This design comes from an exercise in tuning for small area on the open sky130 flow, not from production work. At most, simulation tests tie the RTL to the original design; equivalence was not proved. Not every run is shown, and edits may drop behaviour that the tests do not exercise. For runs 12 and 13, only the layout was checked, not whether the RTL still works.

==> design.v <==
module RAM (
  input clka,
  input wea,
  input [5:0] addra,
  input [63:0] dina,
  output reg [63:0] douta
);
  reg [63:0] mem [0:63];
  always @(posedge clka) begin
    if (wea) begin
      mem[addra] <= dina;
      douta <= dina;
    end else begin
      douta <= mem[addra];
    end
  end
endmodule
module RAM_ctrl (
  input [99:0] game_table,  
  input clk,
  input rst_n,
  input change,
  input [3:0]addr_in,
  input en,
  output reg [7:0] data_out,
  output reg data_valid
);
  parameter IDLE  = 2'd0;
  parameter WRITE = 2'd1;
  parameter GETDATA = 2'd2;
  parameter TRANSDATA = 2'd3;
  reg [5:0] addr, addr_next;
  reg [5:0] counter_word, counter_word_next;
  wire [63:0] data_out_64;
  reg [63:0] data_in;
  reg [5:0] in_temp0, in_temp1, in_temp2, in_temp3,in_temp4,in_temp5,in_temp6,in_temp7,in_temp8,in_temp9;
  reg [3:0] cnt, cnt_next;   
  reg [511:0] mem, mem_next;
  reg [1:0] state, state_next;
  reg flag, flag_next;
  reg [7:0] data_out_next;
  reg data_valid_next;
  reg wen, wen_next;
  reg temp_change, temp_change_next;
	reg [9:0] data;
	always @*
	begin
		case(cnt)
			4'd0: data = game_table[9:0];
			4'd1: data = game_table[19:10];
			4'd2: data = game_table[29:20];
			4'd3: data = game_table[39:30];
			4'd4: data = game_table[49:40];
			4'd5: data = game_table[59:50];
			4'd6: data = game_table[69:60];
			4'd7: data = game_table[79:70];
			4'd8: data = game_table[89:80];
			4'd9: data = game_table[99:90];
			default: data = 10'd0;
		endcase
	end
  always @*
   begin
    if(data[9]==0)
        in_temp9 = 6'b0000_00;
    else 
        in_temp9 = 6'b1111_11;
    if(data[8]==0)
        in_temp8 = 6'b0000_00;
    else 
        in_temp8 = 6'b1111_11;
    if(data[7]==0)
        in_temp7 = 6'b0000_00;
    else 
        in_temp7 = 6'b1111_11;
    if(data[6]==0)
        in_temp6 = 6'b0000_00;
    else 
        in_temp6 = 6'b1111_11;
    if(data[5]==0)
        in_temp5 = 6'b0000_00;
    else 
        in_temp5 = 6'b1111_11;
    if(data[4]==0)
        in_temp4 = 6'b0000_00;
    else 
        in_temp4 = 6'b1111_11;
    if(data[3]==0)
        in_temp3 = 6'b0000_00;
    else 
        in_temp3 = 6'b1111_11;
    if(data[2]==0)
        in_temp2 = 6'b0000_00;
    else 
        in_temp2 = 6'b1111_11;
    if(data[1]==0)
        in_temp1 = 6'b0000_00;
    else 
        in_temp1 = 6'b1111_11;
    if(data[0]==0)
        in_temp0 = 6'b0000_00;
    else 
        in_temp0 = 6'b1111_11;
  end
  RAM R1(
    .clka(clk),
    .wea(wen),
    .addra(addr),
    .dina(data_in),
    .douta(data_out_64)
  );
  always @(posedge clk or negedge rst_n) begin
    if (!rst_n) begin
      addr <= 6'd0;
      cnt <= 2'd0;
      mem <= 512'd0;
      state <= IDLE;
      flag <= 1'b0;
      counter_word <= 6'd0;
      data_out <= 8'd0;
      data_valid <= 1'd0;
      wen <= 1'b1;
      temp_change <= 1'b0;
    end else begin
      addr <= addr_next;
      cnt <= cnt_next;
      mem <= mem_next;
      state <= state_next;
      flag <= flag_next;
      counter_word <= counter_word_next;
      data_out <= data_out_next;
      data_valid <= data_valid_next;
      wen <= wen_next;
      temp_change <= temp_change_next;
    end
  end
  always @(*) begin
    state_next = state;
    case(state)
      IDLE: begin
        if (wen) begin
          state_next = WRITE;
        end else begin
          state_next = GETDATA;
        end
      end
      WRITE: begin
        if (addr == 6'd63) begin
          state_next = GETDATA;
        end
      end
      GETDATA: begin
        if (flag == 1'b1) begin
          state_next = TRANSDATA;
        end
      end
      TRANSDATA: begin
        if (addr == 6'd0 && counter_word == 6'd63 && en) begin
          state_next = IDLE;
        end else if (counter_word == 6'd63 && en) begin
          state_next = GETDATA;
        end
      end
    endcase
  end
  always @(*) begin
    addr_next = addr;
    data_in = 64'd0;
    cnt_next = cnt;
    mem_next = mem;
    flag_next = 1'b0;
    counter_word_next = counter_word;
    data_valid_next = 1'd0;
    data_out_next = 8'd0;
    case(state)
      WRITE: begin
        addr_next = addr + 1'b1;
        if(addr == 6'd0 || addr == 6'd1 || addr == 6'd62 || addr == 6'd63)
          data_in = 64'b11111111_11111111_11111111_11111111_11111111_11111111_11111111_11111111;
        else
          data_in = {2'b11,in_temp0, in_temp1, in_temp2, in_temp3,in_temp4,in_temp5,in_temp6,in_temp7,in_temp8,in_temp9,2'b11};
        if (addr == 6'd7 || addr == 6'd13 || addr == 6'd19 || addr == 6'd25 || addr == 6'd31 || addr == 6'd37 || addr == 6'd43 || addr == 6'd49 || addr == 6'd55 || addr == 6'd61)
        begin
          if(cnt == 4'd9)
            cnt_next =4'd0;
          else
            cnt_next = cnt + 1'd1;
        end
      end
      GETDATA: begin
        if (!flag) begin
          addr_next = addr + 1'b1;
        end
        if ((addr%8) == 6'd7) begin
          flag_next = 1'b1;
        end
        if ((addr%8) >= 6'd1 || flag) begin
          mem_next[(((addr-1)%8)*64)+:64] = data_out_64;
        end
      end
      TRANSDATA: begin
        if (en) begin
          counter_word_next = counter_word + 1'b1;
          data_valid_next = 1'b1;
          data_out_next = {mem[511 - counter_word],
            mem[447 - counter_word],
            mem[383 - counter_word],
            mem[319 - counter_word],
            mem[255 - counter_word],
            mem[191 - counter_word],
            mem[127 - counter_word],
            mem[63 - counter_word]};
        end
      end
    endcase
  end
  always @(*) begin
    wen_next = wen;
    temp_change_next = temp_change;
    if (change) begin
      temp_change_next = 1'b1;
    end
    if (state == WRITE && addr == 6'd63) begin
      wen_next = 1'b0;
    end
    if (state == TRANSDATA && addr == 6'd0 && counter_word == 6'd63 && temp_change == 1'b1) begin
      temp_change_next = 1'b0;
      wen_next = 1'b1;
    end
  end
endmodule
module LCD_control (
  input wire clk,
  input wire rst_n,
  input wire [7:0] data,     
  input wire data_valid,     
  output reg LCD_di,
  output wire LCD_rw,
  output reg LCD_en,
  output wire LCD_rst,
  output wire [1:0] LCD_cs,
  output reg [7:0] LCD_data,
  output reg en_tran
);
  parameter SETDSL = 3'd0;
  parameter SetY = 3'd1;
  parameter SetX = 3'd2;
  parameter Display = 3'd3;
  parameter IDLE = 3'd4;
  parameter EARSE = 3'd5;
  assign LCD_rst = rst_n;
  assign LCD_cs = 2'b10;
  assign LCD_rw = 1'b0;
  reg LCD_di_next;
  reg [7:0] LCD_data_next;
  reg LCD_en_next;
  reg [2:0] state,state_next;
  reg en_tran_next;
  reg [5:0] y_cnt,y_cnt_next;
  reg [1:0] flag,flag_next;
  reg [2:0] x_cnt,x_cnt_next;
  always @(posedge clk or negedge rst_n) begin
    if (~rst_n) begin
      LCD_di <= 1'd0;
      LCD_data <= 8'b0000_0000;
      LCD_en <= 1'b1;
      state <= SETDSL;
      en_tran <= 1'b0;
      y_cnt <= 6'd0;
      x_cnt <= 3'd0;
      flag <= 2'd0;
    end else begin
      LCD_di <= LCD_di_next;
      LCD_data <= LCD_data_next;
      LCD_en <= LCD_en_next;
      state <= state_next;
      en_tran <= en_tran_next;
      y_cnt <= y_cnt_next;
      x_cnt <= x_cnt_next;
      flag <= flag_next;
    end
  end
  always @* begin
    state_next = state;
    if (LCD_en == 1'b0) begin
      case (state)
        SETDSL: begin
          state_next = EARSE;
        end
        EARSE: begin
          if ({x_cnt,y_cnt} == {3'd7,6'd63}) state_next = SetX;
        end
        SetX: begin
          state_next = SetY;
        end
        SetY: begin
          state_next = IDLE;
        end
        Display: begin
          if(flag == 1'b1 && x_cnt == 3'd0 && y_cnt == 6'd0) state_next = IDLE;
        end
        IDLE:begin
          state_next = Display;
        end
      endcase
    end
  end
  always @(*) begin
    LCD_en_next = ~LCD_en;
    LCD_data_next = LCD_data;
    LCD_di_next = LCD_di;
    en_tran_next = 1'd0;
    y_cnt_next = y_cnt;
    x_cnt_next = x_cnt;
    flag_next = flag;
    if (LCD_en ==1'd0) begin
      case (state)
        SETDSL: begin
          LCD_data_next = 8'b1100_0000;
          LCD_di_next   = 1'd0;
        end
        EARSE: begin
          if (flag == 2'b0) begin
            LCD_di_next   = 1'd0;
            LCD_data_next = {5'b10111,x_cnt};
            flag_next = flag + 1'b1;
          end else if (flag == 2'b1) begin
            LCD_di_next   = 1'd0;
            LCD_data_next = 8'b0100_0000;
            flag_next = flag + 1'b1;
          end else begin
            LCD_di_next   = 1'd1;
            LCD_data_next  = 8'b0000_0000;
            if (y_cnt == 6'd63) begin
              y_cnt_next = 6'd0;
              flag_next = 2'd0;
              x_cnt_next = x_cnt + 1'b1;
            end else begin
              y_cnt_next = y_cnt + 1'b1;
            end
          end
        end
        SetX: begin
          LCD_data_next = 8'b10111000;
          LCD_di_next   = 1'd0;
        end
        SetY: begin
          LCD_data_next = 8'b0100_0000;
          LCD_di_next   = 1'd0;
        end
        Display: begin
          if (flag == 2'b0) begin
            en_tran_next = 1'd1;
          end else if (flag == 2'd1) begin
            LCD_data_next = {5'b10111, x_cnt};
            LCD_di_next = 1'd0;
            flag_next = 2'd0;
          end
          if (data_valid) begin
            y_cnt_next = y_cnt + 1'b1;
            LCD_di_next = 1'd1;
            LCD_data_next = data;
            if (y_cnt == 6'd63) begin
              flag_next = flag + 1'b1;
              x_cnt_next = x_cnt + 1'b1;
            end
          end
        end
        IDLE: begin
          LCD_di_next = 1'd0;
          LCD_data_next = 8'b0011_1111;
        end
      endcase
    end
  end
endmodule
module lcd_renderer (
  input clk,
  input rst_n,
  input [99:0] game_table,
  output LCD_rst,
  output [1:0] LCD_cs,
  output LCD_rw,
  output LCD_di,
  output [7:0] LCD_data,
  output LCD_en
);
  wire en;
  wire [7:0] ram_data_out;
  wire out_valid;
  RAM_ctrl ram_c (
    .game_table(game_table),
    .clk(clk),
    .rst_n(rst_n),
    .change(1'b1),
    .addr_in(4'd0),
    .en(en),
    .data_out(ram_data_out),
    .data_valid(out_valid)
  );
  LCD_control LCD_ctrl (
    .clk(clk),
    .rst_n(rst_n),
    .data(ram_data_out),
    .data_valid(out_valid),
    .LCD_di(LCD_di),
    .LCD_rw(LCD_rw),
    .LCD_en(LCD_en),
    .LCD_rst(LCD_rst),
    .LCD_cs(LCD_cs),
    .LCD_data(LCD_data),
    .en_tran(en)
  );
endmodule
==> run.sh <==
#!/bin/bash
# synth_recipe.tcl (not shown) runs the flow's synth.tcl, then flattens the netlist and writes it again
# the make line also repeats each setting of config.mk as NAME=value (left out here)
make -C /OpenROAD-flow-scripts/flow DESIGN_CONFIG=/design/flow/config.mk WORK_HOME=/design/flow/orfs CLKGATE_MAP_FILE= SYNTH_SCRIPT=/design/flow/synth_recipe.tcl finish
==> config.mk <==
export PLATFORM = sky130hd
export DESIGN_NAME = lcd_renderer
export DESIGN_NICKNAME = lcd_renderer
export VERILOG_FILES = /design/flow/design.v
export SDC_FILE = /design/flow/constraint.sdc
export NUM_CORES = 4
export LEC_CHECK = 0
export CAP_MARGIN = 20
export CORE_MARGIN = 2
export CORE_UTILIZATION = 40
export SLEW_MARGIN = 20
==> constraint.sdc <==
create_clock -name core_clock -period 10.0 [get_ports {clk}]
set_input_delay 2.0000 -clock core_clock [delete_from_list [all_inputs] [get_ports {clk}]]
set_output_delay 2.0000 -clock core_clock [all_outputs]
set_load 0.01 [all_outputs]
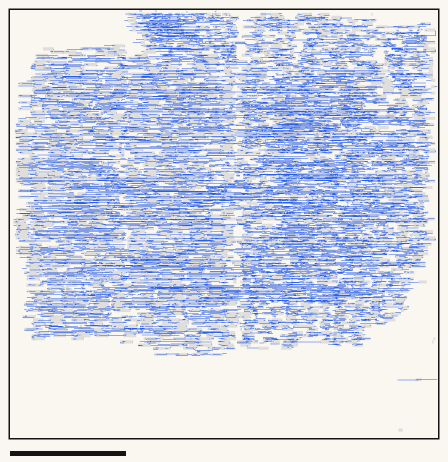
Run 1: met1 routing
The bar under the picture is 100 um long. Cells faint in the background.
main direction = horizontal
wire length on this layer = 60.7 mm
longest straight run = 116 um
nets with wire on the layer = 3768
met1 usage: 28.8%
overall via count from detail_route: 32.9k
final WL: 139000 um

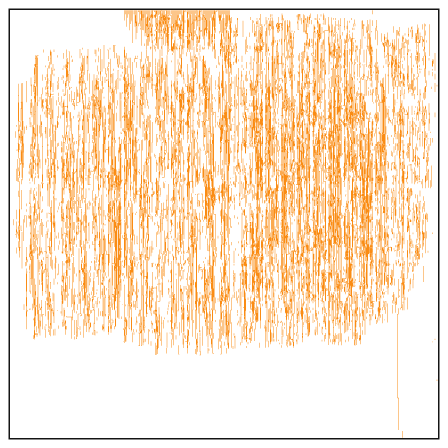
Run 1: the metal 2 layer
main direction = vertical
nets with wire on the layer = 3279
wire length on this layer = 65.6 mm

==> results.txt, run 1 <==
status -> finished clean
met3 wire length -> 8980 um
min cycle time layout -> 5.13 ns
clock sinks -> 1277
Post-Syn Area -> 53400 um2
Remaining Overflow, GRT -> 0
Initial Utilization -> 40.2%
Yosys cell types -> 66
# Max-Cap Violations -> 0
most frequent cells in the layout -> edfxtp_1, dfrtp_1, nand2_1
DRC -> 0
layout cells sized above 1 -> 15.7%
CTS Buffer Depth -> 3
post-cts resize count -> 0
Post-CTS Hold Buffers -> 0
hold-critical path endpoint -> ram_c.mem[183]$_DFFE_PN0P_
H-tree lvl count -> 4
critical path's slowest cell -> clkdlybuf4s50_1
final core occ -> 46.1%
CP Launch Point -> rst_n
critical path arrival -> 3.13 ns
Post-synth EDFFs -> 704
Setup WS post-layout -> 4.87 ns
path type of the worst setup path -> in -> out
Area Overhead vs Synth -> 14.7%
final hold vios -> 0
Worst Setup EP -> LCD_rst
pins over their slew limit -> 0
gr usage total -> 20.2%
worst slack, placed -> 4.78 ns
CTS tree -> yes
Required @ worst endpoint -> 8.00 ns
unrepaired setup endpoints after global routing -> no
most common cell after layout, fill and taps aside -> edfxtp_1
Hold WS -> 0.470 ns
highest routed layer -> met4
row count -> 134
Seq/Total Area, Yosys -> 66.3%
first-pass GRT wire length -> 208000 um
YS warnings -> 3
die height -> 370 um
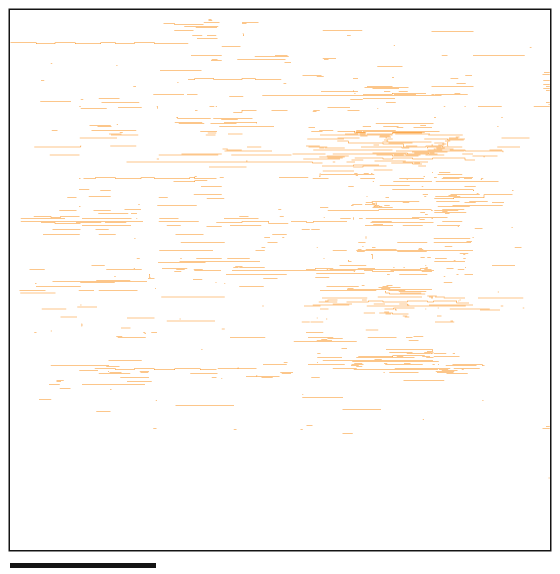
Run 1: M3 wires
The bar under the picture is 100 um long.
longest straight run = 127 um
main direction = horizontal
met3 layer usage reported by global route: 3.34%

## run 1: metal layers
layer	vias to the layer above	global-route usage, %
met2	1188	31.6
met4	0	6.53
met1	17000	28.8
met3	236	3.34
met5	-	0
li1	14400	-
## run 1: flip-flops by register name, indices dropped and copies added, names as in the netlist, 2 cells and up, named ones only
register,cells
LCD_ctrl.state,3
LCD_ctrl.y_cnt,6
LCD_ctrl.LCD_data,8
ram_c.data_out,8
ram_c.cnt,4
LCD_ctrl.flag,2
ram_c.state,2
ram_c.mem,512
LCD_ctrl.x_cnt,3
ram_c.counter_word,6
ram_c.R1.mem,704
ram_c.addr,6
## run 1: cell type report
| cell class | instances | area, um2 |
|---|---|---|
| fill | 11600 | 71700 |
| sequential | 1277 | 35500 |
| multi-input combinational | 2183 | 17400 |
| clock buffer | 176 | 3660 |
| tap | 1768 | 2210 |
| timing repair buffer | 221 | 1970 |
| clock inverter | 61 | 520 |
| inverter | 23 | 86.3 |
| antenna | 1 | 2.50 |
## run 1: cell usage after synthesis, types with 17 or more instances
library cell	count	area, um2
nand2_1	443	1660
o21ai_0	79	395
a21oi_1	19	95.1
clkbuf_1	126	473
buf_2	50	250
nor2b_1	17	106
o22ai_1	61	382
inv_1	23	86.3
nand3_1	365	1830
nor3_1	28	140
nor2_1	105	394
mux2i_1	250	2500
a21o_1	179	1340
dfrtp_1	565	14100
a22o_1	21	184
o21ai_1	54	270
ha_1	19	238
mux4_2	216	4860
a22oi_1	144	1080
buf_1	28	105
edfxtp_1	704	21100
## run 1: cells by family (layout without fill, tap and decap cells)
group | Yosys count | after routing | share of synthesized area, %
DFF | 1277 | 1277 | 66.3
and+or+nand+nor | 1024 | 1024 | 8.58
AOI/OAI and AO/OA | 637 | 637 | 8.29
muxes | 480 | 480 | 14.2
buffers and inverters | 232 | 481 | 1.78
xor gates and xnor gates | 20 | 20 | 0.328
adders and majority gates | 19 | 19 | 0.445
other | 2 | 4 | 0.0141
Run 1, the metal 4 layer:
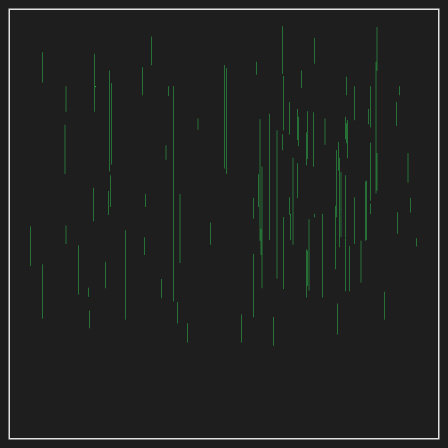

## Run 2: files that changed since run 1, shown whole
==> design.v <==
module RAM (
  input clk,
  input we_s,           
  input we_f,           
  input [9:0] din,      
  input [2:0] sel,      
  output reg [7:0] dout
);
  reg [127:0] r0, r1, r2, r3, r4;
  wire [127:0] n0, n1, n2, n3, n4;
  function [127:0] step;
    input [127:0] r;
    input [6:0] es_a, es_b, ef_a, ef_b;
    input a, b, ws, wf;
    begin
      step = {r[126:0], r[127]};
      if (ws) begin step[es_a] = a; step[es_b] = b; end
      if (wf) begin step[ef_a] = a; step[ef_b] = b; end
    end
  endfunction
  assign n0 = step(r0, 7'd57, 7'd125, 7'd90, 7'd30, din[0], din[5], we_s, we_f);
  assign n1 = step(r1, 7'd45, 7'd113, 7'd78, 7'd18, din[1], din[6], we_s, we_f);
  assign n2 = step(r2, 7'd33, 7'd101, 7'd66, 7'd6,  din[2], din[7], we_s, we_f);
  assign n3 = step(r3, 7'd21, 7'd89,  7'd54, 7'd122, din[3], din[8], we_s, we_f);
  assign n4 = step(r4, 7'd9,  7'd77,  7'd42, 7'd110, din[4], din[9], we_s, we_f);
  always @(posedge clk) begin
    r0 <= n0; r1 <= n1; r2 <= n2; r3 <= n3; r4 <= n4;
  end
  integer i;
  always @* begin
    for (i = 0; i < 8; i = i + 1)
      case (sel)
        3'd0: dout[i] = r0[7-i];
        3'd1: dout[i] = r1[7-i];
        3'd2: dout[i] = r2[7-i];
        3'd3: dout[i] = r3[7-i];
        default: dout[i] = r4[7-i];
      endcase
  end
endmodule
module RAM_ctrl (
  input [99:0] game_table,
  input clk,
  input rst_n,
  input en,
  input y_last,           
  input x_last,           
  output reg data_valid,
  output we_s,
  output we_f,
  output reg [9:0] din
);
  localparam IDLE = 2'd0, WRITE = 2'd1, GETDATA = 2'd2, TRANSDATA = 2'd3;
  reg [1:0] state;
  reg [5:0] addr;
  reg [3:0] cnt;
  reg first;
  always @* begin
    case (cnt)
      4'd0: din = game_table[9:0];
      4'd1: din = game_table[19:10];
      4'd2: din = game_table[29:20];
      4'd3: din = game_table[39:30];
      4'd4: din = game_table[49:40];
      4'd5: din = game_table[59:50];
      4'd6: din = game_table[69:60];
      4'd7: din = game_table[79:70];
      4'd8: din = game_table[89:80];
      default: din = game_table[99:90];
    endcase
  end
  wire wr = (state == WRITE) && (addr[5:1] != 5'b11111);
  assign we_s = wr && !first;
  assign we_f = wr && first;
  always @(posedge clk or negedge rst_n) begin
    if (!rst_n) begin
      state <= IDLE;
      addr <= 6'd0;
      cnt <= 4'd0;
      first <= 1'b1;
      data_valid <= 1'b0;
    end else begin
      data_valid <= (state == TRANSDATA) && en;
      case (state)
        IDLE: state <= WRITE;
        WRITE: begin
          addr <= addr + 1'b1;
          if (addr == 6'd7 || addr == 6'd13 || addr == 6'd19 || addr == 6'd25 || addr == 6'd31 ||
              addr == 6'd37 || addr == 6'd43 || addr == 6'd49 || addr == 6'd55)
            cnt <= cnt + 1'b1;
          if (addr == 6'd61) cnt <= 4'd0;
          if (addr == 6'd63) begin
            state <= GETDATA;
            first <= 1'b0;
          end
        end
        GETDATA: begin
          addr <= addr + 1'b1;
          if (addr == 6'd8) begin
            state <= TRANSDATA;
            addr <= 6'd0;
          end
        end
        TRANSDATA: begin
          if (en && y_last) state <= x_last ? IDLE : GETDATA;
        end
      endcase
    end
  end
endmodule
module LCD_control (
  input wire clk,
  input wire rst_n,
  input wire [7:0] tap,      
  input wire data_valid,     
  output reg [2:0] sel,      
  output wire y_last,
  output wire x_last,
  output reg LCD_di,
  output wire LCD_rw,
  output reg LCD_en,
  output wire LCD_rst,
  output wire [1:0] LCD_cs,
  output reg [7:0] LCD_data,
  output reg en_tran
);
  parameter SETDSL = 3'd0;
  parameter SetY = 3'd1;
  parameter SetX = 3'd2;
  parameter Display = 3'd3;
  parameter IDLE = 3'd4;
  parameter EARSE = 3'd5;
  assign LCD_rst = rst_n;
  assign LCD_cs = 2'b10;
  assign LCD_rw = 1'b0;
  reg LCD_di_next;
  reg [7:0] LCD_data_next;
  reg LCD_en_next;
  reg [2:0] state,state_next;
  reg en_tran_next;
  reg [5:0] y_cnt,y_cnt_next;
  reg [1:0] flag,flag_next;
  reg [2:0] x_cnt,x_cnt_next;
  assign y_last = (y_cnt == 6'd63);
  assign x_last = (x_cnt == 3'd7);
  wire border_col = (y_cnt < 6'd2) || (y_cnt > 6'd61);
  reg first_byte;
  always @* begin
    first_byte = 1'b0;
    sel = 3'd0;
    case (y_cnt)
      6'd2:  begin first_byte = 1'b1; sel = 3'd0; end
      6'd8:  begin first_byte = 1'b1; sel = 3'd1; end
      6'd14: begin first_byte = 1'b1; sel = 3'd2; end
      6'd20: begin first_byte = 1'b1; sel = 3'd3; end
      6'd26: begin first_byte = 1'b1; sel = 3'd4; end
      6'd32: begin first_byte = 1'b1; sel = 3'd0; end
      6'd38: begin first_byte = 1'b1; sel = 3'd1; end
      6'd44: begin first_byte = 1'b1; sel = 3'd2; end
      6'd50: begin first_byte = 1'b1; sel = 3'd3; end
      6'd56: begin first_byte = 1'b1; sel = 3'd4; end
      default: ;
    endcase
  end
  wire [7:0] rowmask = (x_cnt == 3'd0) ? 8'b0000_0011 : (x_cnt == 3'd7) ? 8'b1100_0000 : 8'b0;
  always @(posedge clk or negedge rst_n) begin
    if (~rst_n) begin
      LCD_di <= 1'd0;
      LCD_data <= 8'b0000_0000;
      LCD_en <= 1'b1;
      state <= SETDSL;
      en_tran <= 1'b0;
      y_cnt <= 6'd0;
      x_cnt <= 3'd0;
      flag <= 2'd0;
    end else begin
      LCD_di <= LCD_di_next;
      LCD_data <= LCD_data_next;
      LCD_en <= LCD_en_next;
      state <= state_next;
      en_tran <= en_tran_next;
      y_cnt <= y_cnt_next;
      x_cnt <= x_cnt_next;
      flag <= flag_next;
    end
  end
  always @* begin
    state_next = state;
    if (LCD_en == 1'b0) begin
      case (state)
        SETDSL: begin
          state_next = EARSE;
        end
        EARSE: begin
          if ({x_cnt,y_cnt} == {3'd7,6'd63}) state_next = SetX;
        end
        SetX: begin
          state_next = SetY;
        end
        SetY: begin
          state_next = IDLE;
        end
        Display: begin
          if(flag == 1'b1 && x_cnt == 3'd0 && y_cnt == 6'd0) state_next = IDLE;
        end
        IDLE:begin
          state_next = Display;
        end
      endcase
    end
  end
  always @(*) begin
    LCD_en_next = ~LCD_en;
    LCD_data_next = LCD_data;
    LCD_di_next = LCD_di;
    en_tran_next = 1'd0;
    y_cnt_next = y_cnt;
    x_cnt_next = x_cnt;
    flag_next = flag;
    if (LCD_en ==1'd0) begin
      case (state)
        SETDSL: begin
          LCD_data_next = 8'b1100_0000;
          LCD_di_next   = 1'd0;
        end
        EARSE: begin
          if (flag == 2'b0) begin
            LCD_di_next   = 1'd0;
            LCD_data_next = {5'b10111,x_cnt};
            flag_next = flag + 1'b1;
          end else if (flag == 2'b1) begin
            LCD_di_next   = 1'd0;
            LCD_data_next = 8'b0100_0000;
            flag_next = flag + 1'b1;
          end else begin
            LCD_di_next   = 1'd1;
            LCD_data_next  = 8'b0000_0000;
            if (y_cnt == 6'd63) begin
              y_cnt_next = 6'd0;
              flag_next = 2'd0;
              x_cnt_next = x_cnt + 1'b1;
            end else begin
              y_cnt_next = y_cnt + 1'b1;
            end
          end
        end
        SetX: begin
          LCD_data_next = 8'b10111000;
          LCD_di_next   = 1'd0;
        end
        SetY: begin
          LCD_data_next = 8'b0100_0000;
          LCD_di_next   = 1'd0;
        end
        Display: begin
          if (flag == 2'b0) begin
            en_tran_next = 1'd1;
          end else if (flag == 2'd1) begin
            LCD_data_next = {5'b10111, x_cnt};
            LCD_di_next = 1'd0;
            flag_next = 2'd0;
          end
          if (data_valid) begin
            y_cnt_next = y_cnt + 1'b1;
            LCD_di_next = 1'd1;
            if (border_col) LCD_data_next = 8'hff;
            else if (first_byte) LCD_data_next = tap | rowmask;
            if (y_cnt == 6'd63) begin
              flag_next = flag + 1'b1;
              x_cnt_next = x_cnt + 1'b1;
            end
          end
        end
        IDLE: begin
          LCD_di_next = 1'd0;
          LCD_data_next = 8'b0011_1111;
        end
      endcase
    end
  end
endmodule
module lcd_renderer (
  input clk,
  input rst_n,
  input [99:0] game_table,
  output LCD_rst,
  output [1:0] LCD_cs,
  output LCD_rw,
  output LCD_di,
  output [7:0] LCD_data,
  output LCD_en
);
  wire en, out_valid, we_s, we_f, y_last, x_last;
  wire [9:0] din;
  wire [2:0] sel;
  wire [7:0] tap;
  RAM_ctrl ram_c (
    .game_table(game_table), .clk(clk), .rst_n(rst_n), .en(en),
    .y_last(y_last), .x_last(x_last), .data_valid(out_valid),
    .we_s(we_s), .we_f(we_f), .din(din)
  );
  RAM R1 (.clk(clk), .we_s(we_s), .we_f(we_f), .din(din), .sel(sel), .dout(tap));
  LCD_control LCD_ctrl (
    .clk(clk), .rst_n(rst_n), .tap(tap), .data_valid(out_valid),
    .sel(sel), .y_last(y_last), .x_last(x_last),
    .LCD_di(LCD_di), .LCD_rw(LCD_rw), .LCD_en(LCD_en), .LCD_rst(LCD_rst),
    .LCD_cs(LCD_cs), .LCD_data(LCD_data), .en_tran(en)
  );
endmodule
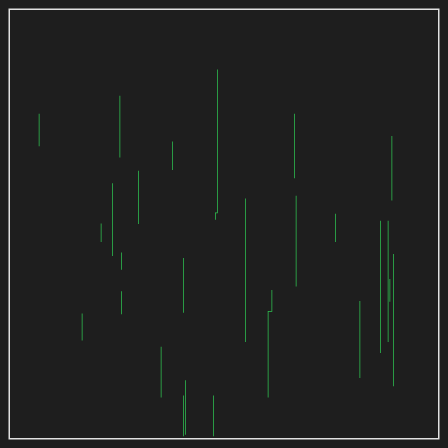
Run 2: the metal 4 layer
wire length on this layer = 834 um
nets with wire on the layer = 13
final WL: 30000 um
overall via count from detail_route: 8572

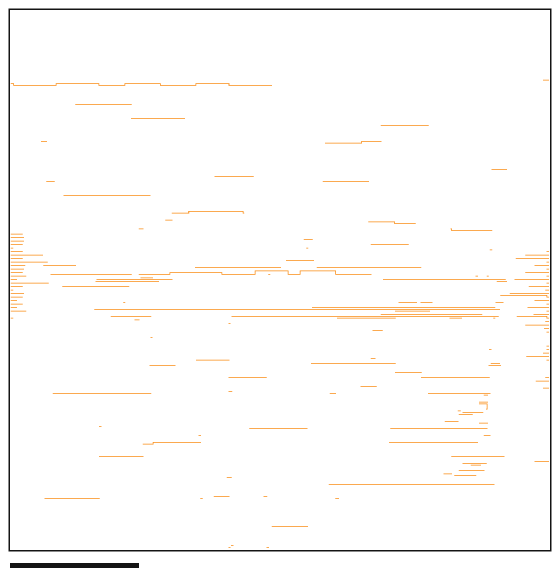
Run 2: M3 wires
The bar under the picture is 50 um long.
main direction = horizontal
nets with wire on the layer = 101
met3 layer usage reported by global route: 3.92%

==> run 2 against run 1 <==
Against the previous run: non-clock buffer count down 103; clock-buffer cell count shrank 91; worst setup slack worse by 0.037 ns; design area shrank 66%; sequential cell count shrank 598; routed wire length down 78%; register-to-register slack better by 1.4 ns; synthesized cell count fell by 68%; global-route usage fell by 6.2 points; synthesized area shrank 68%; hold slack got worse by 0.17 ns.
==> results.txt, run 2 <==
non-filler cells, final -> 1895
syn avg cell area -> 14.5 um2
# Max-Cap Violations -> 0 (unchanged)
Area Overhead vs Synth -> 21.4%
most frequent cells in the layout -> dfxtp_1, clkdlybuf4s50_1, nand2_1
# fillers -> 3585 (-69%)
Remaining Overflow, GRT -> 0 (unchanged)
core area -> 41900 um2
number of CTS-inserted buffers -> 59
die height -> 210 um (-43%)
final core occ -> 49.1% (+3.0 points)
min cycle time layout -> 5.17 ns (+0.0367 ns)
H-tree lvl count -> 2 (-2)
DRC -> 0 (unchanged)
Setup WS post-layout -> 4.83 ns (-0.0367 ns)
iteration count of the initial detailed-routing pass -> 5
row count -> 75 (-44%)
layout cells sized above 1 -> 10.3% (-5.4 points)
number of synthesized register bits -> 679
Post-synth EDFFs -> 0 (-100%)
Seq/Total Area, Yosys -> 81.4% (+15 points)
CTS Buffer Depth -> 3 (unchanged)
pins over their slew limit -> 0 (unchanged)
count leader, synth -> dfxtp_1
Post-CTS Hold Buffers -> 0 (unchanged)
worst slack, placed -> 4.78 ns (+0.00207 ns)
first-pass GRT wire length -> 47700 um (-77%)
YS warnings -> 3 (unchanged)
clock sinks -> 679 (-47%)
critical path arrival -> 3.17 ns (+0.04 ns)
DP HPWL -> 19000 um
most common cell after layout, fill and taps aside -> dfxtp_1
wire per inst -> 15.8 um
fin nets -> 1434
post-cts resize count -> 0 (unchanged)
total die area -> 44000 um2
Buffers on Ports -> 112
Initial Utilization -> 40.5% (+0.30 points)
gr usage total -> 14.0% (-6.2 points)
CTS tree -> yes
path type of the worst setup path -> in -> out
unrepaired setup endpoints after global routing -> no
number of antenna diodes -> 0 (-1)
largest area contributor in the netlist -> dfxtp_1
Yosys top cell area share -> 75.6% (+36 points)
final hold vios -> 0 (unchanged)
Post-Syn Area -> 16900 um2 (-68%)
status -> finished clean
Area contributors post-synth -> dfxtp_1, dfrtp_1, ha_1, mux2_2, nand2_1
Yosys cell types -> 64 (-3.0%)
Required @ worst endpoint -> 8.00 ns (about the same)
most frequent cells after synthesis -> dfxtp_1, nand2_1, a21oi_1, o21ai_0, dfrtp_1
run 2: cells by family after synthesis:
family	share of synthesized area, %
other	0.0443
flip-flops	81.4
adder cells (fa/ha/maj)	1.77
multiplexers	2.28
AND/OR/NAND/NOR	4.87
XOR/XNOR	0.465
buffers and inverters	1.63
AO/OA/AOI/OAI	7.56
run 2: final timing paths:
kind	slack, ns	from	cells past startpoint	to
min reg2reg	0.30	R1.r3[127]$_DFF_P_	0	R1.r3[0]$_DFF_P_
min in group asynchronous	1.49	rst_n	2	LCD_ctrl.LCD_di$_DFFE_PN0P_
max	4.83	rst_n	3	LCD_rst
max in group asynchronous	8.14	rst_n	2	ram_c.first$_DFFE_PN1P_
max reg2reg	6.85	ram_c.cnt[0]$_DFFE_PN0P_	9	R1.r4[110]$_DFF_P_
min	0.30	R1.r3[127]$_DFF_P_	0	R1.r3[0]$_DFF_P_
run 2: cell type report:
class	count	area [um2]	share of cell area, %
sequential	679	13800	67.1
tap	539	674	3.28
clock buffer	85	1700	8.29
inverter	25	93.8	0.456
clock inverter	24	259	1.26
timing repair buffer	118	1160	5.65
multi-input combinational	425	2880	14.0
run 2: per-layer routing:
| layer | global-route usage (%) | vias to the layer above | wire (um) |
|---|---|---|---|
| li1 | - | 4229 | - |
| met1 | 19.6 | 4056 | 14700 |
| met2 | 20.7 | 225 | 12500 |
| met3 | 3.92 | 62 | 1970 |
| met4 | 5.11 | 0 | 833 |
| met5 | 0 | - | 0 |
run 2: critical path: stages:
cell and delay [ns]:
buf_2 0.07, buf_4 0.44, clkdlybuf4s50_1 0.64
run 2: metrics by stage:
step / area (um2) / hold slack, ns
3_5_place_dp: 18600 / 0.312
4_1_cts: 20600 / 0.293
2_1_floorplan: 17000 / 0.310
3_3_place_gp: 18600 / 0.310
5_1_grt: 20600 / 0.298
6_report: 20600 / 0.296
Run 2, routing congestion map:
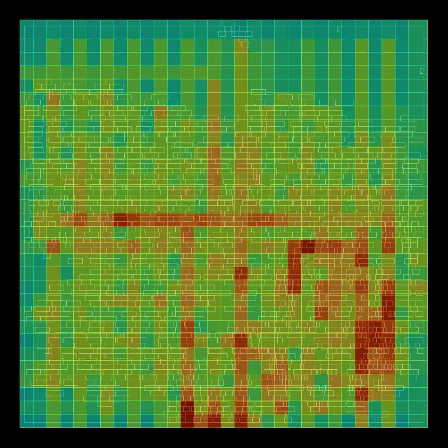

## Run 3: files that changed since run 2, shown whole
==> design.v <==
module RAM (
  input clk,
  input we_s,           
  input we_f,           
  input [9:0] din,      
  input [3:0] col,      
  output reg [7:0] dout
);
  reg [127:0] r0, r1, r2, r3, r4;
  wire [127:0] n0, n1, n2, n3, n4;
  function [127:0] step;
    input [127:0] r;
    input [6:0] es_a, es_b, ef_a, ef_b;
    input a, b, ws, wf;
    begin
      step = {r[126:0], r[127]};
      if (ws) begin step[es_a] = a; step[es_b] = b; end
      if (wf) begin step[ef_a] = a; step[ef_b] = b; end
    end
  endfunction
  assign n0 = step(r0, 7'd57, 7'd125, 7'd90, 7'd30,  din[0], din[5], we_s, we_f);
  assign n1 = step(r1, 7'd45, 7'd113, 7'd78, 7'd18,  din[1], din[6], we_s, we_f);
  assign n2 = step(r2, 7'd33, 7'd101, 7'd66, 7'd6,   din[2], din[7], we_s, we_f);
  assign n3 = step(r3, 7'd21, 7'd89,  7'd54, 7'd122, din[3], din[8], we_s, we_f);
  assign n4 = step(r4, 7'd9,  7'd77,  7'd42, 7'd110, din[4], din[9], we_s, we_f);
  always @(posedge clk) begin
    r0 <= n0; r1 <= n1; r2 <= n2; r3 <= n3; r4 <= n4;
  end
  integer i;
  always @* begin
    for (i = 0; i < 8; i = i + 1)
      case (col)
        4'd1, 4'd6:  dout[i] = r0[7-i];
        4'd2, 4'd7:  dout[i] = r1[7-i];
        4'd3, 4'd8:  dout[i] = r2[7-i];
        4'd4, 4'd9:  dout[i] = r3[7-i];
        default:     dout[i] = r4[7-i];
      endcase
  end
endmodule
module RAM_ctrl (
  input [99:0] game_table,
  input clk,
  input rst_n,
  input en,
  input y_last,           
  input x_last,           
  input init,             
  output reg data_valid,
  output we_s,
  output we_f,
  output reg [9:0] din
);
  reg [3:0] b;
  reg [2:0] m;            
  localparam [2:0] M0 = 3'b000, M2 = 3'b011, M3 = 3'b111, M5 = 3'b100;
  always @* begin
    case (b)
      4'd1: din = game_table[9:0];
      4'd2: din = game_table[19:10];
      4'd3: din = game_table[29:20];
      4'd4: din = game_table[39:30];
      4'd5: din = game_table[49:40];
      4'd6: din = game_table[59:50];
      4'd7: din = game_table[69:60];
      4'd8: din = game_table[79:70];
      4'd9: din = game_table[89:80];
      default: din = game_table[99:90];
    endcase
  end
  wire wr = (b != 4'd0) && (b < 4'd11);
  assign we_s = wr && !init;
  assign we_f = wr && init;
  wire ready = (b == 4'd12) && m[2] && !m[1];    
  wire served = ready && en;
  always @(posedge clk or negedge rst_n) begin
    if (!rst_n) begin
      b <= 4'd0;
      m <= M3;
      data_valid <= 1'b0;
    end else begin
      data_valid <= served;
      if (served && y_last) begin
        if (x_last) begin b <= 4'd0; m <= M3; end
        else begin b <= 4'd11; m <= M2; end
      end else if (!ready) begin
        m <= {m[1:0], ~m[2]};
        if (m[2] && !m[1]) b <= b + 1'b1;
      end
    end
  end
endmodule
module LCD_control (
  input wire clk,
  input wire rst_n,
  input wire [7:0] tap,      
  input wire data_valid,     
  output wire [3:0] col,     
  output wire y_last,
  output wire x_last,
  output wire init,
  output reg LCD_di,
  output wire LCD_rw,
  output reg LCD_en,
  output wire LCD_rst,
  output wire [1:0] LCD_cs,
  output reg [7:0] LCD_data,
  output reg en_tran
);
  localparam [3:0] SETDSL = 4'd0, E_X = 4'd1, E_Y = 4'd2, E_D = 4'd3,
                   SETX = 4'd4, SETY = 4'd5, IDLE = 4'd6, D_D = 4'd7, D_X = 4'd8;
  assign LCD_rst = rst_n;
  assign LCD_cs = 2'b10;
  assign LCD_rw = 1'b0;
  reg [3:0] state;
  reg [2:0] x_cnt;
  reg [3:0] yb;
  reg [2:0] ym;
  assign y_last = (yb == 4'd11) && ym[0] && !ym[1];        
  assign x_last = (x_cnt == 3'd7);
  assign init = (state == SETDSL) || (state == E_X) || (state == E_Y) || (state == E_D);
  assign col = yb;
  wire border = (yb == 4'd0) || (yb == 4'd11);
  wire first_byte = !ym[2] && !ym[0];                       
  wire [7:0] rowmask = (x_cnt == 3'd0) ? 8'b0000_0011 : (x_cnt == 3'd7) ? 8'b1100_0000 : 8'b0;
  always @(posedge clk or negedge rst_n) begin
    if (!rst_n) begin
      LCD_di <= 1'b0;
      LCD_data <= 8'h00;
      LCD_en <= 1'b1;
      state <= SETDSL;
      en_tran <= 1'b0;
      x_cnt <= 3'd0;
      yb <= 4'd0;
      ym <= 3'b110;
    end else begin
      LCD_en <= ~LCD_en;
      en_tran <= 1'b0;
      if (!LCD_en) begin
        case (state)
          SETDSL: begin LCD_di <= 1'b0; LCD_data <= 8'hc0; state <= E_X; end
          E_X:    begin LCD_di <= 1'b0; LCD_data <= {5'b10111, x_cnt}; state <= E_Y; end
          E_Y:    begin LCD_di <= 1'b0; LCD_data <= 8'h40; state <= E_D; end
          E_D: begin
            LCD_di <= 1'b1; LCD_data <= 8'h00;
            if (y_last) begin
              x_cnt <= x_cnt + 1'b1;
              state <= x_last ? SETX : E_X;
            end
          end
          SETX:   begin LCD_di <= 1'b0; LCD_data <= 8'hb8; state <= SETY; end
          SETY:   begin LCD_di <= 1'b0; LCD_data <= 8'h40; state <= IDLE; end
          IDLE:   begin LCD_di <= 1'b0; LCD_data <= 8'h3f; state <= D_D; end
          D_D: begin
            en_tran <= 1'b1;
            if (data_valid) begin
              LCD_di <= 1'b1;
              if (border) LCD_data <= 8'hff;
              else if (first_byte) LCD_data <= tap | rowmask;
              if (y_last) begin
                x_cnt <= x_cnt + 1'b1;
                state <= D_X;
              end
            end
          end
          default: begin    
            LCD_di <= 1'b0; LCD_data <= {5'b10111, x_cnt};
            state <= (x_cnt == 3'd0) ? IDLE : D_D;
          end
        endcase
        if ((state == E_D) || (state == D_D && data_valid)) begin
          if (y_last) begin
            yb <= 4'd0; ym <= 3'b110;
          end else begin
            ym <= {ym[1:0], ~ym[2]};
            if (ym[2] && !ym[1]) yb <= yb + 1'b1;
          end
        end
      end
    end
  end
endmodule
module lcd_renderer (
  input clk,
  input rst_n,
  input [99:0] game_table,
  output LCD_rst,
  output [1:0] LCD_cs,
  output LCD_rw,
  output LCD_di,
  output [7:0] LCD_data,
  output LCD_en
);
  wire en, out_valid, we_s, we_f, y_last, x_last, init;
  wire [9:0] din;
  wire [3:0] col;
  wire [7:0] tap;
  RAM_ctrl ram_c (
    .game_table(game_table), .clk(clk), .rst_n(rst_n), .en(en),
    .y_last(y_last), .x_last(x_last), .init(init), .data_valid(out_valid),
    .we_s(we_s), .we_f(we_f), .din(din)
  );
  RAM R1 (.clk(clk), .we_s(we_s), .we_f(we_f), .din(din), .col(col), .dout(tap));
  LCD_control LCD_ctrl (
    .clk(clk), .rst_n(rst_n), .tap(tap), .data_valid(out_valid),
    .col(col), .y_last(y_last), .x_last(x_last), .init(init),
    .LCD_di(LCD_di), .LCD_rw(LCD_rw), .LCD_en(LCD_en), .LCD_rst(LCD_rst),
    .LCD_cs(LCD_cs), .LCD_data(LCD_data), .en_tran(en)
  );
endmodule
==> config.mk <==
export PLATFORM = sky130hd
export DESIGN_NAME = lcd_renderer
export DESIGN_NICKNAME = lcd_renderer
export VERILOG_FILES = /design/flow/design.v
export SDC_FILE = /design/flow/constraint.sdc
export NUM_CORES = 4
export LEC_CHECK = 0
export ABC_AREA = 1
export CAP_MARGIN = 20
export CORE_MARGIN = 2
export CORE_UTILIZATION = 70
export SLEW_MARGIN = 20
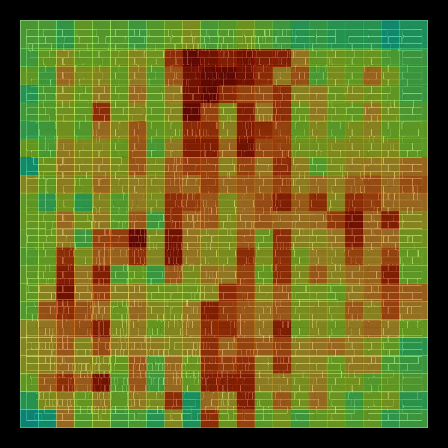
Run 3: routing congestion map
GRT Max-Usage Layer: met2
gr usage total: 29.7%
wire per inst: 21.0 um
final core occ: 86.5%
met3 layer usage reported by global route: 5.92%

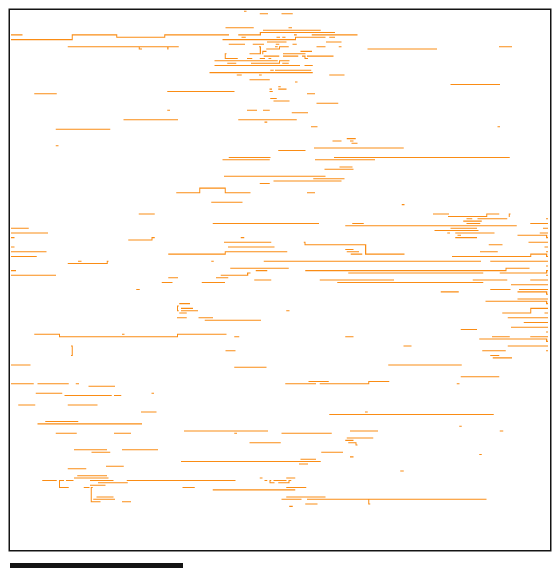
Run 3: M3 wires
The bar under the picture is 50 um long.
longest straight run = 62.3 um
main direction = horizontal

==> run 3 against run 2 <==
Against the previous run: design area decreased by 4.8%; utilization rose by 37 points; critical path type unchanged.
==> results.txt, run 3 <==
most common cell after layout, fill and taps aside -> dfxtp_1
Area Overhead vs Synth -> 21.4% (about the same)
Seq/Total Area, Yosys -> 84.6% (+3.3 points)
unrepaired setup endpoints after global routing -> no
clock sinks -> 673 (-0.88%)
post-route cell area -> 19600 um2 (-4.8%)
Post-Route M1 WL -> 14000 um (-4.8%)
path type of the worst setup path -> in -> out
# fillers -> 927 (-74%)
Required @ worst endpoint -> 8.00 ns (about the same)
fin nets -> 1472 (+2.6%)
iteration count of the initial detailed-routing pass -> 5 (unchanged)
Yosys cell types -> 37 (-42%)
Post-CTS Hold Buffers -> 0 (unchanged)
routed length on met2 -> 17700 um (+42%)
critical path's slowest cell -> clkdlybuf4s50_1
number of antenna diodes -> 0 (unchanged)
Post-Syn Area -> 16100 um2 (-4.9%)
status -> finished clean
final WL -> 35500 um (+18%)
Critical Path Most Common Cell -> clkdlybuf4s50_1
met3 wire length -> 2370 um (+20%)
layout cells sized above 1 -> 10.8% (+0.49 points)
first-pass GRT wire length -> 53700 um (+13%)
number of CTS-inserted buffers -> 57 (-3.4%)
# Max-Cap Violations -> 0 (unchanged)
pins over their slew limit -> 0 (unchanged)
Initial Utilization -> 71.2% (+31 points)
core area -> 22600 um2 (-46%)
Yosys top cell area share -> 79.5% (+3.9 points)
H-tree lvl count -> 2 (unchanged)
syn avg cell area -> 13.5 um2 (-7.3%)
overall via count from detail_route -> 8970 (+4.6%)
CP cell instances -> clkdlybuf4s50_1 > buf_4 > clkdlybuf4s50_1
CP Buf/Inv Count -> 3 (unchanged)
-- run 3: cell count changes in the layout (fill, tap and decap cells not counted), moves of 17 or more --
cell     previous run  this run
a21oi_1            42        12
nand4_1             5        31
o21ai_0            42        16
nand3_1            11        67
nor2_1             27        44
nand2_1            69       232
mux2_2             24         0
-- run 3: cells by family after synthesis --
family,Yosys count,synth area share [%]
AND/OR/NAND/NOR,400,11.0
buffers and inverters,65,1.75
flip-flops,673,84.6
AO/OA/AOI/OAI,41,1.53
other,2,0.0466
XOR/XNOR,4,0.217
adder cells (fa/ha/maj),11,0.854
-- run 3: metal layers --
metal	up-vias	global-route usage, %
li1	4112	-
met1	4296	37.2
met2	433	51.0
met3	129	5.92
met4	0	11.9
met5	-	0
-- run 3: cell type report --
class / instances / area (um2) / area share, %
Clock inverter: 24 / 303 / 1.55
Timing Repair Buffer: 119 / 1170 / 5.99
Tap cell: 285 / 357 / 1.82
Clock buffer: 82 / 1710 / 8.74
Inverter: 49 / 189 / 0.965
Multi-Input combinational cell: 459 / 2200 / 11.2
Sequential cell: 673 / 13600 / 69.7
-- run 3: through the flow --
stage | worst slack (ns) | hold slack [ns] | std cells
2_1_floorplan | 5.88 | 0.310 | 1197
3_3_place_gp | 4.51 | 0.310 | 1585
3_5_place_dp | 4.50 | 0.312 | 1585
4_1_cts | 4.47 | 0.315 | 1691
5_1_grt | 4.38 | 0.317 | 1691
6_report | 4.50 | 0.321 | 1691
-- run 3: worst paths after layout --
path	from	end	cells after the start
worst max-delay path	rst_n	LCD_rst	3
worst min-delay path	R1.r4[75]$_DFF_P_	R1.r4[76]$_DFF_P_	0
worst max register to register	ram_c.b[1]$_DFFE_PN0P_	R1.r1[18]$_DFF_P_	10
worst min register to register	R1.r4[75]$_DFF_P_	R1.r4[76]$_DFF_P_	0
max in group asynchronous	rst_n	LCD_ctrl.LCD_en$_DFF_PN1_	2
min in group asynchronous	rst_n	ram_c.b[1]$_DFFE_PN0P_	2
-- run 3: worst reg2reg max path, stage by stage (launching register included) --
cell     delay, ns
dfrtp_1       0.43
inv_1         0.12
ha_1          0.63
inv_1         0.12
nor2_2        0.71
nand2_1       0.22
nand4_1       0.15
nor2_1        0.07
nand3_1       0.15
nand2_1       0.09
nand2_1       0.09
Run 3, the metal 4 layer:
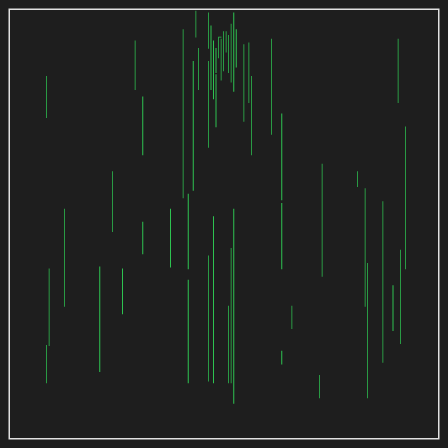

==> run 4: changes to the inputs <==
--- a/config.mk
+++ b/config.mk
@@ -10,3 +10,4 @@
 export CORE_MARGIN = 2
 export CORE_UTILIZATION = 70
+export CTS_BUF_LIST = sky130_fd_sc_hd__clkbuf_2 sky130_fd_sc_hd__clkbuf_4
 export SLEW_MARGIN = 20
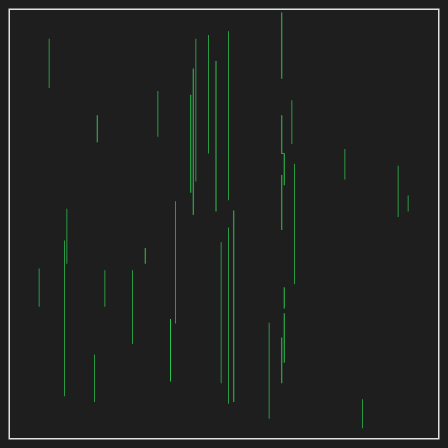
Run 4: the metal 4 layer
wire length on this layer = 994 um
share of all routed wire = 3.2%
nets with wire on the layer = 25
final WL: 31600 um
overall via count from detail_route: 9079

==> run 4 against run 3 <==
Against the previous run: still clean; fmax increased by 0.53%; synthesized area unchanged; final cell count increased by 8.9%; routed wire length decreased by 11%; synthesized cell count unchanged; non-clock buffer count unchanged; critical path depth unchanged; sequential cell count unchanged.
==> results.txt, run 4 <==
status -> finished clean
core area -> 22600 um2 (unchanged)
Post-Syn Area -> 16100 um2 (unchanged)
unrepaired setup endpoints after global routing -> no
Yosys cell types -> 37 (unchanged)
Setup TNS -> 0 ns
CP Buf/Inv Count -> 3 (unchanged)
placed cells -> 1585 (unchanged)
Post-CTS Hold Buffers -> 0 (unchanged)
CP cell instances -> clkdlybuf4s50_1 > buf_4 > clkdlybuf4s50_1
number of CTS-inserted buffers -> 149 (+160%)
beginning of the worst hold path -> R1.r3[8]$_DFF_P_
path type of the worst setup path -> in -> out
H-tree lvl count -> 4 (+2)
fin nets -> 1564 (+6.3%)
clock sinks -> 673 (unchanged)
Finish-stage setup viols -> 0
non-filler cells, final -> 1841 (+8.9%)
critical path arrival -> 3.47 ns
pins over their slew limit -> 0 (unchanged)
Initial Utilization -> 71.2% (unchanged)
Seq/Total Area, Yosys -> 84.6% (unchanged)
Critical Path Most Common Cell -> clkdlybuf4s50_1
Area Overhead vs Synth -> 20.6%
initial antenna violation count -> 1
Crit Reg-Reg Startpoint -> ram_c.b[1]$_DFFE_PN0P_
first-pass GRT wire length -> 49600 um (-7.6%)
# Max-Cap Violations -> 0 (unchanged)
layout cells sized above 1 -> 18.5% (+7.7 points)
iteration count of the initial detailed-routing pass -> 5 (unchanged)
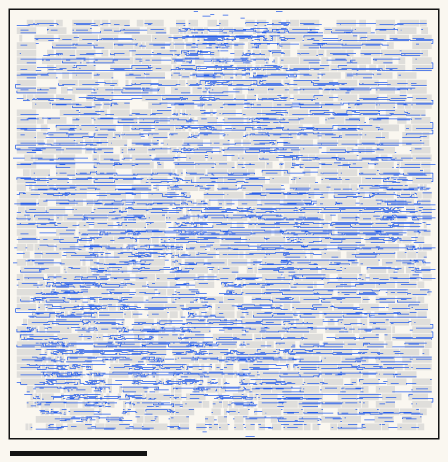
Run 4: met1 routing
The bar under the picture is 50 um long. Cells faint in the background.
wire length on this layer = 13100 um
share of all routed wire = 41%
nets with wire on the layer = 1482
main direction = horizontal
met1 usage: 32.3%

[run 4: per-layer routing]
layer,vias up,share of wire (%),track usage [%]
li1,4384,-,-
met1,4322,41,32.3
met2,295,49,45.5
met3,78,6.2,8.33
met4,0,3.1,13.1
met5,-,0,0
[run 4: cells by family after synthesis]
| logic type | after synthesis | synth area share (%) |
|---|---|---|
| buffers and inverters | 65 | 1.75 |
| AND/OR/NAND/NOR | 400 | 11.0 |
| flip-flops | 673 | 84.6 |
| other | 2 | 0.0466 |
| AO/OA/AOI/OAI | 41 | 1.53 |
| adder cells (fa/ha/maj) | 11 | 0.854 |
| XOR/XNOR | 4 | 0.217 |
[run 4: path summary, 6_finish.rpt]
kind	to	slack (ns)	depth (start not counted)
worst max register to register	R1.r2[101]$_DFF_P_	7.31	10
worst min-delay path	R1.r3[9]$_DFF_P_	0.29	0
worst max-delay path	LCD_rst	4.53	3
min in group asynchronous	ram_c.data_valid$_DFF_PN0_	1.59	2
worst min register to register	R1.r3[9]$_DFF_P_	0.29	0
max in group asynchronous	ram_c.b[3]$_DFFE_PN0P_	8.01	2
[run 4: cell type report]
| class | count | area [um2] |
|---|---|---|
| multi-input combinational | 459 | 2200 |
| timing repair buffer | 119 | 1170 |
| sequential | 673 | 13600 |
| clock inverter | 37 | 246 |
| antenna | 1 | 2.50 |
| fill | 1082 | 3190 |
| tap | 285 | 357 |
| inverter | 49 | 189 |
| clock buffer | 218 | 1640 |
[run 4: per-stage QoR]
stage                     utilization [%]  worst slack [ns]  hold slack (ns)  instance area (um2)
after floorplan                         -              5.88            0.310                16100
after global placement               77.6              4.51            0.310                17600
after detailed placement             77.6              4.50            0.312                17600
after CTS                            85.9              4.50            0.285                19400
after global routing                 85.9              4.40            0.287                19400
final                                85.9              4.53            0.288                19400
==> run 5: changes to the inputs <==
--- a/config.mk
+++ b/config.mk
@@ -10,4 +10,5 @@
 export CORE_MARGIN = 2
 export CORE_UTILIZATION = 70
-export CTS_BUF_LIST = sky130_fd_sc_hd__clkbuf_2 sky130_fd_sc_hd__clkbuf_4
+export CTS_BUF_LIST = sky130_fd_sc_hd__clkbuf_4
+export CTS_CLUSTER_SIZE = 30
 export SLEW_MARGIN = 20
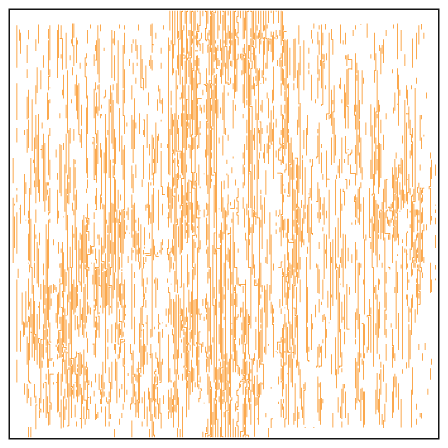
Run 5: the metal 2 layer
nets with wire on the layer = 1371
main direction = vertical
longest straight run = 68.0 um
wire length on this layer = 15600 um

==> run 5 against run 4 <==
Against the previous run: still clean on timing, DRC and antenna; final cell count did not move; clock-buffer cell count did not move; sequential share of layout area did not move; routed wire length did not move; global-route usage did not move; clock skew did not move; first-iteration DRC count did not move; critical endpoint unchanged.
==> results.txt, run 5 <==
Seq/Total Area, Yosys -> 84.6% (unchanged)
unrepaired setup endpoints after global routing -> no
GRT Max-Usage Layer -> met2
Required @ worst endpoint -> 8.00 ns
placed cells -> 1585 (unchanged)
row count -> 55
final WL -> 31600 um (unchanged)
Setup TNS -> 0 ns (unchanged)
Post-CTS Hold Buffers -> 0 (unchanged)
# fillers -> 1082 (unchanged)
# Max-Cap Violations -> 0 (unchanged)
largest area contributor in the netlist -> dfxtp_1
initial antenna violation count -> 1 (unchanged)
drt via density -> 4.93
most common cell after layout, fill and taps aside -> dfxtp_1
Post-synth EDFFs -> 0
iteration count of the initial detailed-routing pass -> 5 (unchanged)
Yosys cell types -> 37 (unchanged)
Finish-stage setup viols -> 0 (unchanged)
hold depth -> 0 (unchanged)
overall via count from detail_route -> 9079 (unchanged)
met1 usage -> 32.3% (unchanged)
first-pass GRT wire length -> 49600 um (unchanged)
met3 layer usage reported by global route -> 8.33% (unchanged)
post-CTS setup buffer count -> 0
multi-input logic area -> 2200 um2 (unchanged)
clock sinks -> 673 (unchanged)
most frequent cells in the layout -> dfxtp_1, nand2_1, clkbuf_4
pins over their slew limit -> 0 (unchanged)
critical path arrival -> 3.47 ns (about the same)
Initial Utilization -> 71.2% (unchanged)
Hold WS -> 0.288 ns (unchanged)
layout cells sized above 1 -> 18.5% (unchanged)
H-tree lvl count -> 4 (unchanged)
CP cell instances -> clkdlybuf4s50_1 > buf_4 > clkdlybuf4s50_1
Critical Path Most Common Cell -> clkdlybuf4s50_1
gr usage total -> 27.2%
Area Overhead vs Synth -> 20.6% (unchanged)
critical path depth -> 3 (unchanged)
status -> finished clean
slew margin rel. -> 45.1%
Worst Reg-to-Reg Cells -> 10 (unchanged)
maximum operating frequency -> 183 MHz
number of synthesized register bits -> 673
CP Buf/Inv Count -> 3 (unchanged)
core area -> 22600 um2 (unchanged)
path type of the worst setup path -> in -> out
number of CTS-inserted buffers -> 149 (unchanged)
non-filler cells, final -> 1841 (unchanged)
Post-Syn Area -> 16100 um2 (unchanged)
register area -> 13600 um2 (unchanged)
gpl congestion -> 0.820
die height -> 156 um
fin nets -> 1564 (unchanged)
GRT met2 Usage -> 45.5% (unchanged)
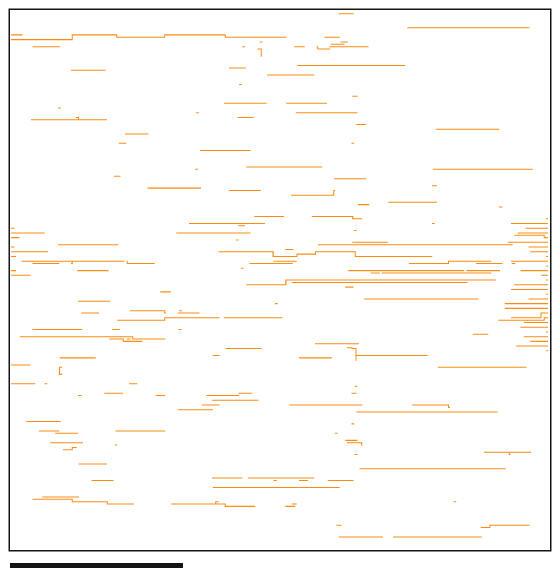
Run 5: M3 wires
The bar under the picture is 50 um long.
wire length on this layer = 1950 um
longest straight run = 60.5 um

-- run 5: cell counts in the layout (fill, tap and decap cells not counted) --
No cell type changed its count.
-- run 5: cells by family after synthesis --
family | Yosys count | share of synthesized area (%)
AOI/OAI and AO/OA | 41 | 1.53
xor gates and xnor gates | 4 | 0.217
other | 2 | 0.0466
adders and majority gates | 11 | 0.854
and+or+nand+nor | 400 | 11.0
DFF | 673 | 84.6
buffers and inverters | 65 | 1.75
-- run 5: final cells by class --
class | count | area share [%]
multi-input cells | 459 | 11.3
well taps | 285 | 1.83
diodes | 1 | 0.0129
clock inverters | 37 | 1.27
inverters | 49 | 0.971
flip-flops and latches | 673 | 70.2
clock buffers | 218 | 8.41
repair buffers | 119 | 6.03
-- run 5: per-layer routing --
metal | wire, um | up-vias
li1 | - | 4384
met1 | 13100 | 4322
met2 | 15600 | 295
met3 | 1950 | 78
met4 | 994 | 0
met5 | 0 | -
-- run 5: per-stage QoR --
step / utilization (%) / setup WS, ns / area [um2]
after floorplan: - / 5.88 / 16100
after global placement: 77.6 / 4.51 / 17600
after detailed placement: 77.6 / 4.50 / 17600
after CTS: 85.9 / 4.50 / 19400
after global routing: 85.9 / 4.40 / 19400
final: 85.9 / 4.53 / 19400
-- run 5: path summary, 6_finish.rpt --
path	startpoint	endpoint	slack, ns
min in group asynchronous	rst_n	ram_c.data_valid$_DFF_PN0_	1.59
setup reg to reg	ram_c.b[1]$_DFFE_PN0P_	R1.r2[101]$_DFF_P_	7.31
hold / removal	R1.r3[8]$_DFF_P_	R1.r3[9]$_DFF_P_	0.29
hold reg to reg	R1.r3[8]$_DFF_P_	R1.r3[9]$_DFF_P_	0.29
setup / recovery	rst_n	LCD_rst	4.53
max in group asynchronous	rst_n	ram_c.b[3]$_DFFE_PN0P_	8.01
Run 5, routing congestion map:
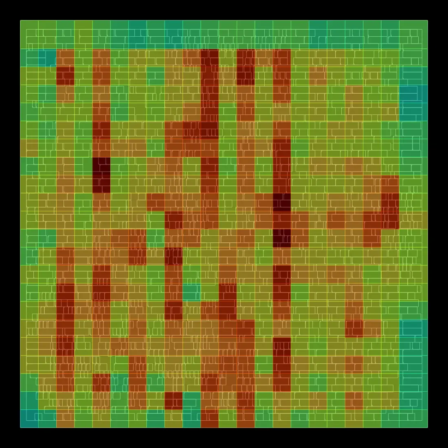

==> run 6: changes to the inputs <==
--- a/config.mk
+++ b/config.mk
@@ -6,9 +6,9 @@
 export NUM_CORES = 4
 export LEC_CHECK = 0
-export ABC_AREA = 1
 export CAP_MARGIN = 20
 export CORE_MARGIN = 2
 export CORE_UTILIZATION = 70
-export CTS_BUF_LIST = sky130_fd_sc_hd__clkbuf_4
+export CTS_BUF_LIST = sky130_fd_sc_hd__clkbuf_16
+export CTS_CLUSTER_DIAMETER = 60
 export CTS_CLUSTER_SIZE = 30
 export SLEW_MARGIN = 20
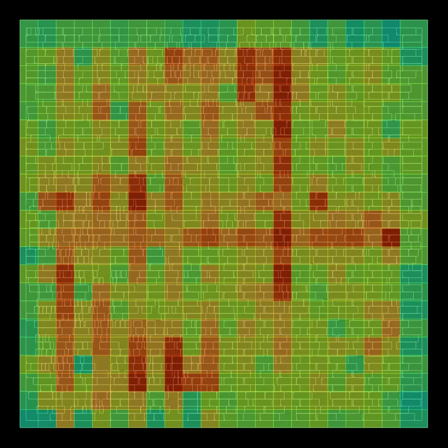
Run 6: routing congestion map
final core occ: 80.5%
GRT met2 Usage: 37.8%

==> run 6 against run 5 <==
Against the previous run: sequential share of layout area rose by 4.9 points; register-to-register slack got worse by 0.33 ns; clock skew decreased by 0.064 ns; die area is 0.55% lower; synthesized cell count is 13% lower; critical path type unchanged; critical endpoint unchanged.
==> results.txt, run 6 <==
status -> finished clean
gr usage total -> 23.6% (-3.6 points)
# fillers -> 1214 (+12%)
setup slack, reg-to-reg -> 6.98 ns (-0.33 ns)
number of CTS-inserted buffers -> 28 (-81%)
slew margin rel. -> 28.4% (-17 points)
# Max-Cap Violations -> 0 (unchanged)
initial antenna violation count -> 1 (unchanged)
Finish-stage setup viols -> 0 (unchanged)
Setup TNS -> 0 ns (unchanged)
first-pass GRT wire length -> 43200 um (-13%)
number of antenna diodes -> 0 (-1)
beginning of the worst hold path -> R1.r2[125]$_DFF_P_
unrepaired setup endpoints after global routing -> no
Critical Path Most Common Cell -> clkdlybuf4s50_1
non-filler cells, final -> 1448 (-21%)
fin nets -> 1268 (-19%)
post-CTS setup buffer count -> 0 (unchanged)
critical path arrival -> 3.45 ns (-0.02 ns)
Post-synth EDFFs -> 0 (unchanged)
core area -> 22600 um2 (-0.30%)
placed cells -> 1410 (-11%)
register area -> 13600 um2 (unchanged)
Post-Syn Area -> 16000 um2 (-0.57%)
row count -> 55 (unchanged)
worst slack, placed -> 4.52 ns (+0.0280 ns)
final WL -> 28100 um (-11%)
number of synthesized register bits -> 673 (unchanged)
pins over their slew limit -> 0 (unchanged)
die height -> 155 um (-0.28%)
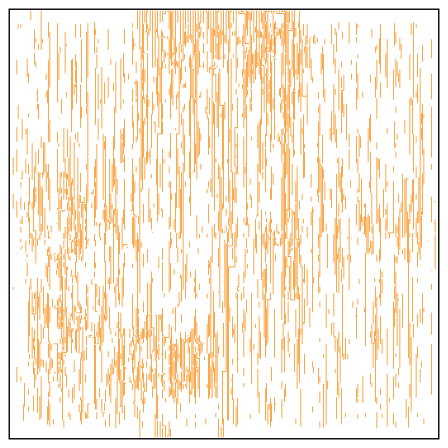
Run 6: the metal 2 layer
share of all routed wire = 47%
main direction = vertical
wire length on this layer = 13200 um

-- run 6: cell types whose count changed after synthesis, moves of 14 or more --
cell      change
nand4_1      -29
o21ai_0      +21
inv_1        -22
a221oi_1     +17
nand2_1     -180
a22oi_1      +18
a21oi_1      +15
nand3_1      -57
a222oi_1     +14
nor2_1       -17
-- run 6: worst max-delay path by stage --
stage | end | slack (ns) | cells past startpoint
6_report | LCD_rst | 4.55 | 3
4_1_cts | LCD_rst | 4.52 | 3
3_3_place_gp | LCD_rst | 4.49 | 3
2_1_floorplan | LCD_rst | 5.88 | 1
3_5_place_dp | LCD_rst | 4.52 | 3
5_1_grt | LCD_rst | 4.43 | 3
-- run 6: worst max-delay path, delay by kind of cell --
family / cells / cell delay, ns
buf+inv: 3 / 1.44
-- run 6: routing by layer --
metal | part of all wire, % | global-route usage [%] | vias up | routed length, um
met5 | 0.043 | 0 | - | 12
met4 | 2.5 | 6.38 | 2 | 715
met3 | 5.3 | 4.29 | 48 | 1500
met2 | 47 | 37.8 | 198 | 13200
met1 | 45 | 33.6 | 3696 | 12700
li1 | - | - | 3696 | -
-- run 6: per-stage QoR --
step                area [um2]  util, %
finish                   18200     80.5
global route             18200     80.5
CTS                      18200     80.5
detailed placement       17400     76.9
global placement         17400     76.9
floorplan                16000        -
-- run 6: logic make-up (layout without fill, tap and decap cells) --
kind of cell	after synthesis	count (layout)	share of synthesized area (%)
mux	20	20	1.35
simple gates	125	125	3.75
compound gates	161	161	7.22
buf+inv	46	168	1.50
xor+xnor	2	2	0.156
flops	673	673	85.1
other cells	2	3	0.0468
fa+ha+maj	11	11	0.859
-- run 6: area by class of cell --
type | instances | area share [%]
tap | 285 | 1.96
clock inverter | 10 | 0.599
sequential | 673 | 75.1
inverter | 12 | 0.248
clock buffer | 28 | 3.85
timing repair buffer | 118 | 6.42
multi-input combinational | 322 | 11.9
Run 6, met1 routing:
The bar under the picture is 50 um long. Cells faint in the background.
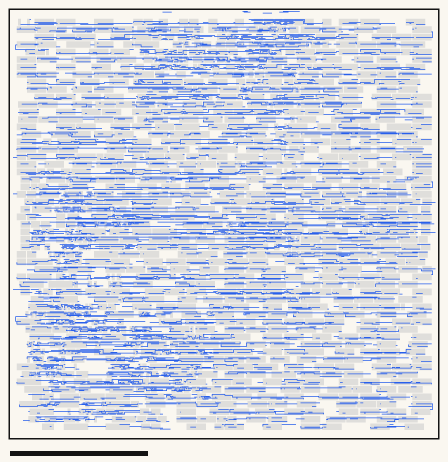

==> run 7: changes to the inputs <==
--- a/config.mk
+++ b/config.mk
@@ -9,6 +9,6 @@
 export CORE_MARGIN = 2
 export CORE_UTILIZATION = 70
-export CTS_BUF_LIST = sky130_fd_sc_hd__clkbuf_16
+export CTS_BUF_LIST = sky130_fd_sc_hd__clkbuf_8
 export CTS_CLUSTER_DIAMETER = 60
-export CTS_CLUSTER_SIZE = 30
+export CTS_CLUSTER_SIZE = 20
 export SLEW_MARGIN = 20
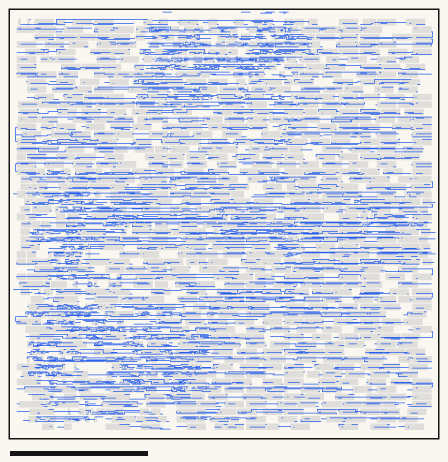
Run 7: met1 routing
The bar under the picture is 50 um long. Cells faint in the background.
nets with wire on the layer = 1225
longest straight run = 43.7 um
wire length on this layer = 12600 um
main direction = horizontal

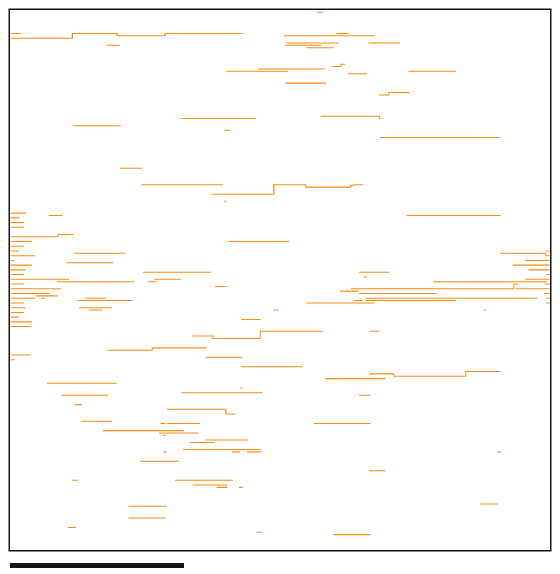
Run 7: M3 wires
The bar under the picture is 50 um long.
main direction = horizontal
longest straight run = 49.2 um
met3 layer usage reported by global route: 4.68%
overall via count from detail_route: 7575

==> run 7 against run 6 <==
Against the previous run: still clean; critical path depth did not move; die area did not move; non-clock buffer count did not move; worst setup slack barely moved; critical endpoint unchanged; highest routed layer unchanged.
==> results.txt, run 7 <==
status -> finished clean
post-CTS setup buffer count -> 0 (unchanged)
first-pass GRT wire length -> 40700 um (-5.8%)
# Max-Cap Violations -> 0 (unchanged)
gr usage total -> 22.0% (-1.6 points)
row count -> 55 (unchanged)
final WL -> 26200 um (-6.7%)
number of synthesized register bits -> 673 (unchanged)
die height -> 155 um (unchanged)
Finish-stage setup viols -> 0 (unchanged)
non-filler cells, final -> 1457 (+0.62%)
fin nets -> 1280 (+0.95%)
unrepaired setup endpoints after global routing -> no
Post-synth EDFFs -> 0 (unchanged)
number of CTS-inserted buffers -> 40 (+43%)
slew margin rel. -> 28.4% (about the same)
core area -> 22600 um2 (unchanged)
placed cells -> 1410 (unchanged)
pins over their slew limit -> 0 (unchanged)
==> run 7: cell counts after synthesis <==
No cell type changed its count.
==> run 7: logic make-up after synthesis <==
logic type	share of synthesized area [%]
and+or+nand+nor	3.75
adders and majority gates	0.859
DFF	85.1
AOI/OAI and AO/OA	7.22
xor gates and xnor gates	0.156
buffers and inverters	1.50
other	0.0468
muxes	1.35
==> run 7: stage by stage <==
step	hold WS, ns	cell area [um2]	setup WS (ns)
floorplan	0.310	16000	5.88
detailed placement	0.312	17400	4.52
global route	0.326	18000	4.43
finish	0.319	18000	4.55
global placement	0.311	17400	4.49
CTS	0.320	18000	4.52
==> run 7: path summary, 6_finish.rpt <==
| kind | start | endpoint | slack [ns] | cells past startpoint |
|---|---|---|---|---|
| min in group asynchronous | rst_n | LCD_ctrl.en_tran$_DFF_PN0_ | 1.81 | 2 |
| max reg2reg | ram_c.b[0]$_DFFE_PN0P_ | R1.r4[9]$_DFF_P_ | 7.08 | 6 |
| max in group asynchronous | rst_n | LCD_ctrl.ym[1]$_DFFE_PN1P_ | 7.83 | 2 |
| max | rst_n | LCD_rst | 4.55 | 3 |
| min | R1.r1[78]$_DFF_P_ | R1.r1[79]$_DFF_P_ | 0.32 | 0 |
| min reg2reg | R1.r1[78]$_DFF_P_ | R1.r1[79]$_DFF_P_ | 0.32 | 0 |
==> run 7: per-layer routing <==
layer	track usage, %	part of all wire [%]	wire [um]	up-vias
met5	0	0.046	12	-
li1	-	-	-	3706
met3	4.68	5.4	1430	48
met4	6.68	2.1	548	2
met1	32.8	48	12600	3621
met2	32.8	44	11600	198
==> run 7: worst max-delay path: stages <==
cell and delay, ns:
clkdlybuf4s50_1 0.45, buf_4 0.37, clkdlybuf4s50_1 0.62
==> run 7: area by class of cell <==
cell class                 instances  area, um2
clock inverter                     5       46.3
tap                              285        357
timing repair buffer             118       1170
fill                            1280       4580
inverter                          12       45.0
clock buffer                      42        578
sequential                       673      13600
multi-input combinational        322       2150
Run 7, routing congestion map:
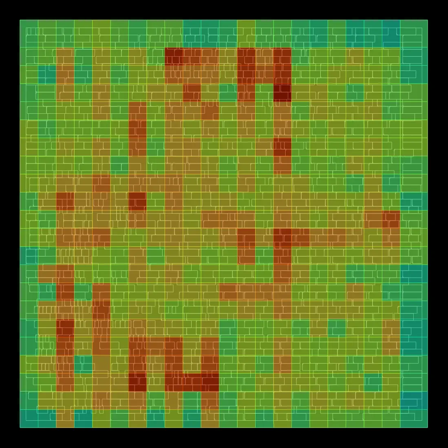

==> run 8: changes to the inputs <==
==> flow/run.sh (new file) <==
#!/bin/bash
set -euo pipefail
cat >> config.mk <<'C'
export BUFFER_PORTS_ARGS = -buffer_cell sky130_fd_sc_hd__buf_1
export CTS_ARGS = -sink_clustering_enable -repair_clock_nets -dont_use_dummy_load -buf_list sky130_fd_sc_hd__clkbuf_8 -sink_clustering_size 16 -sink_clustering_max_diameter 40
C
bash standard.sh finish > make.log 2>&1
==> standard.sh (new file) <==
#!/bin/bash
# synth_recipe.tcl (not shown) runs the flow's synth.tcl, then flattens the netlist and writes it again
# the make line also repeats each setting of config.mk as NAME=value (left out here)
make -C /OpenROAD-flow-scripts/flow DESIGN_CONFIG=/design/flow/config.mk WORK_HOME=/design/flow/orfs CLKGATE_MAP_FILE= SYNTH_SCRIPT=/design/flow/synth_recipe.tcl "${@:-finish}"
--- a/config.mk
+++ b/config.mk
@@ -9,6 +9,5 @@
 export CORE_MARGIN = 2
 export CORE_UTILIZATION = 70
-export CTS_BUF_LIST = sky130_fd_sc_hd__clkbuf_8
-export CTS_CLUSTER_DIAMETER = 60
-export CTS_CLUSTER_SIZE = 20
 export SLEW_MARGIN = 20
+export BUFFER_PORTS_ARGS = -buffer_cell sky130_fd_sc_hd__buf_1
+export CTS_ARGS = -sink_clustering_enable -repair_clock_nets -dont_use_dummy_load -buf_list sky130_fd_sc_hd__clkbuf_8 -sink_clustering_size 16 -sink_clustering_max_diameter 40
removed: run.sh
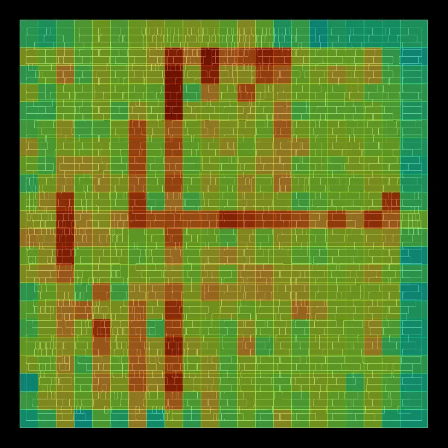
Run 8: routing congestion map
wire per inst: 17.0 um
met3 layer usage reported by global route: 5.82%
gr usage total: 20.9%
met1 usage: 30.6%

==> run 8 against run 7 <==
Against the previous run: global-route usage shrank 1.1 points; clock skew grew 0.026 ns; design area shrank 3.4%; largest cell class unchanged; first-iteration DRC count grew 6.3%; synthesized area is the same; fmax grew 12%; still clean; routed wire length shrank 5.0%; hold slack lost 0.027 ns.
==> results.txt, run 8 <==
Worst R2R End -> R1.r1[18]$_DFF_P_
CP Buf/Inv Count -> 2 (-1)
Post-synth EDFFs -> 0 (unchanged)
CP top delay family -> buffers and inverters
number of CTS-inserted buffers -> 52 (+30%)
row count -> 55 (unchanged)
setup slack, reg-to-reg -> 7.24 ns (+0.16 ns)
total die area -> 24100 um2
core area -> 22600 um2 (unchanged)
Worst Reg-to-Reg Cells -> 7 (+1)
# Max-Cap Violations -> 0 (unchanged)
unrepaired setup endpoints after global routing -> no
maximum operating frequency -> 205 MHz
status -> finished clean
Slowest Stage Delay on Critical Path -> 0.66 ns (+0.04 ns)
die height -> 155 um (unchanged)
Hold WS -> 0.292 ns (-0.0266 ns)
overall via count from detail_route -> 7626 (+0.67%)
Crit Reg-Reg Startpoint -> ram_c.b[0]$_DFFE_PN0P_
fin nets -> 1292 (+0.94%)
critical path's slowest cell -> clkbuf_2
critical path depth -> 2 (-1)
final WL -> 24900 um (-5.0%)
CP cell instances -> clkbuf_2 > buf_1
post-CTS setup buffer count -> 0 (unchanged)
slew margin rel. -> 40.4% (+12 points)
pins over their slew limit -> 0 (unchanged)
Worst Setup EP -> LCD_rst
CTS Buffer Depth -> 3
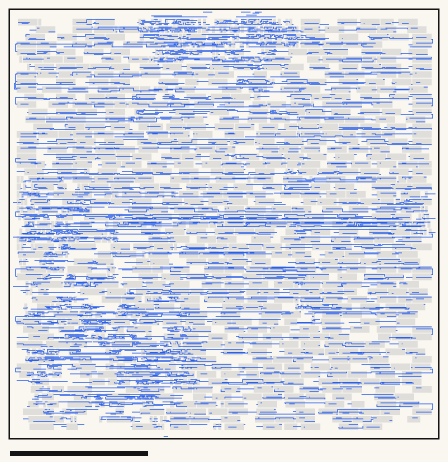
Run 8: met1 routing
The bar under the picture is 50 um long. Cells faint in the background.
share of all routed wire = 48%
wire length on this layer = 11900 um

[run 8: changes by cell type in the layout (fill, tap and decap cells not counted), moves of 3 or more]
cell / delta
clkbuf_8: +10
inv_6: -3
buf_1: +111
clkdlybuf4s50_1: -112
[run 8: cells by family after synthesis]
logic type               Yosys count  share of synthesized area (%)
multiplexers                      20                           1.35
AND/OR/NAND/NOR                  125                           3.75
flip-flops                       673                           85.1
buffers and inverters             46                           1.50
other                              2                         0.0468
adder cells (fa/ha/maj)           11                          0.859
AO/OA/AOI/OAI                    161                           7.22
XOR/XNOR                           2                          0.156
[run 8: cell type report]
class,instances,area (um2)
Inverter,12,45.0
Multi-Input combinational cell,322,2150
Clock buffer,52,716
Fill cell,1351,5190
Sequential cell,673,13600
Tap cell,285,357
Timing Repair Buffer,118,467
[run 8: routing by layer]
layer / global-route usage (%) / vias up / part of all wire [%]
li1: - / 3719 / -
met4: 7.38 / 0 / 2.8
met2: 30.2 / 240 / 43
met3: 5.82 / 59 / 6.7
met1: 30.6 / 3608 / 48
met5: 0 / - / 0
[run 8: worst min path at each step]
stage / start / to / slack, ns / depth (start not counted)
after global routing: R1.r3[9]$_DFF_P_ / R1.r3[10]$_DFF_P_ / 0.29 / 0
after global placement: R1.r2[8]$_DFF_P_ / R1.r2[9]$_DFF_P_ / 0.31 / 0
after detailed placement: R1.r2[114]$_DFF_P_ / R1.r2[115]$_DFF_P_ / 0.31 / 0
after floorplan: R1.r0[127]$_DFF_P_ / R1.r0[0]$_DFF_P_ / 0.31 / 0
after CTS: R1.r3[9]$_DFF_P_ / R1.r3[10]$_DFF_P_ / 0.27 / 0
final: R1.r3[9]$_DFF_P_ / R1.r3[10]$_DFF_P_ / 0.29 / 0
[run 8: through the flow]
stage / cells / setup slack [ns] / util [%] / cell area [um2]
4_1_cts: 1462 / 5.07 / 77.0 / 17400
2_1_floorplan: 1041 / 5.88 / - / 16000
3_3_place_gp: 1410 / 5.09 / 73.8 / 16700
5_1_grt: 1462 / 4.97 / 77.0 / 17400
3_5_place_dp: 1410 / 5.07 / 73.8 / 16700
6_report: 1462 / 5.12 / 77.0 / 17400
Run 8, M3 wires:
The bar under the picture is 50 um long.
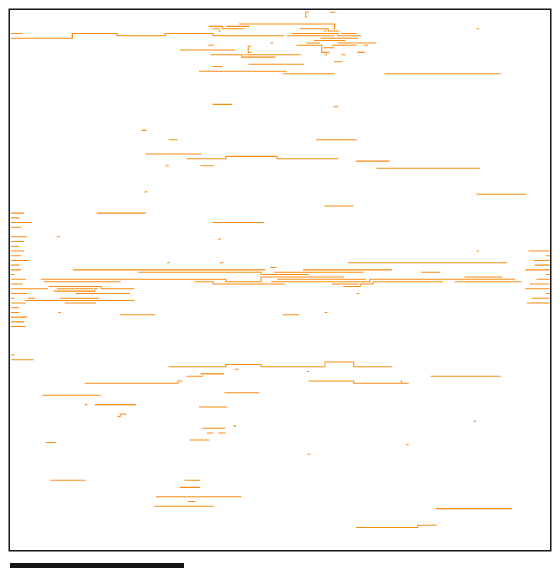

==> run 9: changes to the inputs <==
==> flow/run.sh (replaced) <==
#!/bin/bash
set -euo pipefail
cat >> config.mk <<'C'
export BUFFER_PORTS_ARGS = -buffer_cell sky130_fd_sc_hd__buf_1
export CTS_ARGS = -sink_clustering_enable -repair_clock_nets -dont_use_dummy_load -buf_list sky130_fd_sc_hd__clkbuf_4 -sink_clustering_size 12 -sink_clustering_max_diameter 25
C
bash standard.sh finish > make.log 2>&1
--- a/config.mk
+++ b/config.mk
@@ -11,3 +11,3 @@
 export SLEW_MARGIN = 20
 export BUFFER_PORTS_ARGS = -buffer_cell sky130_fd_sc_hd__buf_1
-export CTS_ARGS = -sink_clustering_enable -repair_clock_nets -dont_use_dummy_load -buf_list sky130_fd_sc_hd__clkbuf_8 -sink_clustering_size 16 -sink_clustering_max_diameter 40
+export CTS_ARGS = -sink_clustering_enable -repair_clock_nets -dont_use_dummy_load -buf_list sky130_fd_sc_hd__clkbuf_4 -sink_clustering_size 12 -sink_clustering_max_diameter 25
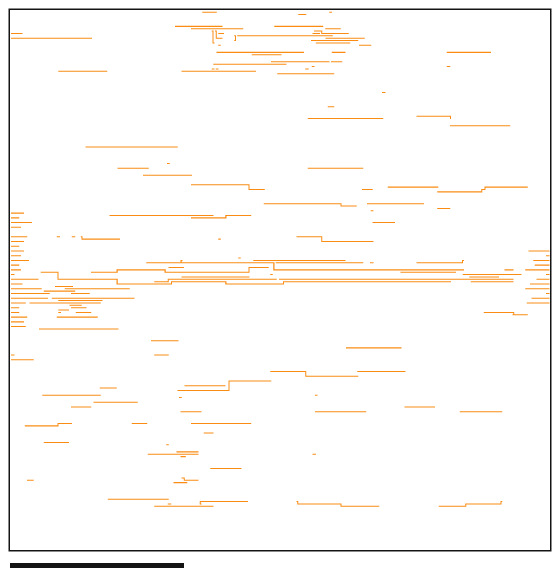
Run 9: M3 wires
The bar under the picture is 50 um long.
longest straight run = 67.2 um
nets with wire on the layer = 103
main direction = horizontal
wire length on this layer = 1820 um
met3 layer usage reported by global route: 7.21%
overall via count from detail_route: 7865
final WL: 25200 um

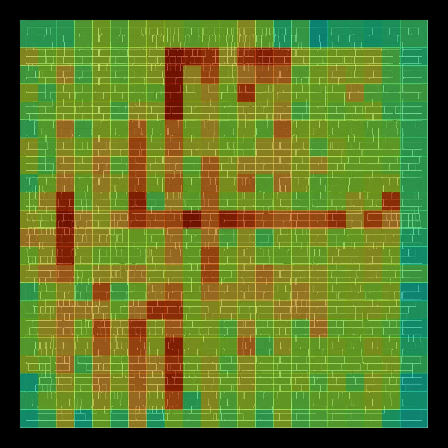
Run 9: routing congestion map
wire per inst: 16.6 um
final core occ: 77.5%
met1 usage: 30.2%

==> run 9 against run 8 <==
Against the previous run: still clean on timing, DRC and antenna; worst setup slack got worse by 0.0055 ns; synthesized area unchanged; utilization increased by 0.50 points; non-clock buffer count unchanged; synthesized cell count unchanged; routed wire length increased by 1.3%; global-route usage increased by 0.53 points; highest routed layer unchanged.
==> results.txt, run 9 <==
# Max-Cap Violations -> 0 (unchanged)
status -> finished clean
CTS Buffer Depth -> 3 (unchanged)
CP Buf/Inv Count -> 2 (unchanged)
Cell Area, Placed -> 16700 um2 (unchanged)
Buffers on Ports -> 112
non-filler cells, final -> 1523 (+4.2%)
Post-CTS Hold Buffers -> 0
row count -> 55 (unchanged)
Hold WS -> 0.260 ns (-0.0317 ns)
pins over their slew limit -> 0 (unchanged)
Crit Reg-Reg Startpoint -> ram_c.b[0]$_DFFE_PN0P_
Setup WS post-layout -> 5.11 ns (-0.00548 ns)
post-route cell area -> 17500 um2 (+0.65%)
total die area -> 24100 um2 (unchanged)
clock sinks -> 673
core area -> 22600 um2 (unchanged)
maximum operating frequency -> 205 MHz (-0.11%)
fin nets -> 1349 (+4.4%)
critical path's slowest cell -> clkbuf_2
worst slack, placed -> 5.07 ns (unchanged)
startpoint types -> input port
crit-path max FO -> 34
final hold vios -> 0
placed cells -> 1410 (unchanged)
CP top delay family -> buffers and inverters
number of CTS-inserted buffers -> 109 (+110%)
gr usage total -> 21.4% (+0.53 points)
Slowest Stage Delay on Critical Path -> 0.66 ns (about the same)
# fillers -> 1371 (+1.5%)
unrepaired setup endpoints after global routing -> no
GRT Max-Usage Layer -> met2
die height -> 155 um (unchanged)
slew margin rel. -> 40.4% (about the same)
GRT met2 Usage -> 30.4% (+0.21 points)
[run 9: area by class of cell]
| type | count | area (um2) | area share (%) |
|---|---|---|---|
| Inverter | 12 | 45.0 | 0.257 |
| Antenna cell | 4 | 10.0 | 0.0572 |
| Multi-Input combinational cell | 322 | 2150 | 12.3 |
| Timing Repair Buffer | 118 | 467 | 2.67 |
| Clock buffer | 109 | 818 | 4.68 |
| Sequential cell | 673 | 13600 | 78.0 |
| Tap cell | 285 | 357 | 2.04 |
[run 9: worst paths after layout]
kind / to / slack, ns / depth (start not counted)
max: LCD_rst / 5.11 / 2
min: R1.r0[52]$_DFF_P_ / 0.26 / 0
max reg2reg: R1.r2[6]$_DFF_P_ / 7.19 / 7
min reg2reg: R1.r0[52]$_DFF_P_ / 0.26 / 0
max in group asynchronous: LCD_ctrl.LCD_data[6]$_DFFE_PN0P_ / 7.96 / 1
min in group asynchronous: ram_c.b[1]$_DFFE_PN0P_ / 1.42 / 1
[run 9: cell families after synthesis]
family	synth area share, %
flip-flops	85.1
AO/OA/AOI/OAI	7.22
AND/OR/NAND/NOR	3.75
buffers and inverters	1.50
multiplexers	1.35
adder cells (fa/ha/maj)	0.859
other	0.0468
XOR/XNOR	0.156
[run 9: per-layer routing]
metal,wire length [um],up-vias
met5,0,-
met4,573,0
met3,1820,58
met2,10900,270
met1,11900,3660
li1,-,3877
Run 9, the metal 4 layer:
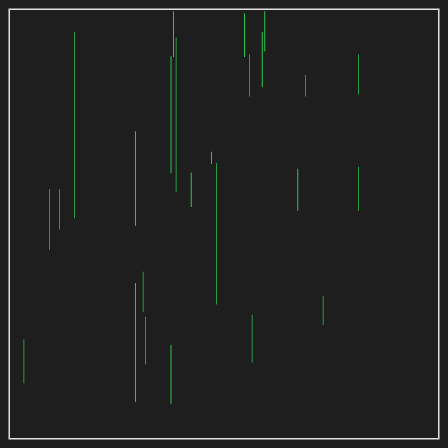

==> run 10: changes to the inputs <==
==> flow/run.sh (replaced) <==
#!/bin/bash
set -euo pipefail
cat >> config.mk <<'C'
export BUFFER_PORTS_ARGS = -buffer_cell sky130_fd_sc_hd__buf_1
export CTS_ARGS = -sink_clustering_enable -repair_clock_nets -dont_use_dummy_load -buf_list sky130_fd_sc_hd__clkbuf_4 -sink_clustering_size 11 -sink_clustering_max_diameter 30
C
bash standard.sh finish > make.log 2>&1
--- a/config.mk
+++ b/config.mk
@@ -11,3 +11,3 @@
 export SLEW_MARGIN = 20
 export BUFFER_PORTS_ARGS = -buffer_cell sky130_fd_sc_hd__buf_1
-export CTS_ARGS = -sink_clustering_enable -repair_clock_nets -dont_use_dummy_load -buf_list sky130_fd_sc_hd__clkbuf_4 -sink_clustering_size 12 -sink_clustering_max_diameter 25
+export CTS_ARGS = -sink_clustering_enable -repair_clock_nets -dont_use_dummy_load -buf_list sky130_fd_sc_hd__clkbuf_4 -sink_clustering_size 11 -sink_clustering_max_diameter 30
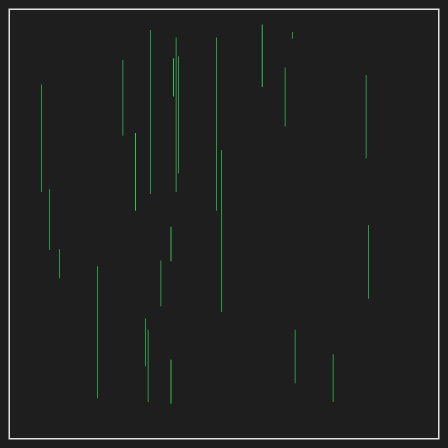
Run 10: the metal 4 layer
share of all routed wire = 2.8%
main direction = vertical

==> run 10 against run 9 <==
Against the previous run: global-route usage shrank 0.25 points; die area is the same; critical path type unchanged; worst setup slack gained 0.0081 ns; utilization shrank 0.83 points; clock-buffer cell count shrank 24; synthesized area is the same; non-clock buffer count is the same; hold slack gained 0.019 ns; via count shrank 0.51%; highest routed layer unchanged.
==> results.txt, run 10 <==
status -> finished clean
setup slack, reg-to-reg -> 7.22 ns (+0.03 ns)
Worst R2R End -> R1.r1[18]$_DFF_P_
Worst Reg-to-Reg Cells -> 7 (unchanged)
# Max-Cap Violations -> 0 (unchanged)
wire per inst -> 16.8 um (+1.2%)
Adder-Cell Fraction of Synth Area -> 0.859% (unchanged)
critical path's slowest cell -> clkbuf_2
CTS Buffer Depth -> 3 (unchanged)
critical path depth -> 2 (unchanged)
final hold vios -> 0 (unchanged)
total die area -> 24100 um2 (unchanged)
Worst Setup EP -> LCD_rst
final WL -> 25100 um (-0.61%)
gr usage total -> 21.2% (-0.25 points)
Post-Synth Simple-Gate Area -> 3.75% (unchanged)
core area -> 22600 um2 (unchanged)
overall via count from detail_route -> 7825 (-0.51%)
post-synthesis mux area share -> 1.35% (unchanged)
unrepaired setup endpoints after global routing -> no
fin nets -> 1325 (-1.8%)
die height -> 155 um (unchanged)
CP top delay family -> buffers and inverters
startpoint types -> input port
Post-CTS Hold Buffers -> 0 (unchanged)
slew margin rel. -> 40.9% (+0.50 points)
Buffers on Ports -> 112 (unchanged)
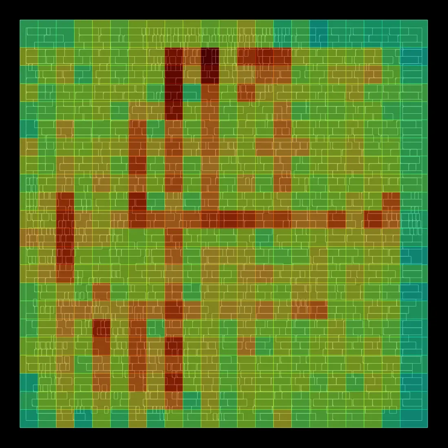
Run 10: routing congestion map
met3 layer usage reported by global route: 6.63%
GRT met2 Usage: 30.1%

run 10: cell counts after synthesis:
No cell type changed its count.
run 10: cell type report:
type	count	area, um2
antenna	1	2.50
clock buffer	85	638
fill	1398	5270
inverter	12	45.0
multi-input combinational	322	2150
sequential	673	13600
tap	285	357
timing repair buffer	118	467
run 10: metal layers:
| metal | global-route usage, % | share of wire, % |
|---|---|---|
| met1 | 30.5 | 47 |
| met2 | 30.1 | 43 |
| met3 | 6.63 | 7.6 |
| met4 | 8.56 | 2.8 |
| met5 | 0 | 0 |
run 10: cells by family (layout without fill, tap and decap cells):
group / Yosys count / in the layout
AOI/OAI and AO/OA: 161 / 161
DFF: 673 / 673
adders and majority gates: 11 / 11
other: 2 / 4
and+or+nand+nor: 125 / 125
buffers and inverters: 46 / 215
xor gates and xnor gates: 2 / 2
muxes: 20 / 20
run 10: worst min path at each step:
stage / startpoint / to / slack [ns] / cells past startpoint
global route: R1.r1[91]$_DFF_P_ / R1.r1[92]$_DFF_P_ / 0.27 / 0
floorplan: R1.r0[127]$_DFF_P_ / R1.r0[0]$_DFF_P_ / 0.31 / 0
CTS: R1.r1[91]$_DFF_P_ / R1.r1[92]$_DFF_P_ / 0.27 / 0
detailed placement: R1.r2[114]$_DFF_P_ / R1.r2[115]$_DFF_P_ / 0.31 / 0
global placement: R1.r2[8]$_DFF_P_ / R1.r2[9]$_DFF_P_ / 0.31 / 0
finish: R1.r1[87]$_DFF_P_ / R1.r1[88]$_DFF_P_ / 0.28 / 0
run 10: metrics by stage:
stage | cells | area (um2) | setup WS, ns | hold WS (ns) | util, %
after floorplan | 1041 | 16000 | 5.88 | 0.310 | -
after global placement | 1410 | 16700 | 5.09 | 0.311 | 73.8
after detailed placement | 1410 | 16700 | 5.07 | 0.312 | 73.8
after CTS | 1495 | 17300 | 5.07 | 0.266 | 76.7
after global routing | 1496 | 17300 | 4.97 | 0.274 | 76.7
final | 1496 | 17300 | 5.12 | 0.279 | 76.7
Run 10, met1 routing:
The bar under the picture is 50 um long. Cells faint in the background.
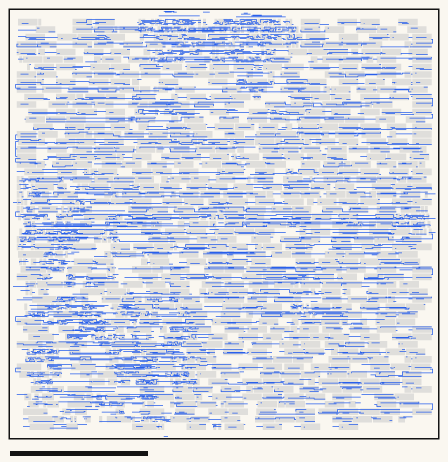

==> run 11: changes to the inputs <==
==> flow/run.sh (replaced) <==
#!/bin/bash
set -euo pipefail
cat >> config.mk <<'C'
export BUFFER_PORTS_ARGS = -buffer_cell sky130_fd_sc_hd__buf_1
export CTS_ARGS = -sink_clustering_enable -repair_clock_nets -dont_use_dummy_load -buf_list sky130_fd_sc_hd__clkbuf_4 -sink_clustering_size 10 -sink_clustering_max_diameter 30
C
bash standard.sh finish > make.log 2>&1
--- a/config.mk
+++ b/config.mk
@@ -11,3 +11,3 @@
 export SLEW_MARGIN = 20
 export BUFFER_PORTS_ARGS = -buffer_cell sky130_fd_sc_hd__buf_1
-export CTS_ARGS = -sink_clustering_enable -repair_clock_nets -dont_use_dummy_load -buf_list sky130_fd_sc_hd__clkbuf_4 -sink_clustering_size 11 -sink_clustering_max_diameter 30
+export CTS_ARGS = -sink_clustering_enable -repair_clock_nets -dont_use_dummy_load -buf_list sky130_fd_sc_hd__clkbuf_4 -sink_clustering_size 10 -sink_clustering_max_diameter 30
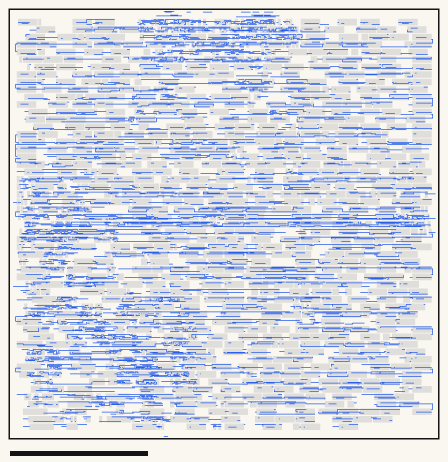
Run 11: met1 routing
The bar under the picture is 50 um long. Cells faint in the background.
main direction = horizontal
nets with wire on the layer = 1251
wire length on this layer = 11700 um

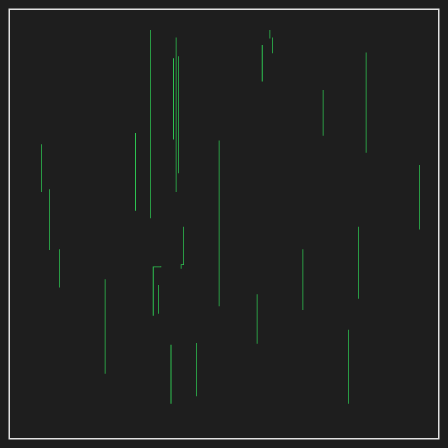
Run 11: the metal 4 layer
nets with wire on the layer = 17
main direction = vertical
overall via count from detail_route: 7848
final WL: 25100 um

==> run 11 against run 10 <==
Against the previous run: sequential share of layout area is essentially flat; first-iteration DRC count shrank 4.4%; register-to-register slack is essentially flat; synthesized area is the same; critical endpoint unchanged; final cell count is essentially flat; largest cell class unchanged; hold slack lost 0.0049 ns; global-route usage grew 0.054 points; design area is essentially flat; critical path depth is the same; synthesized cell count is the same.
==> results.txt, run 11 <==
status -> finished clean
Worst R2R End -> R1.r1[18]$_DFF_P_
# fillers -> 1398 (unchanged)
wire per inst -> 16.7 um (-0.13%)
Crit Reg-Reg Startpoint -> ram_c.b[0]$_DFFE_PN0P_
Main synth FF type -> dfxtp_1
post-route cell area -> 17300 um2 (about the same)
CTS Buffer Depth -> 3 (unchanged)
Setup WS post-layout -> 5.12 ns (-0.00506 ns)
startpoint types -> input port
Buffers on Ports -> 112 (unchanged)
final hold vios -> 0 (unchanged)
unrepaired setup endpoints after global routing -> no
maximum operating frequency -> 205 MHz
cell count after synthesis -> 1040
# Max-Cap Violations -> 0 (unchanged)
critical path's slowest cell -> clkbuf_2
hold depth -> 0 (unchanged)
core area -> 22600 um2 (unchanged)
largest area contributor in the netlist -> dfxtp_1
drt via density -> 5.24
clock sinks -> 673
final core occ -> 76.7% (about the same)
Post-CTS Hold Buffers -> 0 (unchanged)
fin nets -> 1326 (+0.075%)
DRC -> 0
gr usage total -> 21.2% (+0.054 points)
die height -> 155 um (unchanged)
latest clock arrival within the worst-skew pair -> 0.71 ns
Finish-stage setup viols -> 0
Worst Reg-to-Reg Cells -> 7 (unchanged)
Cell Area, Placed -> 16700 um2 (unchanged)
total die area -> 24100 um2 (unchanged)
path type of the worst setup path -> in -> out
slew margin rel. -> 38.1% (-2.8 points)
## run 11: cell counts after synthesis
Identical to the previous run, type by type.
## run 11: metal layers
layer | share of wire (%) | global-route usage, % | routed length (um)
met4 | 2.6 | 8.82 | 644
met5 | 0 | 0 | 0
met1 | 47 | 30.4 | 11700
met2 | 43 | 30.3 | 10900
met3 | 7.2 | 6.49 | 1820
## run 11: cells by family (layout without fill, tap and decap cells)
group | after synthesis | in the layout | share of synthesized area, %
other cells | 2 | 4 | 0.0468
mux | 20 | 20 | 1.35
xor+xnor | 2 | 2 | 0.156
simple gates | 125 | 125 | 3.75
flops | 673 | 673 | 85.1
compound gates | 161 | 161 | 7.22
fa+ha+maj | 11 | 11 | 0.859
buf+inv | 46 | 216 | 1.50
## run 11: worst max path at each step
stage	cells after the start	start	endpoint
finish	2	rst_n	LCD_rst
detailed placement	2	rst_n	LCD_rst
global placement	2	rst_n	LCD_rst
CTS	2	rst_n	LCD_rst
global route	2	rst_n	LCD_rst
floorplan	1	rst_n	LCD_rst
## run 11: cell type report
cell class | instances | area (um2) | share of cell area (%)
repair buffers | 118 | 467 | 2.70
well taps | 285 | 357 | 2.06
diodes | 1 | 2.50 | 0.0145
inverters | 12 | 45.0 | 0.260
flip-flops and latches | 673 | 13600 | 78.8
multi-input cells | 322 | 2150 | 12.4
clock buffers | 86 | 646 | 3.73
## run 11: metrics by stage
| step | cells | hold slack, ns |
|---|---|---|
| 2_1_floorplan | 1041 | 0.310 |
| 3_3_place_gp | 1410 | 0.311 |
| 3_5_place_dp | 1410 | 0.312 |
| 4_1_cts | 1496 | 0.251 |
| 5_1_grt | 1497 | 0.276 |
| 6_report | 1497 | 0.274 |
Run 11, the metal 2 layer:
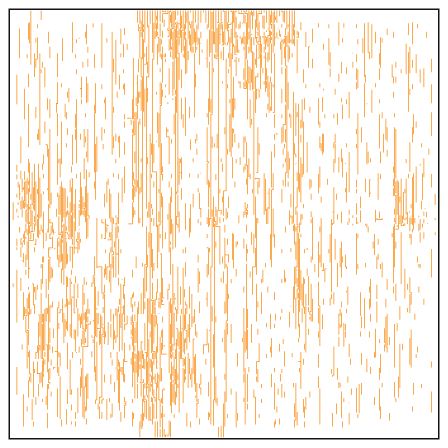

## Run 12: files that changed since run 11, shown whole
==> design.v <==
module RAM (
  input clk,
  input we_s,           
  input we_f,           
  input [9:0] din,      
  input [3:0] col,      
  output reg [7:0] dout
);
  reg [127:0] r0, r1, r2, r3, r4;
  wire [127:0] n0, n1, n2, n3, n4;
  function [127:0] step;
    input [127:0] r;
    input [6:0] es_a, es_b, ef_a, ef_b;
    input a, b, ws, wf;
    begin
      step = {r[126:0], r[127]};
      if (ws) begin step[es_a] = a; step[es_b] = b; end
      if (wf) begin step[ef_a] = a; step[ef_b] = b; end
    end
  endfunction
  assign n0 = step(r0, 7'd57, 7'd125, 7'd90, 7'd30,  din[0], din[5], we_s, we_f);
  assign n1 = step(r1, 7'd45, 7'd113, 7'd78, 7'd18,  din[1], din[6], we_s, we_f);
  assign n2 = step(r2, 7'd33, 7'd101, 7'd66, 7'd6,   din[2], din[7], we_s, we_f);
  assign n3 = step(r3, 7'd21, 7'd89,  7'd54, 7'd122, din[3], din[8], we_s, we_f);
  assign n4 = step(r4, 7'd9,  7'd77,  7'd42, 7'd110, din[4], din[9], we_s, we_f);
  always @(posedge clk) begin
    r0 <= n0; r1 <= n1; r2 <= n2; r3 <= n3; r4 <= n4;
  end
  integer i;
  always @* begin
    for (i = 0; i < 8; i = i + 1)
      case (col)
        4'd1, 4'd6:  dout[i] = r0[7-i];
        4'd2, 4'd7:  dout[i] = r1[7-i];
        4'd3, 4'd8:  dout[i] = r2[7-i];
        4'd4, 4'd9:  dout[i] = r3[7-i];
        default:     dout[i] = r4[7-i];
      endcase
  end
endmodule
module RAM_ctrl (
  input [99:0] game_table,
  input clk,
  input rst_n,
  input data_valid,       
  input y_last,           
  input x_last,           
  input init,             
  output ready,
  output we_s,
  output we_f,
  output reg [9:0] din
);
  reg [3:0] b;
  reg [2:0] m;            
  always @* begin
    case (b)
      4'd1: din = game_table[9:0];
      4'd2: din = game_table[19:10];
      4'd3: din = game_table[29:20];
      4'd4: din = game_table[39:30];
      4'd5: din = game_table[49:40];
      4'd6: din = game_table[59:50];
      4'd7: din = game_table[69:60];
      4'd8: din = game_table[79:70];
      4'd9: din = game_table[89:80];
      default: din = game_table[99:90];
    endcase
  end
  wire wr = (b != 4'd0) && (b < 4'd11);
  assign we_s = wr && !init;
  assign we_f = wr && init;
  assign ready = (b == 4'd13) && m[2] && m[0];     
  always @(posedge clk or negedge rst_n) begin
    if (!rst_n) begin
      b <= 4'd0;
      m <= 3'b000;                                    
    end else begin
      if (data_valid && y_last) begin
        if (x_last) begin b <= 4'd0; m <= 3'b001; end    
        else begin b <= 4'd11; m <= 3'b001; end           
      end else if (!ready) begin
        m <= {m[1:0], ~m[2]};
        if (m[1] && !m[2]) b <= b + 1'b1;              
      end
    end
  end
endmodule
module LCD_control (
  input wire clk,
  input wire rst_n,
  input wire [7:0] tap,      
  input wire ready,          
  output wire data_valid,    
  output wire [3:0] col,     
  output wire y_last,
  output wire x_last,
  output wire init,
  output reg LCD_di,
  output wire LCD_rw,
  output reg LCD_en,
  output wire LCD_rst,
  output wire [1:0] LCD_cs,
  output reg [7:0] LCD_data
);
  localparam [3:0] SETDSL = 4'd0, E_X = 4'd1, E_Y = 4'd2, E_D = 4'd3,
                   SETX = 4'd4, SETY = 4'd5, IDLE = 4'd6, D_D = 4'd7, D_X = 4'd8, D_D0 = 4'd9;
  assign LCD_rst = rst_n;
  assign LCD_cs = 2'b10;
  assign LCD_rw = 1'b0;
  reg [3:0] state;
  reg [2:0] x_cnt;
  reg [3:0] yb;
  reg [2:0] ym;
  assign data_valid = ready && (state == D_D) && !LCD_en;
  assign y_last = (yb == 4'd11) && ym[2] && ym[0];         
  assign x_last = (x_cnt == 3'd7);
  assign init = (state == SETDSL) || (state == E_X) || (state == E_Y) || (state == E_D);
  assign col = yb;
  wire border = (yb == 4'd0) || (yb == 4'd11);
  wire first_byte = ym[1] && !ym[2];                        
  wire [7:0] rowmask = (x_cnt == 3'd0) ? 8'b0000_0011 : (x_cnt == 3'd7) ? 8'b1100_0000 : 8'b0;
  reg [7:0] cmd;
  always @* begin
    case (state)
      SETDSL:     cmd = 8'hc0;
      E_X, D_X:   cmd = {5'b10111, x_cnt};
      E_Y, SETY:  cmd = 8'h40;
      SETX:       cmd = 8'hb8;
      IDLE:       cmd = 8'h3f;
      default:    cmd = 8'h00;    
    endcase
  end
  wire data_st = (state == D_D) || (state == D_D0);
  wire load = !LCD_en && (data_st ? (data_valid && (border || first_byte)) : 1'b1);
  wire [7:0] data_next = data_st ? (tap | rowmask | {8{border}}) : cmd;
  always @(posedge clk or negedge rst_n) begin
    if (!rst_n) begin
      LCD_di <= 1'b0;
      LCD_data <= 8'h00;
      LCD_en <= 1'b1;
      state <= SETDSL;
      x_cnt <= 3'd0;
      yb <= 4'd0;
      ym <= 3'b000;
    end else begin
      LCD_en <= ~LCD_en;
      if (load) LCD_data <= data_next;
      if (!LCD_en) begin
        case (state)
          SETDSL: begin LCD_di <= 1'b0; state <= E_X; end
          E_X:    begin LCD_di <= 1'b0; state <= E_Y; end
          E_Y:    begin LCD_di <= 1'b0; state <= E_D; end
          E_D: begin
            LCD_di <= 1'b1;
            if (y_last) begin
              x_cnt <= x_cnt + 1'b1;
              state <= x_last ? SETX : E_X;
            end
          end
          SETX:   begin LCD_di <= 1'b0; state <= SETY; end
          SETY:   begin LCD_di <= 1'b0; state <= IDLE; end
          IDLE:   begin LCD_di <= 1'b0; state <= D_D0; end
          D_D0:   state <= D_D;    
          D_D: begin
            if (data_valid) begin
              LCD_di <= 1'b1;
              if (y_last) begin
                x_cnt <= x_cnt + 1'b1;
                state <= D_X;
              end
            end
          end
          D_X: begin
            LCD_di <= 1'b0;
            state <= (x_cnt == 3'd0) ? IDLE : D_D;
          end
          default: ;
        endcase
        if ((state == E_D) || (state == D_D && data_valid)) begin
          if (y_last) begin
            yb <= 4'd0; ym <= 3'b000;
          end else begin
            ym <= {ym[1:0], ~ym[2]};
            if (ym[0] && !ym[1]) yb <= yb + 1'b1;    
          end
        end
      end
    end
  end
endmodule
module lcd_renderer (
  input clk,
  input rst_n,
  input [99:0] game_table,
  output LCD_rst,
  output [1:0] LCD_cs,
  output LCD_rw,
  output LCD_di,
  output [7:0] LCD_data,
  output LCD_en
);
  wire ready, out_valid, we_s, we_f, y_last, x_last, init;
  wire [9:0] din;
  wire [3:0] col;
  wire [7:0] tap;
  RAM_ctrl ram_c (
    .game_table(game_table), .clk(clk), .rst_n(rst_n), .data_valid(out_valid),
    .y_last(y_last), .x_last(x_last), .init(init), .ready(ready),
    .we_s(we_s), .we_f(we_f), .din(din)
  );
  RAM R1 (.clk(clk), .we_s(we_s), .we_f(we_f), .din(din), .col(col), .dout(tap));
  LCD_control LCD_ctrl (
    .clk(clk), .rst_n(rst_n), .tap(tap), .ready(ready), .data_valid(out_valid),
    .col(col), .y_last(y_last), .x_last(x_last), .init(init),
    .LCD_di(LCD_di), .LCD_rw(LCD_rw), .LCD_en(LCD_en), .LCD_rst(LCD_rst),
    .LCD_cs(LCD_cs), .LCD_data(LCD_data)
  );
endmodule
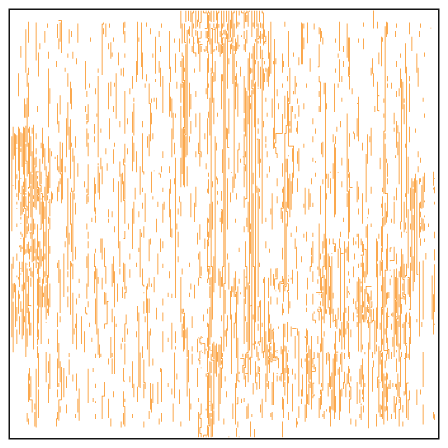
Run 12: the metal 2 layer
wire length on this layer = 11300 um
nets with wire on the layer = 1137
share of all routed wire = 44%
longest straight run = 96.9 um
main direction = vertical
overall via count from detail_route: 7855
GRT met2 Usage: 33.3%

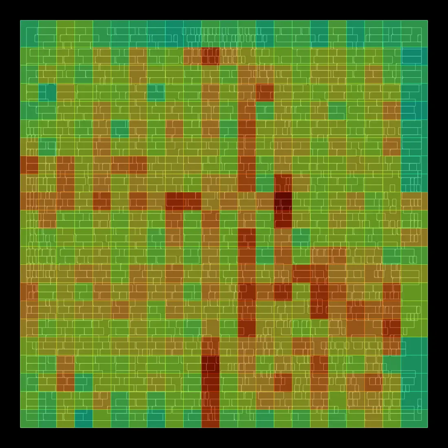
Run 12: routing congestion map
gr usage total: 22.0%
wire per inst: 17.3 um
met3 layer usage reported by global route: 4.71%

==> run 12 against run 11 <==
Against the previous run: non-clock buffer count unchanged; design area decreased by 0.11%; global-route usage rose by 0.84 points.
==> results.txt, run 12 <==
status -> finished clean
CTS Buffer Depth -> 3 (unchanged)
die height -> 155 um (-0.16%)
startpoint types -> input port
drt via density -> 5.27 (+0.49%)
routed length on met2 -> 11300 um (+4.4%)
unrepaired setup endpoints after global routing -> no
Setup WS post-layout -> 5.18 ns (+0.0653 ns)
GRT Max-Usage Layer -> met2
multi-input logic area -> 2180 um2 (+1.4%)
fin nets -> 1320 (-0.45%)
Hold WS -> 0.282 ns (+0.00823 ns)
Post-Route M1 WL -> 12400 um (+5.5%)
critical path's slowest cell -> clkbuf_2
placed cells -> 1404 (-0.43%)
final WL -> 25800 um (+2.9%)
final hold vios -> 0 (unchanged)
core area -> 22500 um2 (-0.30%)
total die area -> 24000 um2 (-0.32%)
# fillers -> 1359 (-2.8%)
maximum operating frequency -> 208 MHz (+1.4%)
latest clock arrival within the worst-skew pair -> 0.68 ns (-0.03 ns)
slew margin rel. -> 20.9% (-17 points)
non-filler cells, final -> 1491 (-0.40%)
highest routed layer -> met4
Finish-stage setup viols -> 0 (unchanged)
DRC -> 0 (unchanged)
Main synth FF type -> dfxtp_1
run 12: cell types whose count changed after synthesis, moves of 8 or more:
| cell | before | now |
|---|---|---|
| o21ai_1 | 1 | 13 |
| o22a_1 | 1 | 9 |
| o21ai_0 | 37 | 10 |
| nand2_1 | 52 | 40 |
| mux2_1 | 0 | 9 |
run 12: final timing paths:
kind                                         from                             to  slack [ns]  cells past startpoint
max in group asynchronous                   rst_n  LCD_ctrl.state[2]$_DFFE_PN0P_        8.02                      1
min                             R1.r3[86]$_DFF_P_              R1.r3[87]$_DFF_P_        0.28                      0
max                                         rst_n                        LCD_rst        5.18                      2
min reg2reg                     R1.r3[86]$_DFF_P_              R1.r3[87]$_DFF_P_        0.28                      0
max reg2reg                ram_c.b[0]$_DFFE_PN0P_               R1.r2[6]$_DFF_P_        6.70                      6
min in group asynchronous                   rst_n         ram_c.b[1]$_DFFE_PN0P_        1.41                      1
run 12: metrics by stage:
stage          area [um2]
2_1_floorplan       16000
3_3_place_gp        16600
3_5_place_dp        16600
4_1_cts             17300
5_1_grt             17300
6_report            17300
run 12: final cells by class:
cell class                 instances  share of cell area (%)
timing repair buffer             118                    2.70
antenna                            1                  0.0145
multi-input combinational        316                    12.6
tap                              285                    2.06
clock buffer                      86                    3.73
sequential                       671                    78.6
inverter                          14                   0.304
run 12: logic make-up after synthesis:
family | Yosys count | share of synthesized area, %
buffers and inverters | 48 | 1.34
muxes | 27 | 1.82
xor gates and xnor gates | 6 | 0.329
AOI/OAI and AO/OA | 158 | 7.17
adders and majority gates | 11 | 0.861
other | 2 | 0.0470
DFF | 671 | 85.1
and+or+nand+nor | 111 | 3.38
run 12: worst reg2reg max path: cells and delay by family (launching register included):
family | cells | cell delay (ns)
AO/OA/AOI/OAI | 1 | 0.26
adder cells (fa/ha/maj) | 1 | 0.82
buffers and inverters | 1 | 0.11
flip-flops | 1 | 0.44
multiplexers | 1 | 0.38
AND/OR/NAND/NOR | 2 | 1.16
Run 12, M3 wires:
The bar under the picture is 50 um long.
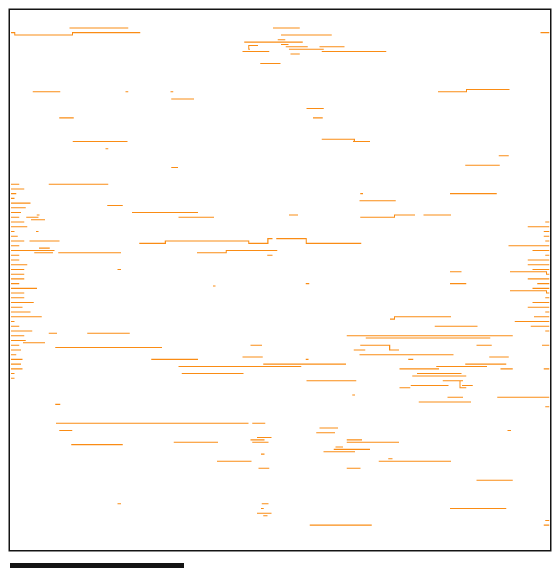

==> run 13: changes to the inputs <==
--- a/config.mk
+++ b/config.mk
@@ -8,5 +8,5 @@
 export CAP_MARGIN = 20
 export CORE_MARGIN = 2
-export CORE_UTILIZATION = 70
+export CORE_UTILIZATION = 55
 export SLEW_MARGIN = 20
 export BUFFER_PORTS_ARGS = -buffer_cell sky130_fd_sc_hd__buf_1
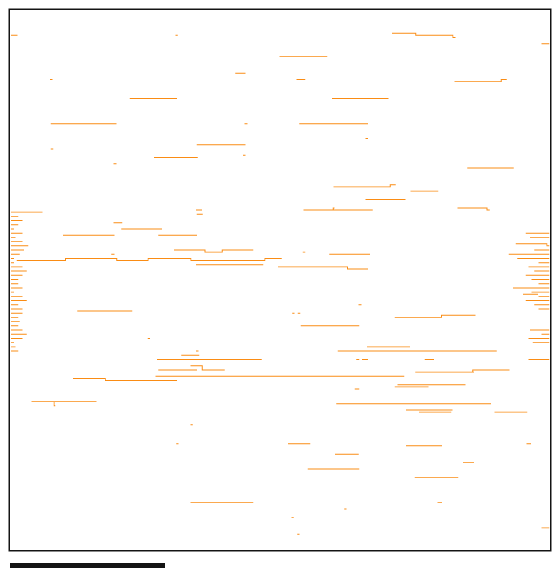
Run 13: M3 wires
The bar under the picture is 50 um long.
longest straight run = 80.0 um
main direction = horizontal

==> run 13 against run 12 <==
Against the previous run: final cell count grew 7.0%; hold slack lost 0.030 ns; register-to-register slack lost 0.04 ns.
==> results.txt, run 13 <==
status -> finished clean
die height -> 174 um (+12%)
Initial Utilization -> 55.8%
Remaining Overflow, GRT -> 0
startpoint types -> input port
drt initial violations -> 435
worst hold path type -> reg -> reg
min cycle time layout -> 4.86 ns
number of CTS-inserted buffers -> 92
count leader, synth -> dfxtp_1
final hold vios -> 0 (unchanged)
path type of the worst setup path -> in -> out
Cell Area, Placed -> 16800 um2 (+0.72%)
Seq/Total Area, Yosys -> 85.1%
I/O pin count -> 116
clock root buffer -> clkbuf_4
CTS Buffer Depth -> 3 (unchanged)
wire per inst -> 15.9 um (-8.3%)
number of global-route vias before repair -> 7607
latest clock arrival within the worst-skew pair -> 0.70 ns (+0.02 ns)
overall via count from detail_route -> 7765 (-1.1%)
number of antenna-violating nets in the routed design -> 0
critical path arrival -> 2.86 ns
drt via density -> 4.87 (-7.6%)
core area -> 28600 um2 (+27%)
total die area -> 30400 um2 (+27%)
final WL -> 25300 um (-1.8%)
CP top delay family -> buffers and inverters
slew margin rel. -> 32.5% (+12 points)
cell count after synthesis -> 1034
unrepaired setup endpoints after global routing -> no
Main synth FF type -> dfxtp_1
maximum operating frequency -> 206 MHz (-0.97%)
crit share post-route -> 48.6%
iteration count of the initial detailed-routing pass -> 5
most common cell after layout, fill and taps aside -> dfxtp_1
crit-path max FO -> 32
Area Overhead vs Synth -> 9.28%
syn avg cell area -> 15.5 um2
fin nets -> 1326 (+0.45%)
DRC -> 0 (unchanged)
Post-synth EDFFs -> 0
post-route cell area -> 17500 um2 (+0.96%)
Finish-stage setup viols -> 0 (unchanged)
CP cell instances -> clkbuf_2 > buf_1
critical path's slowest cell -> clkbuf_2
gr usage total -> 17.0% (-5.0 points)
initial antenna violation count -> 1
post-CTS setup buffer count -> 0
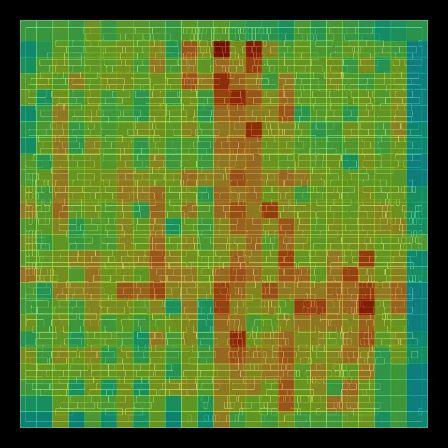
Run 13: routing congestion map
GRT Max-Usage Layer: met1
met3 layer usage reported by global route: 4.00%

==> run 13: cell families (layout without fill, tap and decap cells) <==
group,after synthesis,after routing,share of synthesized area (%)
flops,671,671,85.1
compound gates,158,158,7.17
mux,27,27,1.82
simple gates,111,111,3.38
fa+ha+maj,11,11,0.861
buf+inv,48,224,1.34
xor+xnor,6,6,0.329
other cells,2,4,0.0470
==> run 13: worst paths after layout <==
path | startpoint | end | slack, ns | cells after the start
max reg2reg | ram_c.b[0]$_DFFE_PN0P_ | R1.r2[6]$_DFF_P_ | 6.66 | 6
min | R1.r4[22]$_DFF_P_ | R1.r4[23]$_DFF_P_ | 0.25 | 0
max in group asynchronous | rst_n | LCD_ctrl.LCD_data[1]$_DFFE_PN0P_ | 7.97 | 1
min in group asynchronous | rst_n | LCD_ctrl.LCD_data[7]$_DFFE_PN0P_ | 1.44 | 1
max | rst_n | LCD_rst | 5.14 | 2
min reg2reg | R1.r4[22]$_DFF_P_ | R1.r4[23]$_DFF_P_ | 0.25 | 0
==> run 13: layout make-up <==
cell class	count	area, um2
diodes	1	2.50
clock buffers	92	691
fillers	2239	11200
inverters	14	52.6
multi-input cells	316	2180
flip-flops and latches	671	13600
well taps	384	480
repair buffers	118	467
==> run 13: through the flow <==
stage	setup WS (ns)	hold WS, ns	instances
detailed placement	5.07	0.312	1503
global route	5.01	0.243	1596
CTS	5.08	0.240	1595
finish	5.14	0.252	1596
global placement	5.08	0.310	1503
floorplan	5.88	0.310	1035
==> run 13: layer usage <==
| layer | up-vias | GRT usage, % | wire, um |
|---|---|---|---|
| li1 | 3839 | - | - |
| met1 | 3681 | 24.9 | 12700 |
| met2 | 187 | 24.1 | 10600 |
| met3 | 58 | 4.00 | 1300 |
| met4 | 0 | 7.70 | 715 |
| met5 | - | 0 | 0 |
==> run 13: worst register-to-register path, delay by kind of cell (launching register included) <==
kind            cells  cell delay [ns]
simple gates        2             1.24
compound gates      1             0.23
fa+ha+maj           1             0.77
mux                 1             0.39
buf+inv             1             0.11
flops               1             0.46

==> screenshots <==
Met1 routing.
The bar under the picture is 50 um long. Cells faint in the background.
image #1
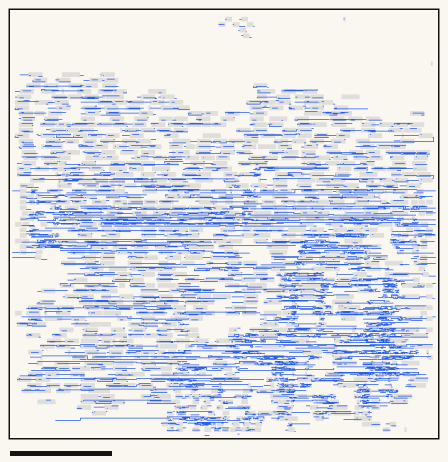
image #2
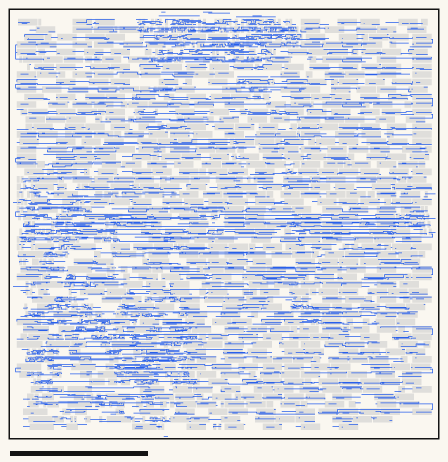
image #3
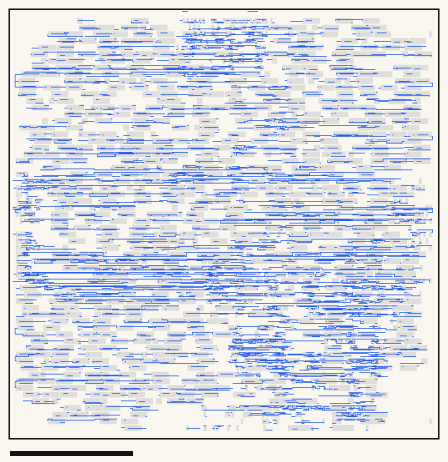
run 13 -> image #3
run 9 -> image #2
run 2 -> image #1
- largest die: image #1
- smallest die: image #2


==> notes/layouts.md <==
Pictures saved along the way, in no particular order.

The metal 4 layer.
panel A
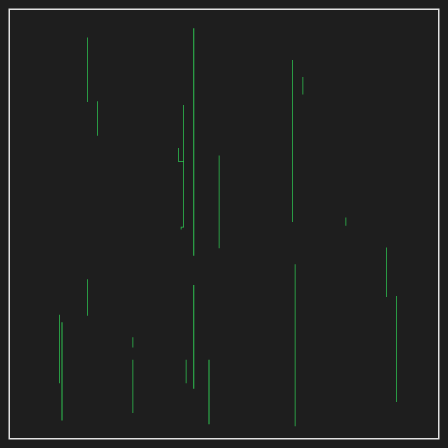
panel B
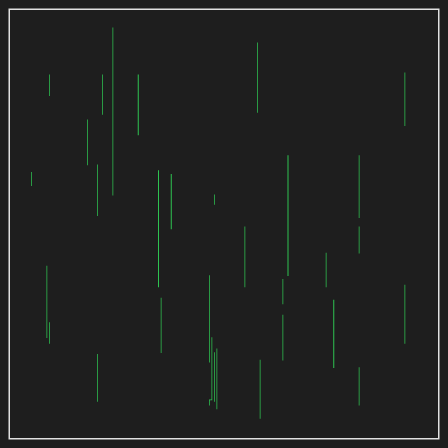
panel C
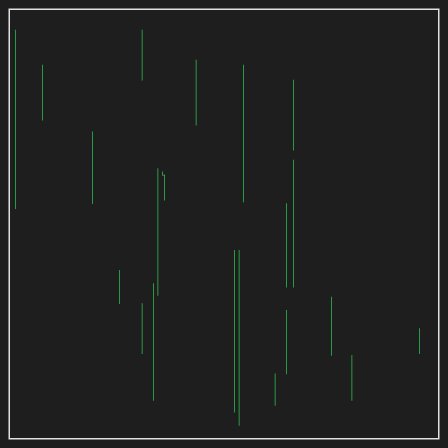
panel D
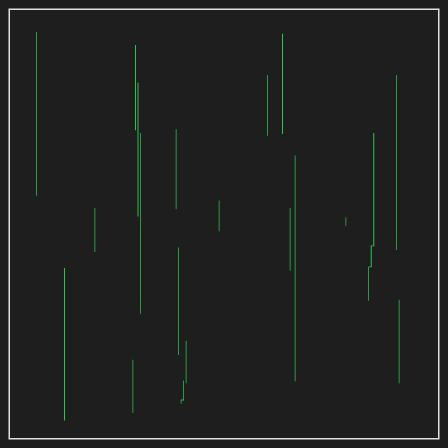
run 7: panel A
run 6: panel D
run 12: panel B
run 13: panel C

Key to panel D:
wire length on this layer = 715 um
longest straight run = 81.6 um
share of all routed wire = 2.5%

==> port drivers added, routing unchanged <==
The flow's constraints put no driver on any port. The routed layouts listed below were extracted and timed again, unchanged, in two steps. Step 1, drivers: a clkbuf_16 drives clk and a buf_2 each remaining input, both assumed. Step 2 moves the port delays by t, midway between the first and last clock arrival at a register: inputs arrive t later, outputs are due t later. That takes back most of the time a late clock gives input paths. Slacks: no drivers / after step 1 / after step 2; pairs: no drivers / after step 1.
run | shift t [ns] | setup WS [ns] | worst data-port slew with drivers (ns)
run 1 | 0.812 | 4.865 / 4.810 / 4.810 | 0.08
run 2 | 0.635 | 4.828 / 4.802 / 4.802 | 0.05
run 3 | 0.607 | 4.504 / 4.473 / 4.473 | 0.07
run 4 | 0.814 | 4.534 / 4.503 / 4.503 | 0.05
run 5 | 0.814 | 4.534 / 4.503 / 4.503 | 0.05
run 6 | 0.620 | 4.550 / 4.527 / 4.527 | 0.08
run 7 | 0.611 | 4.550 / 4.527 / 4.527 | 0.07
run 8 | 0.613 | 5.120 / 5.098 / 5.098 | 0.06
run 9 | 0.736 | 5.114 / 5.093 / 5.093 | 0.06
run 10 | 0.710 | 5.122 / 5.101 / 5.101 | 0.06
run 11 | 0.712 | 5.117 / 5.096 / 5.096 | 0.06
run 12 | 0.694 | 5.183 / 5.161 / 5.161 | 0.07
run 13 | 0.710 | 5.135 / 5.115 / 5.115 | 0.04
After both steps every run listed still meets setup and hold. The setup slack of run 1, which loses most, moves by -0.055 ns with the drivers and by -0.055 ns with both steps.
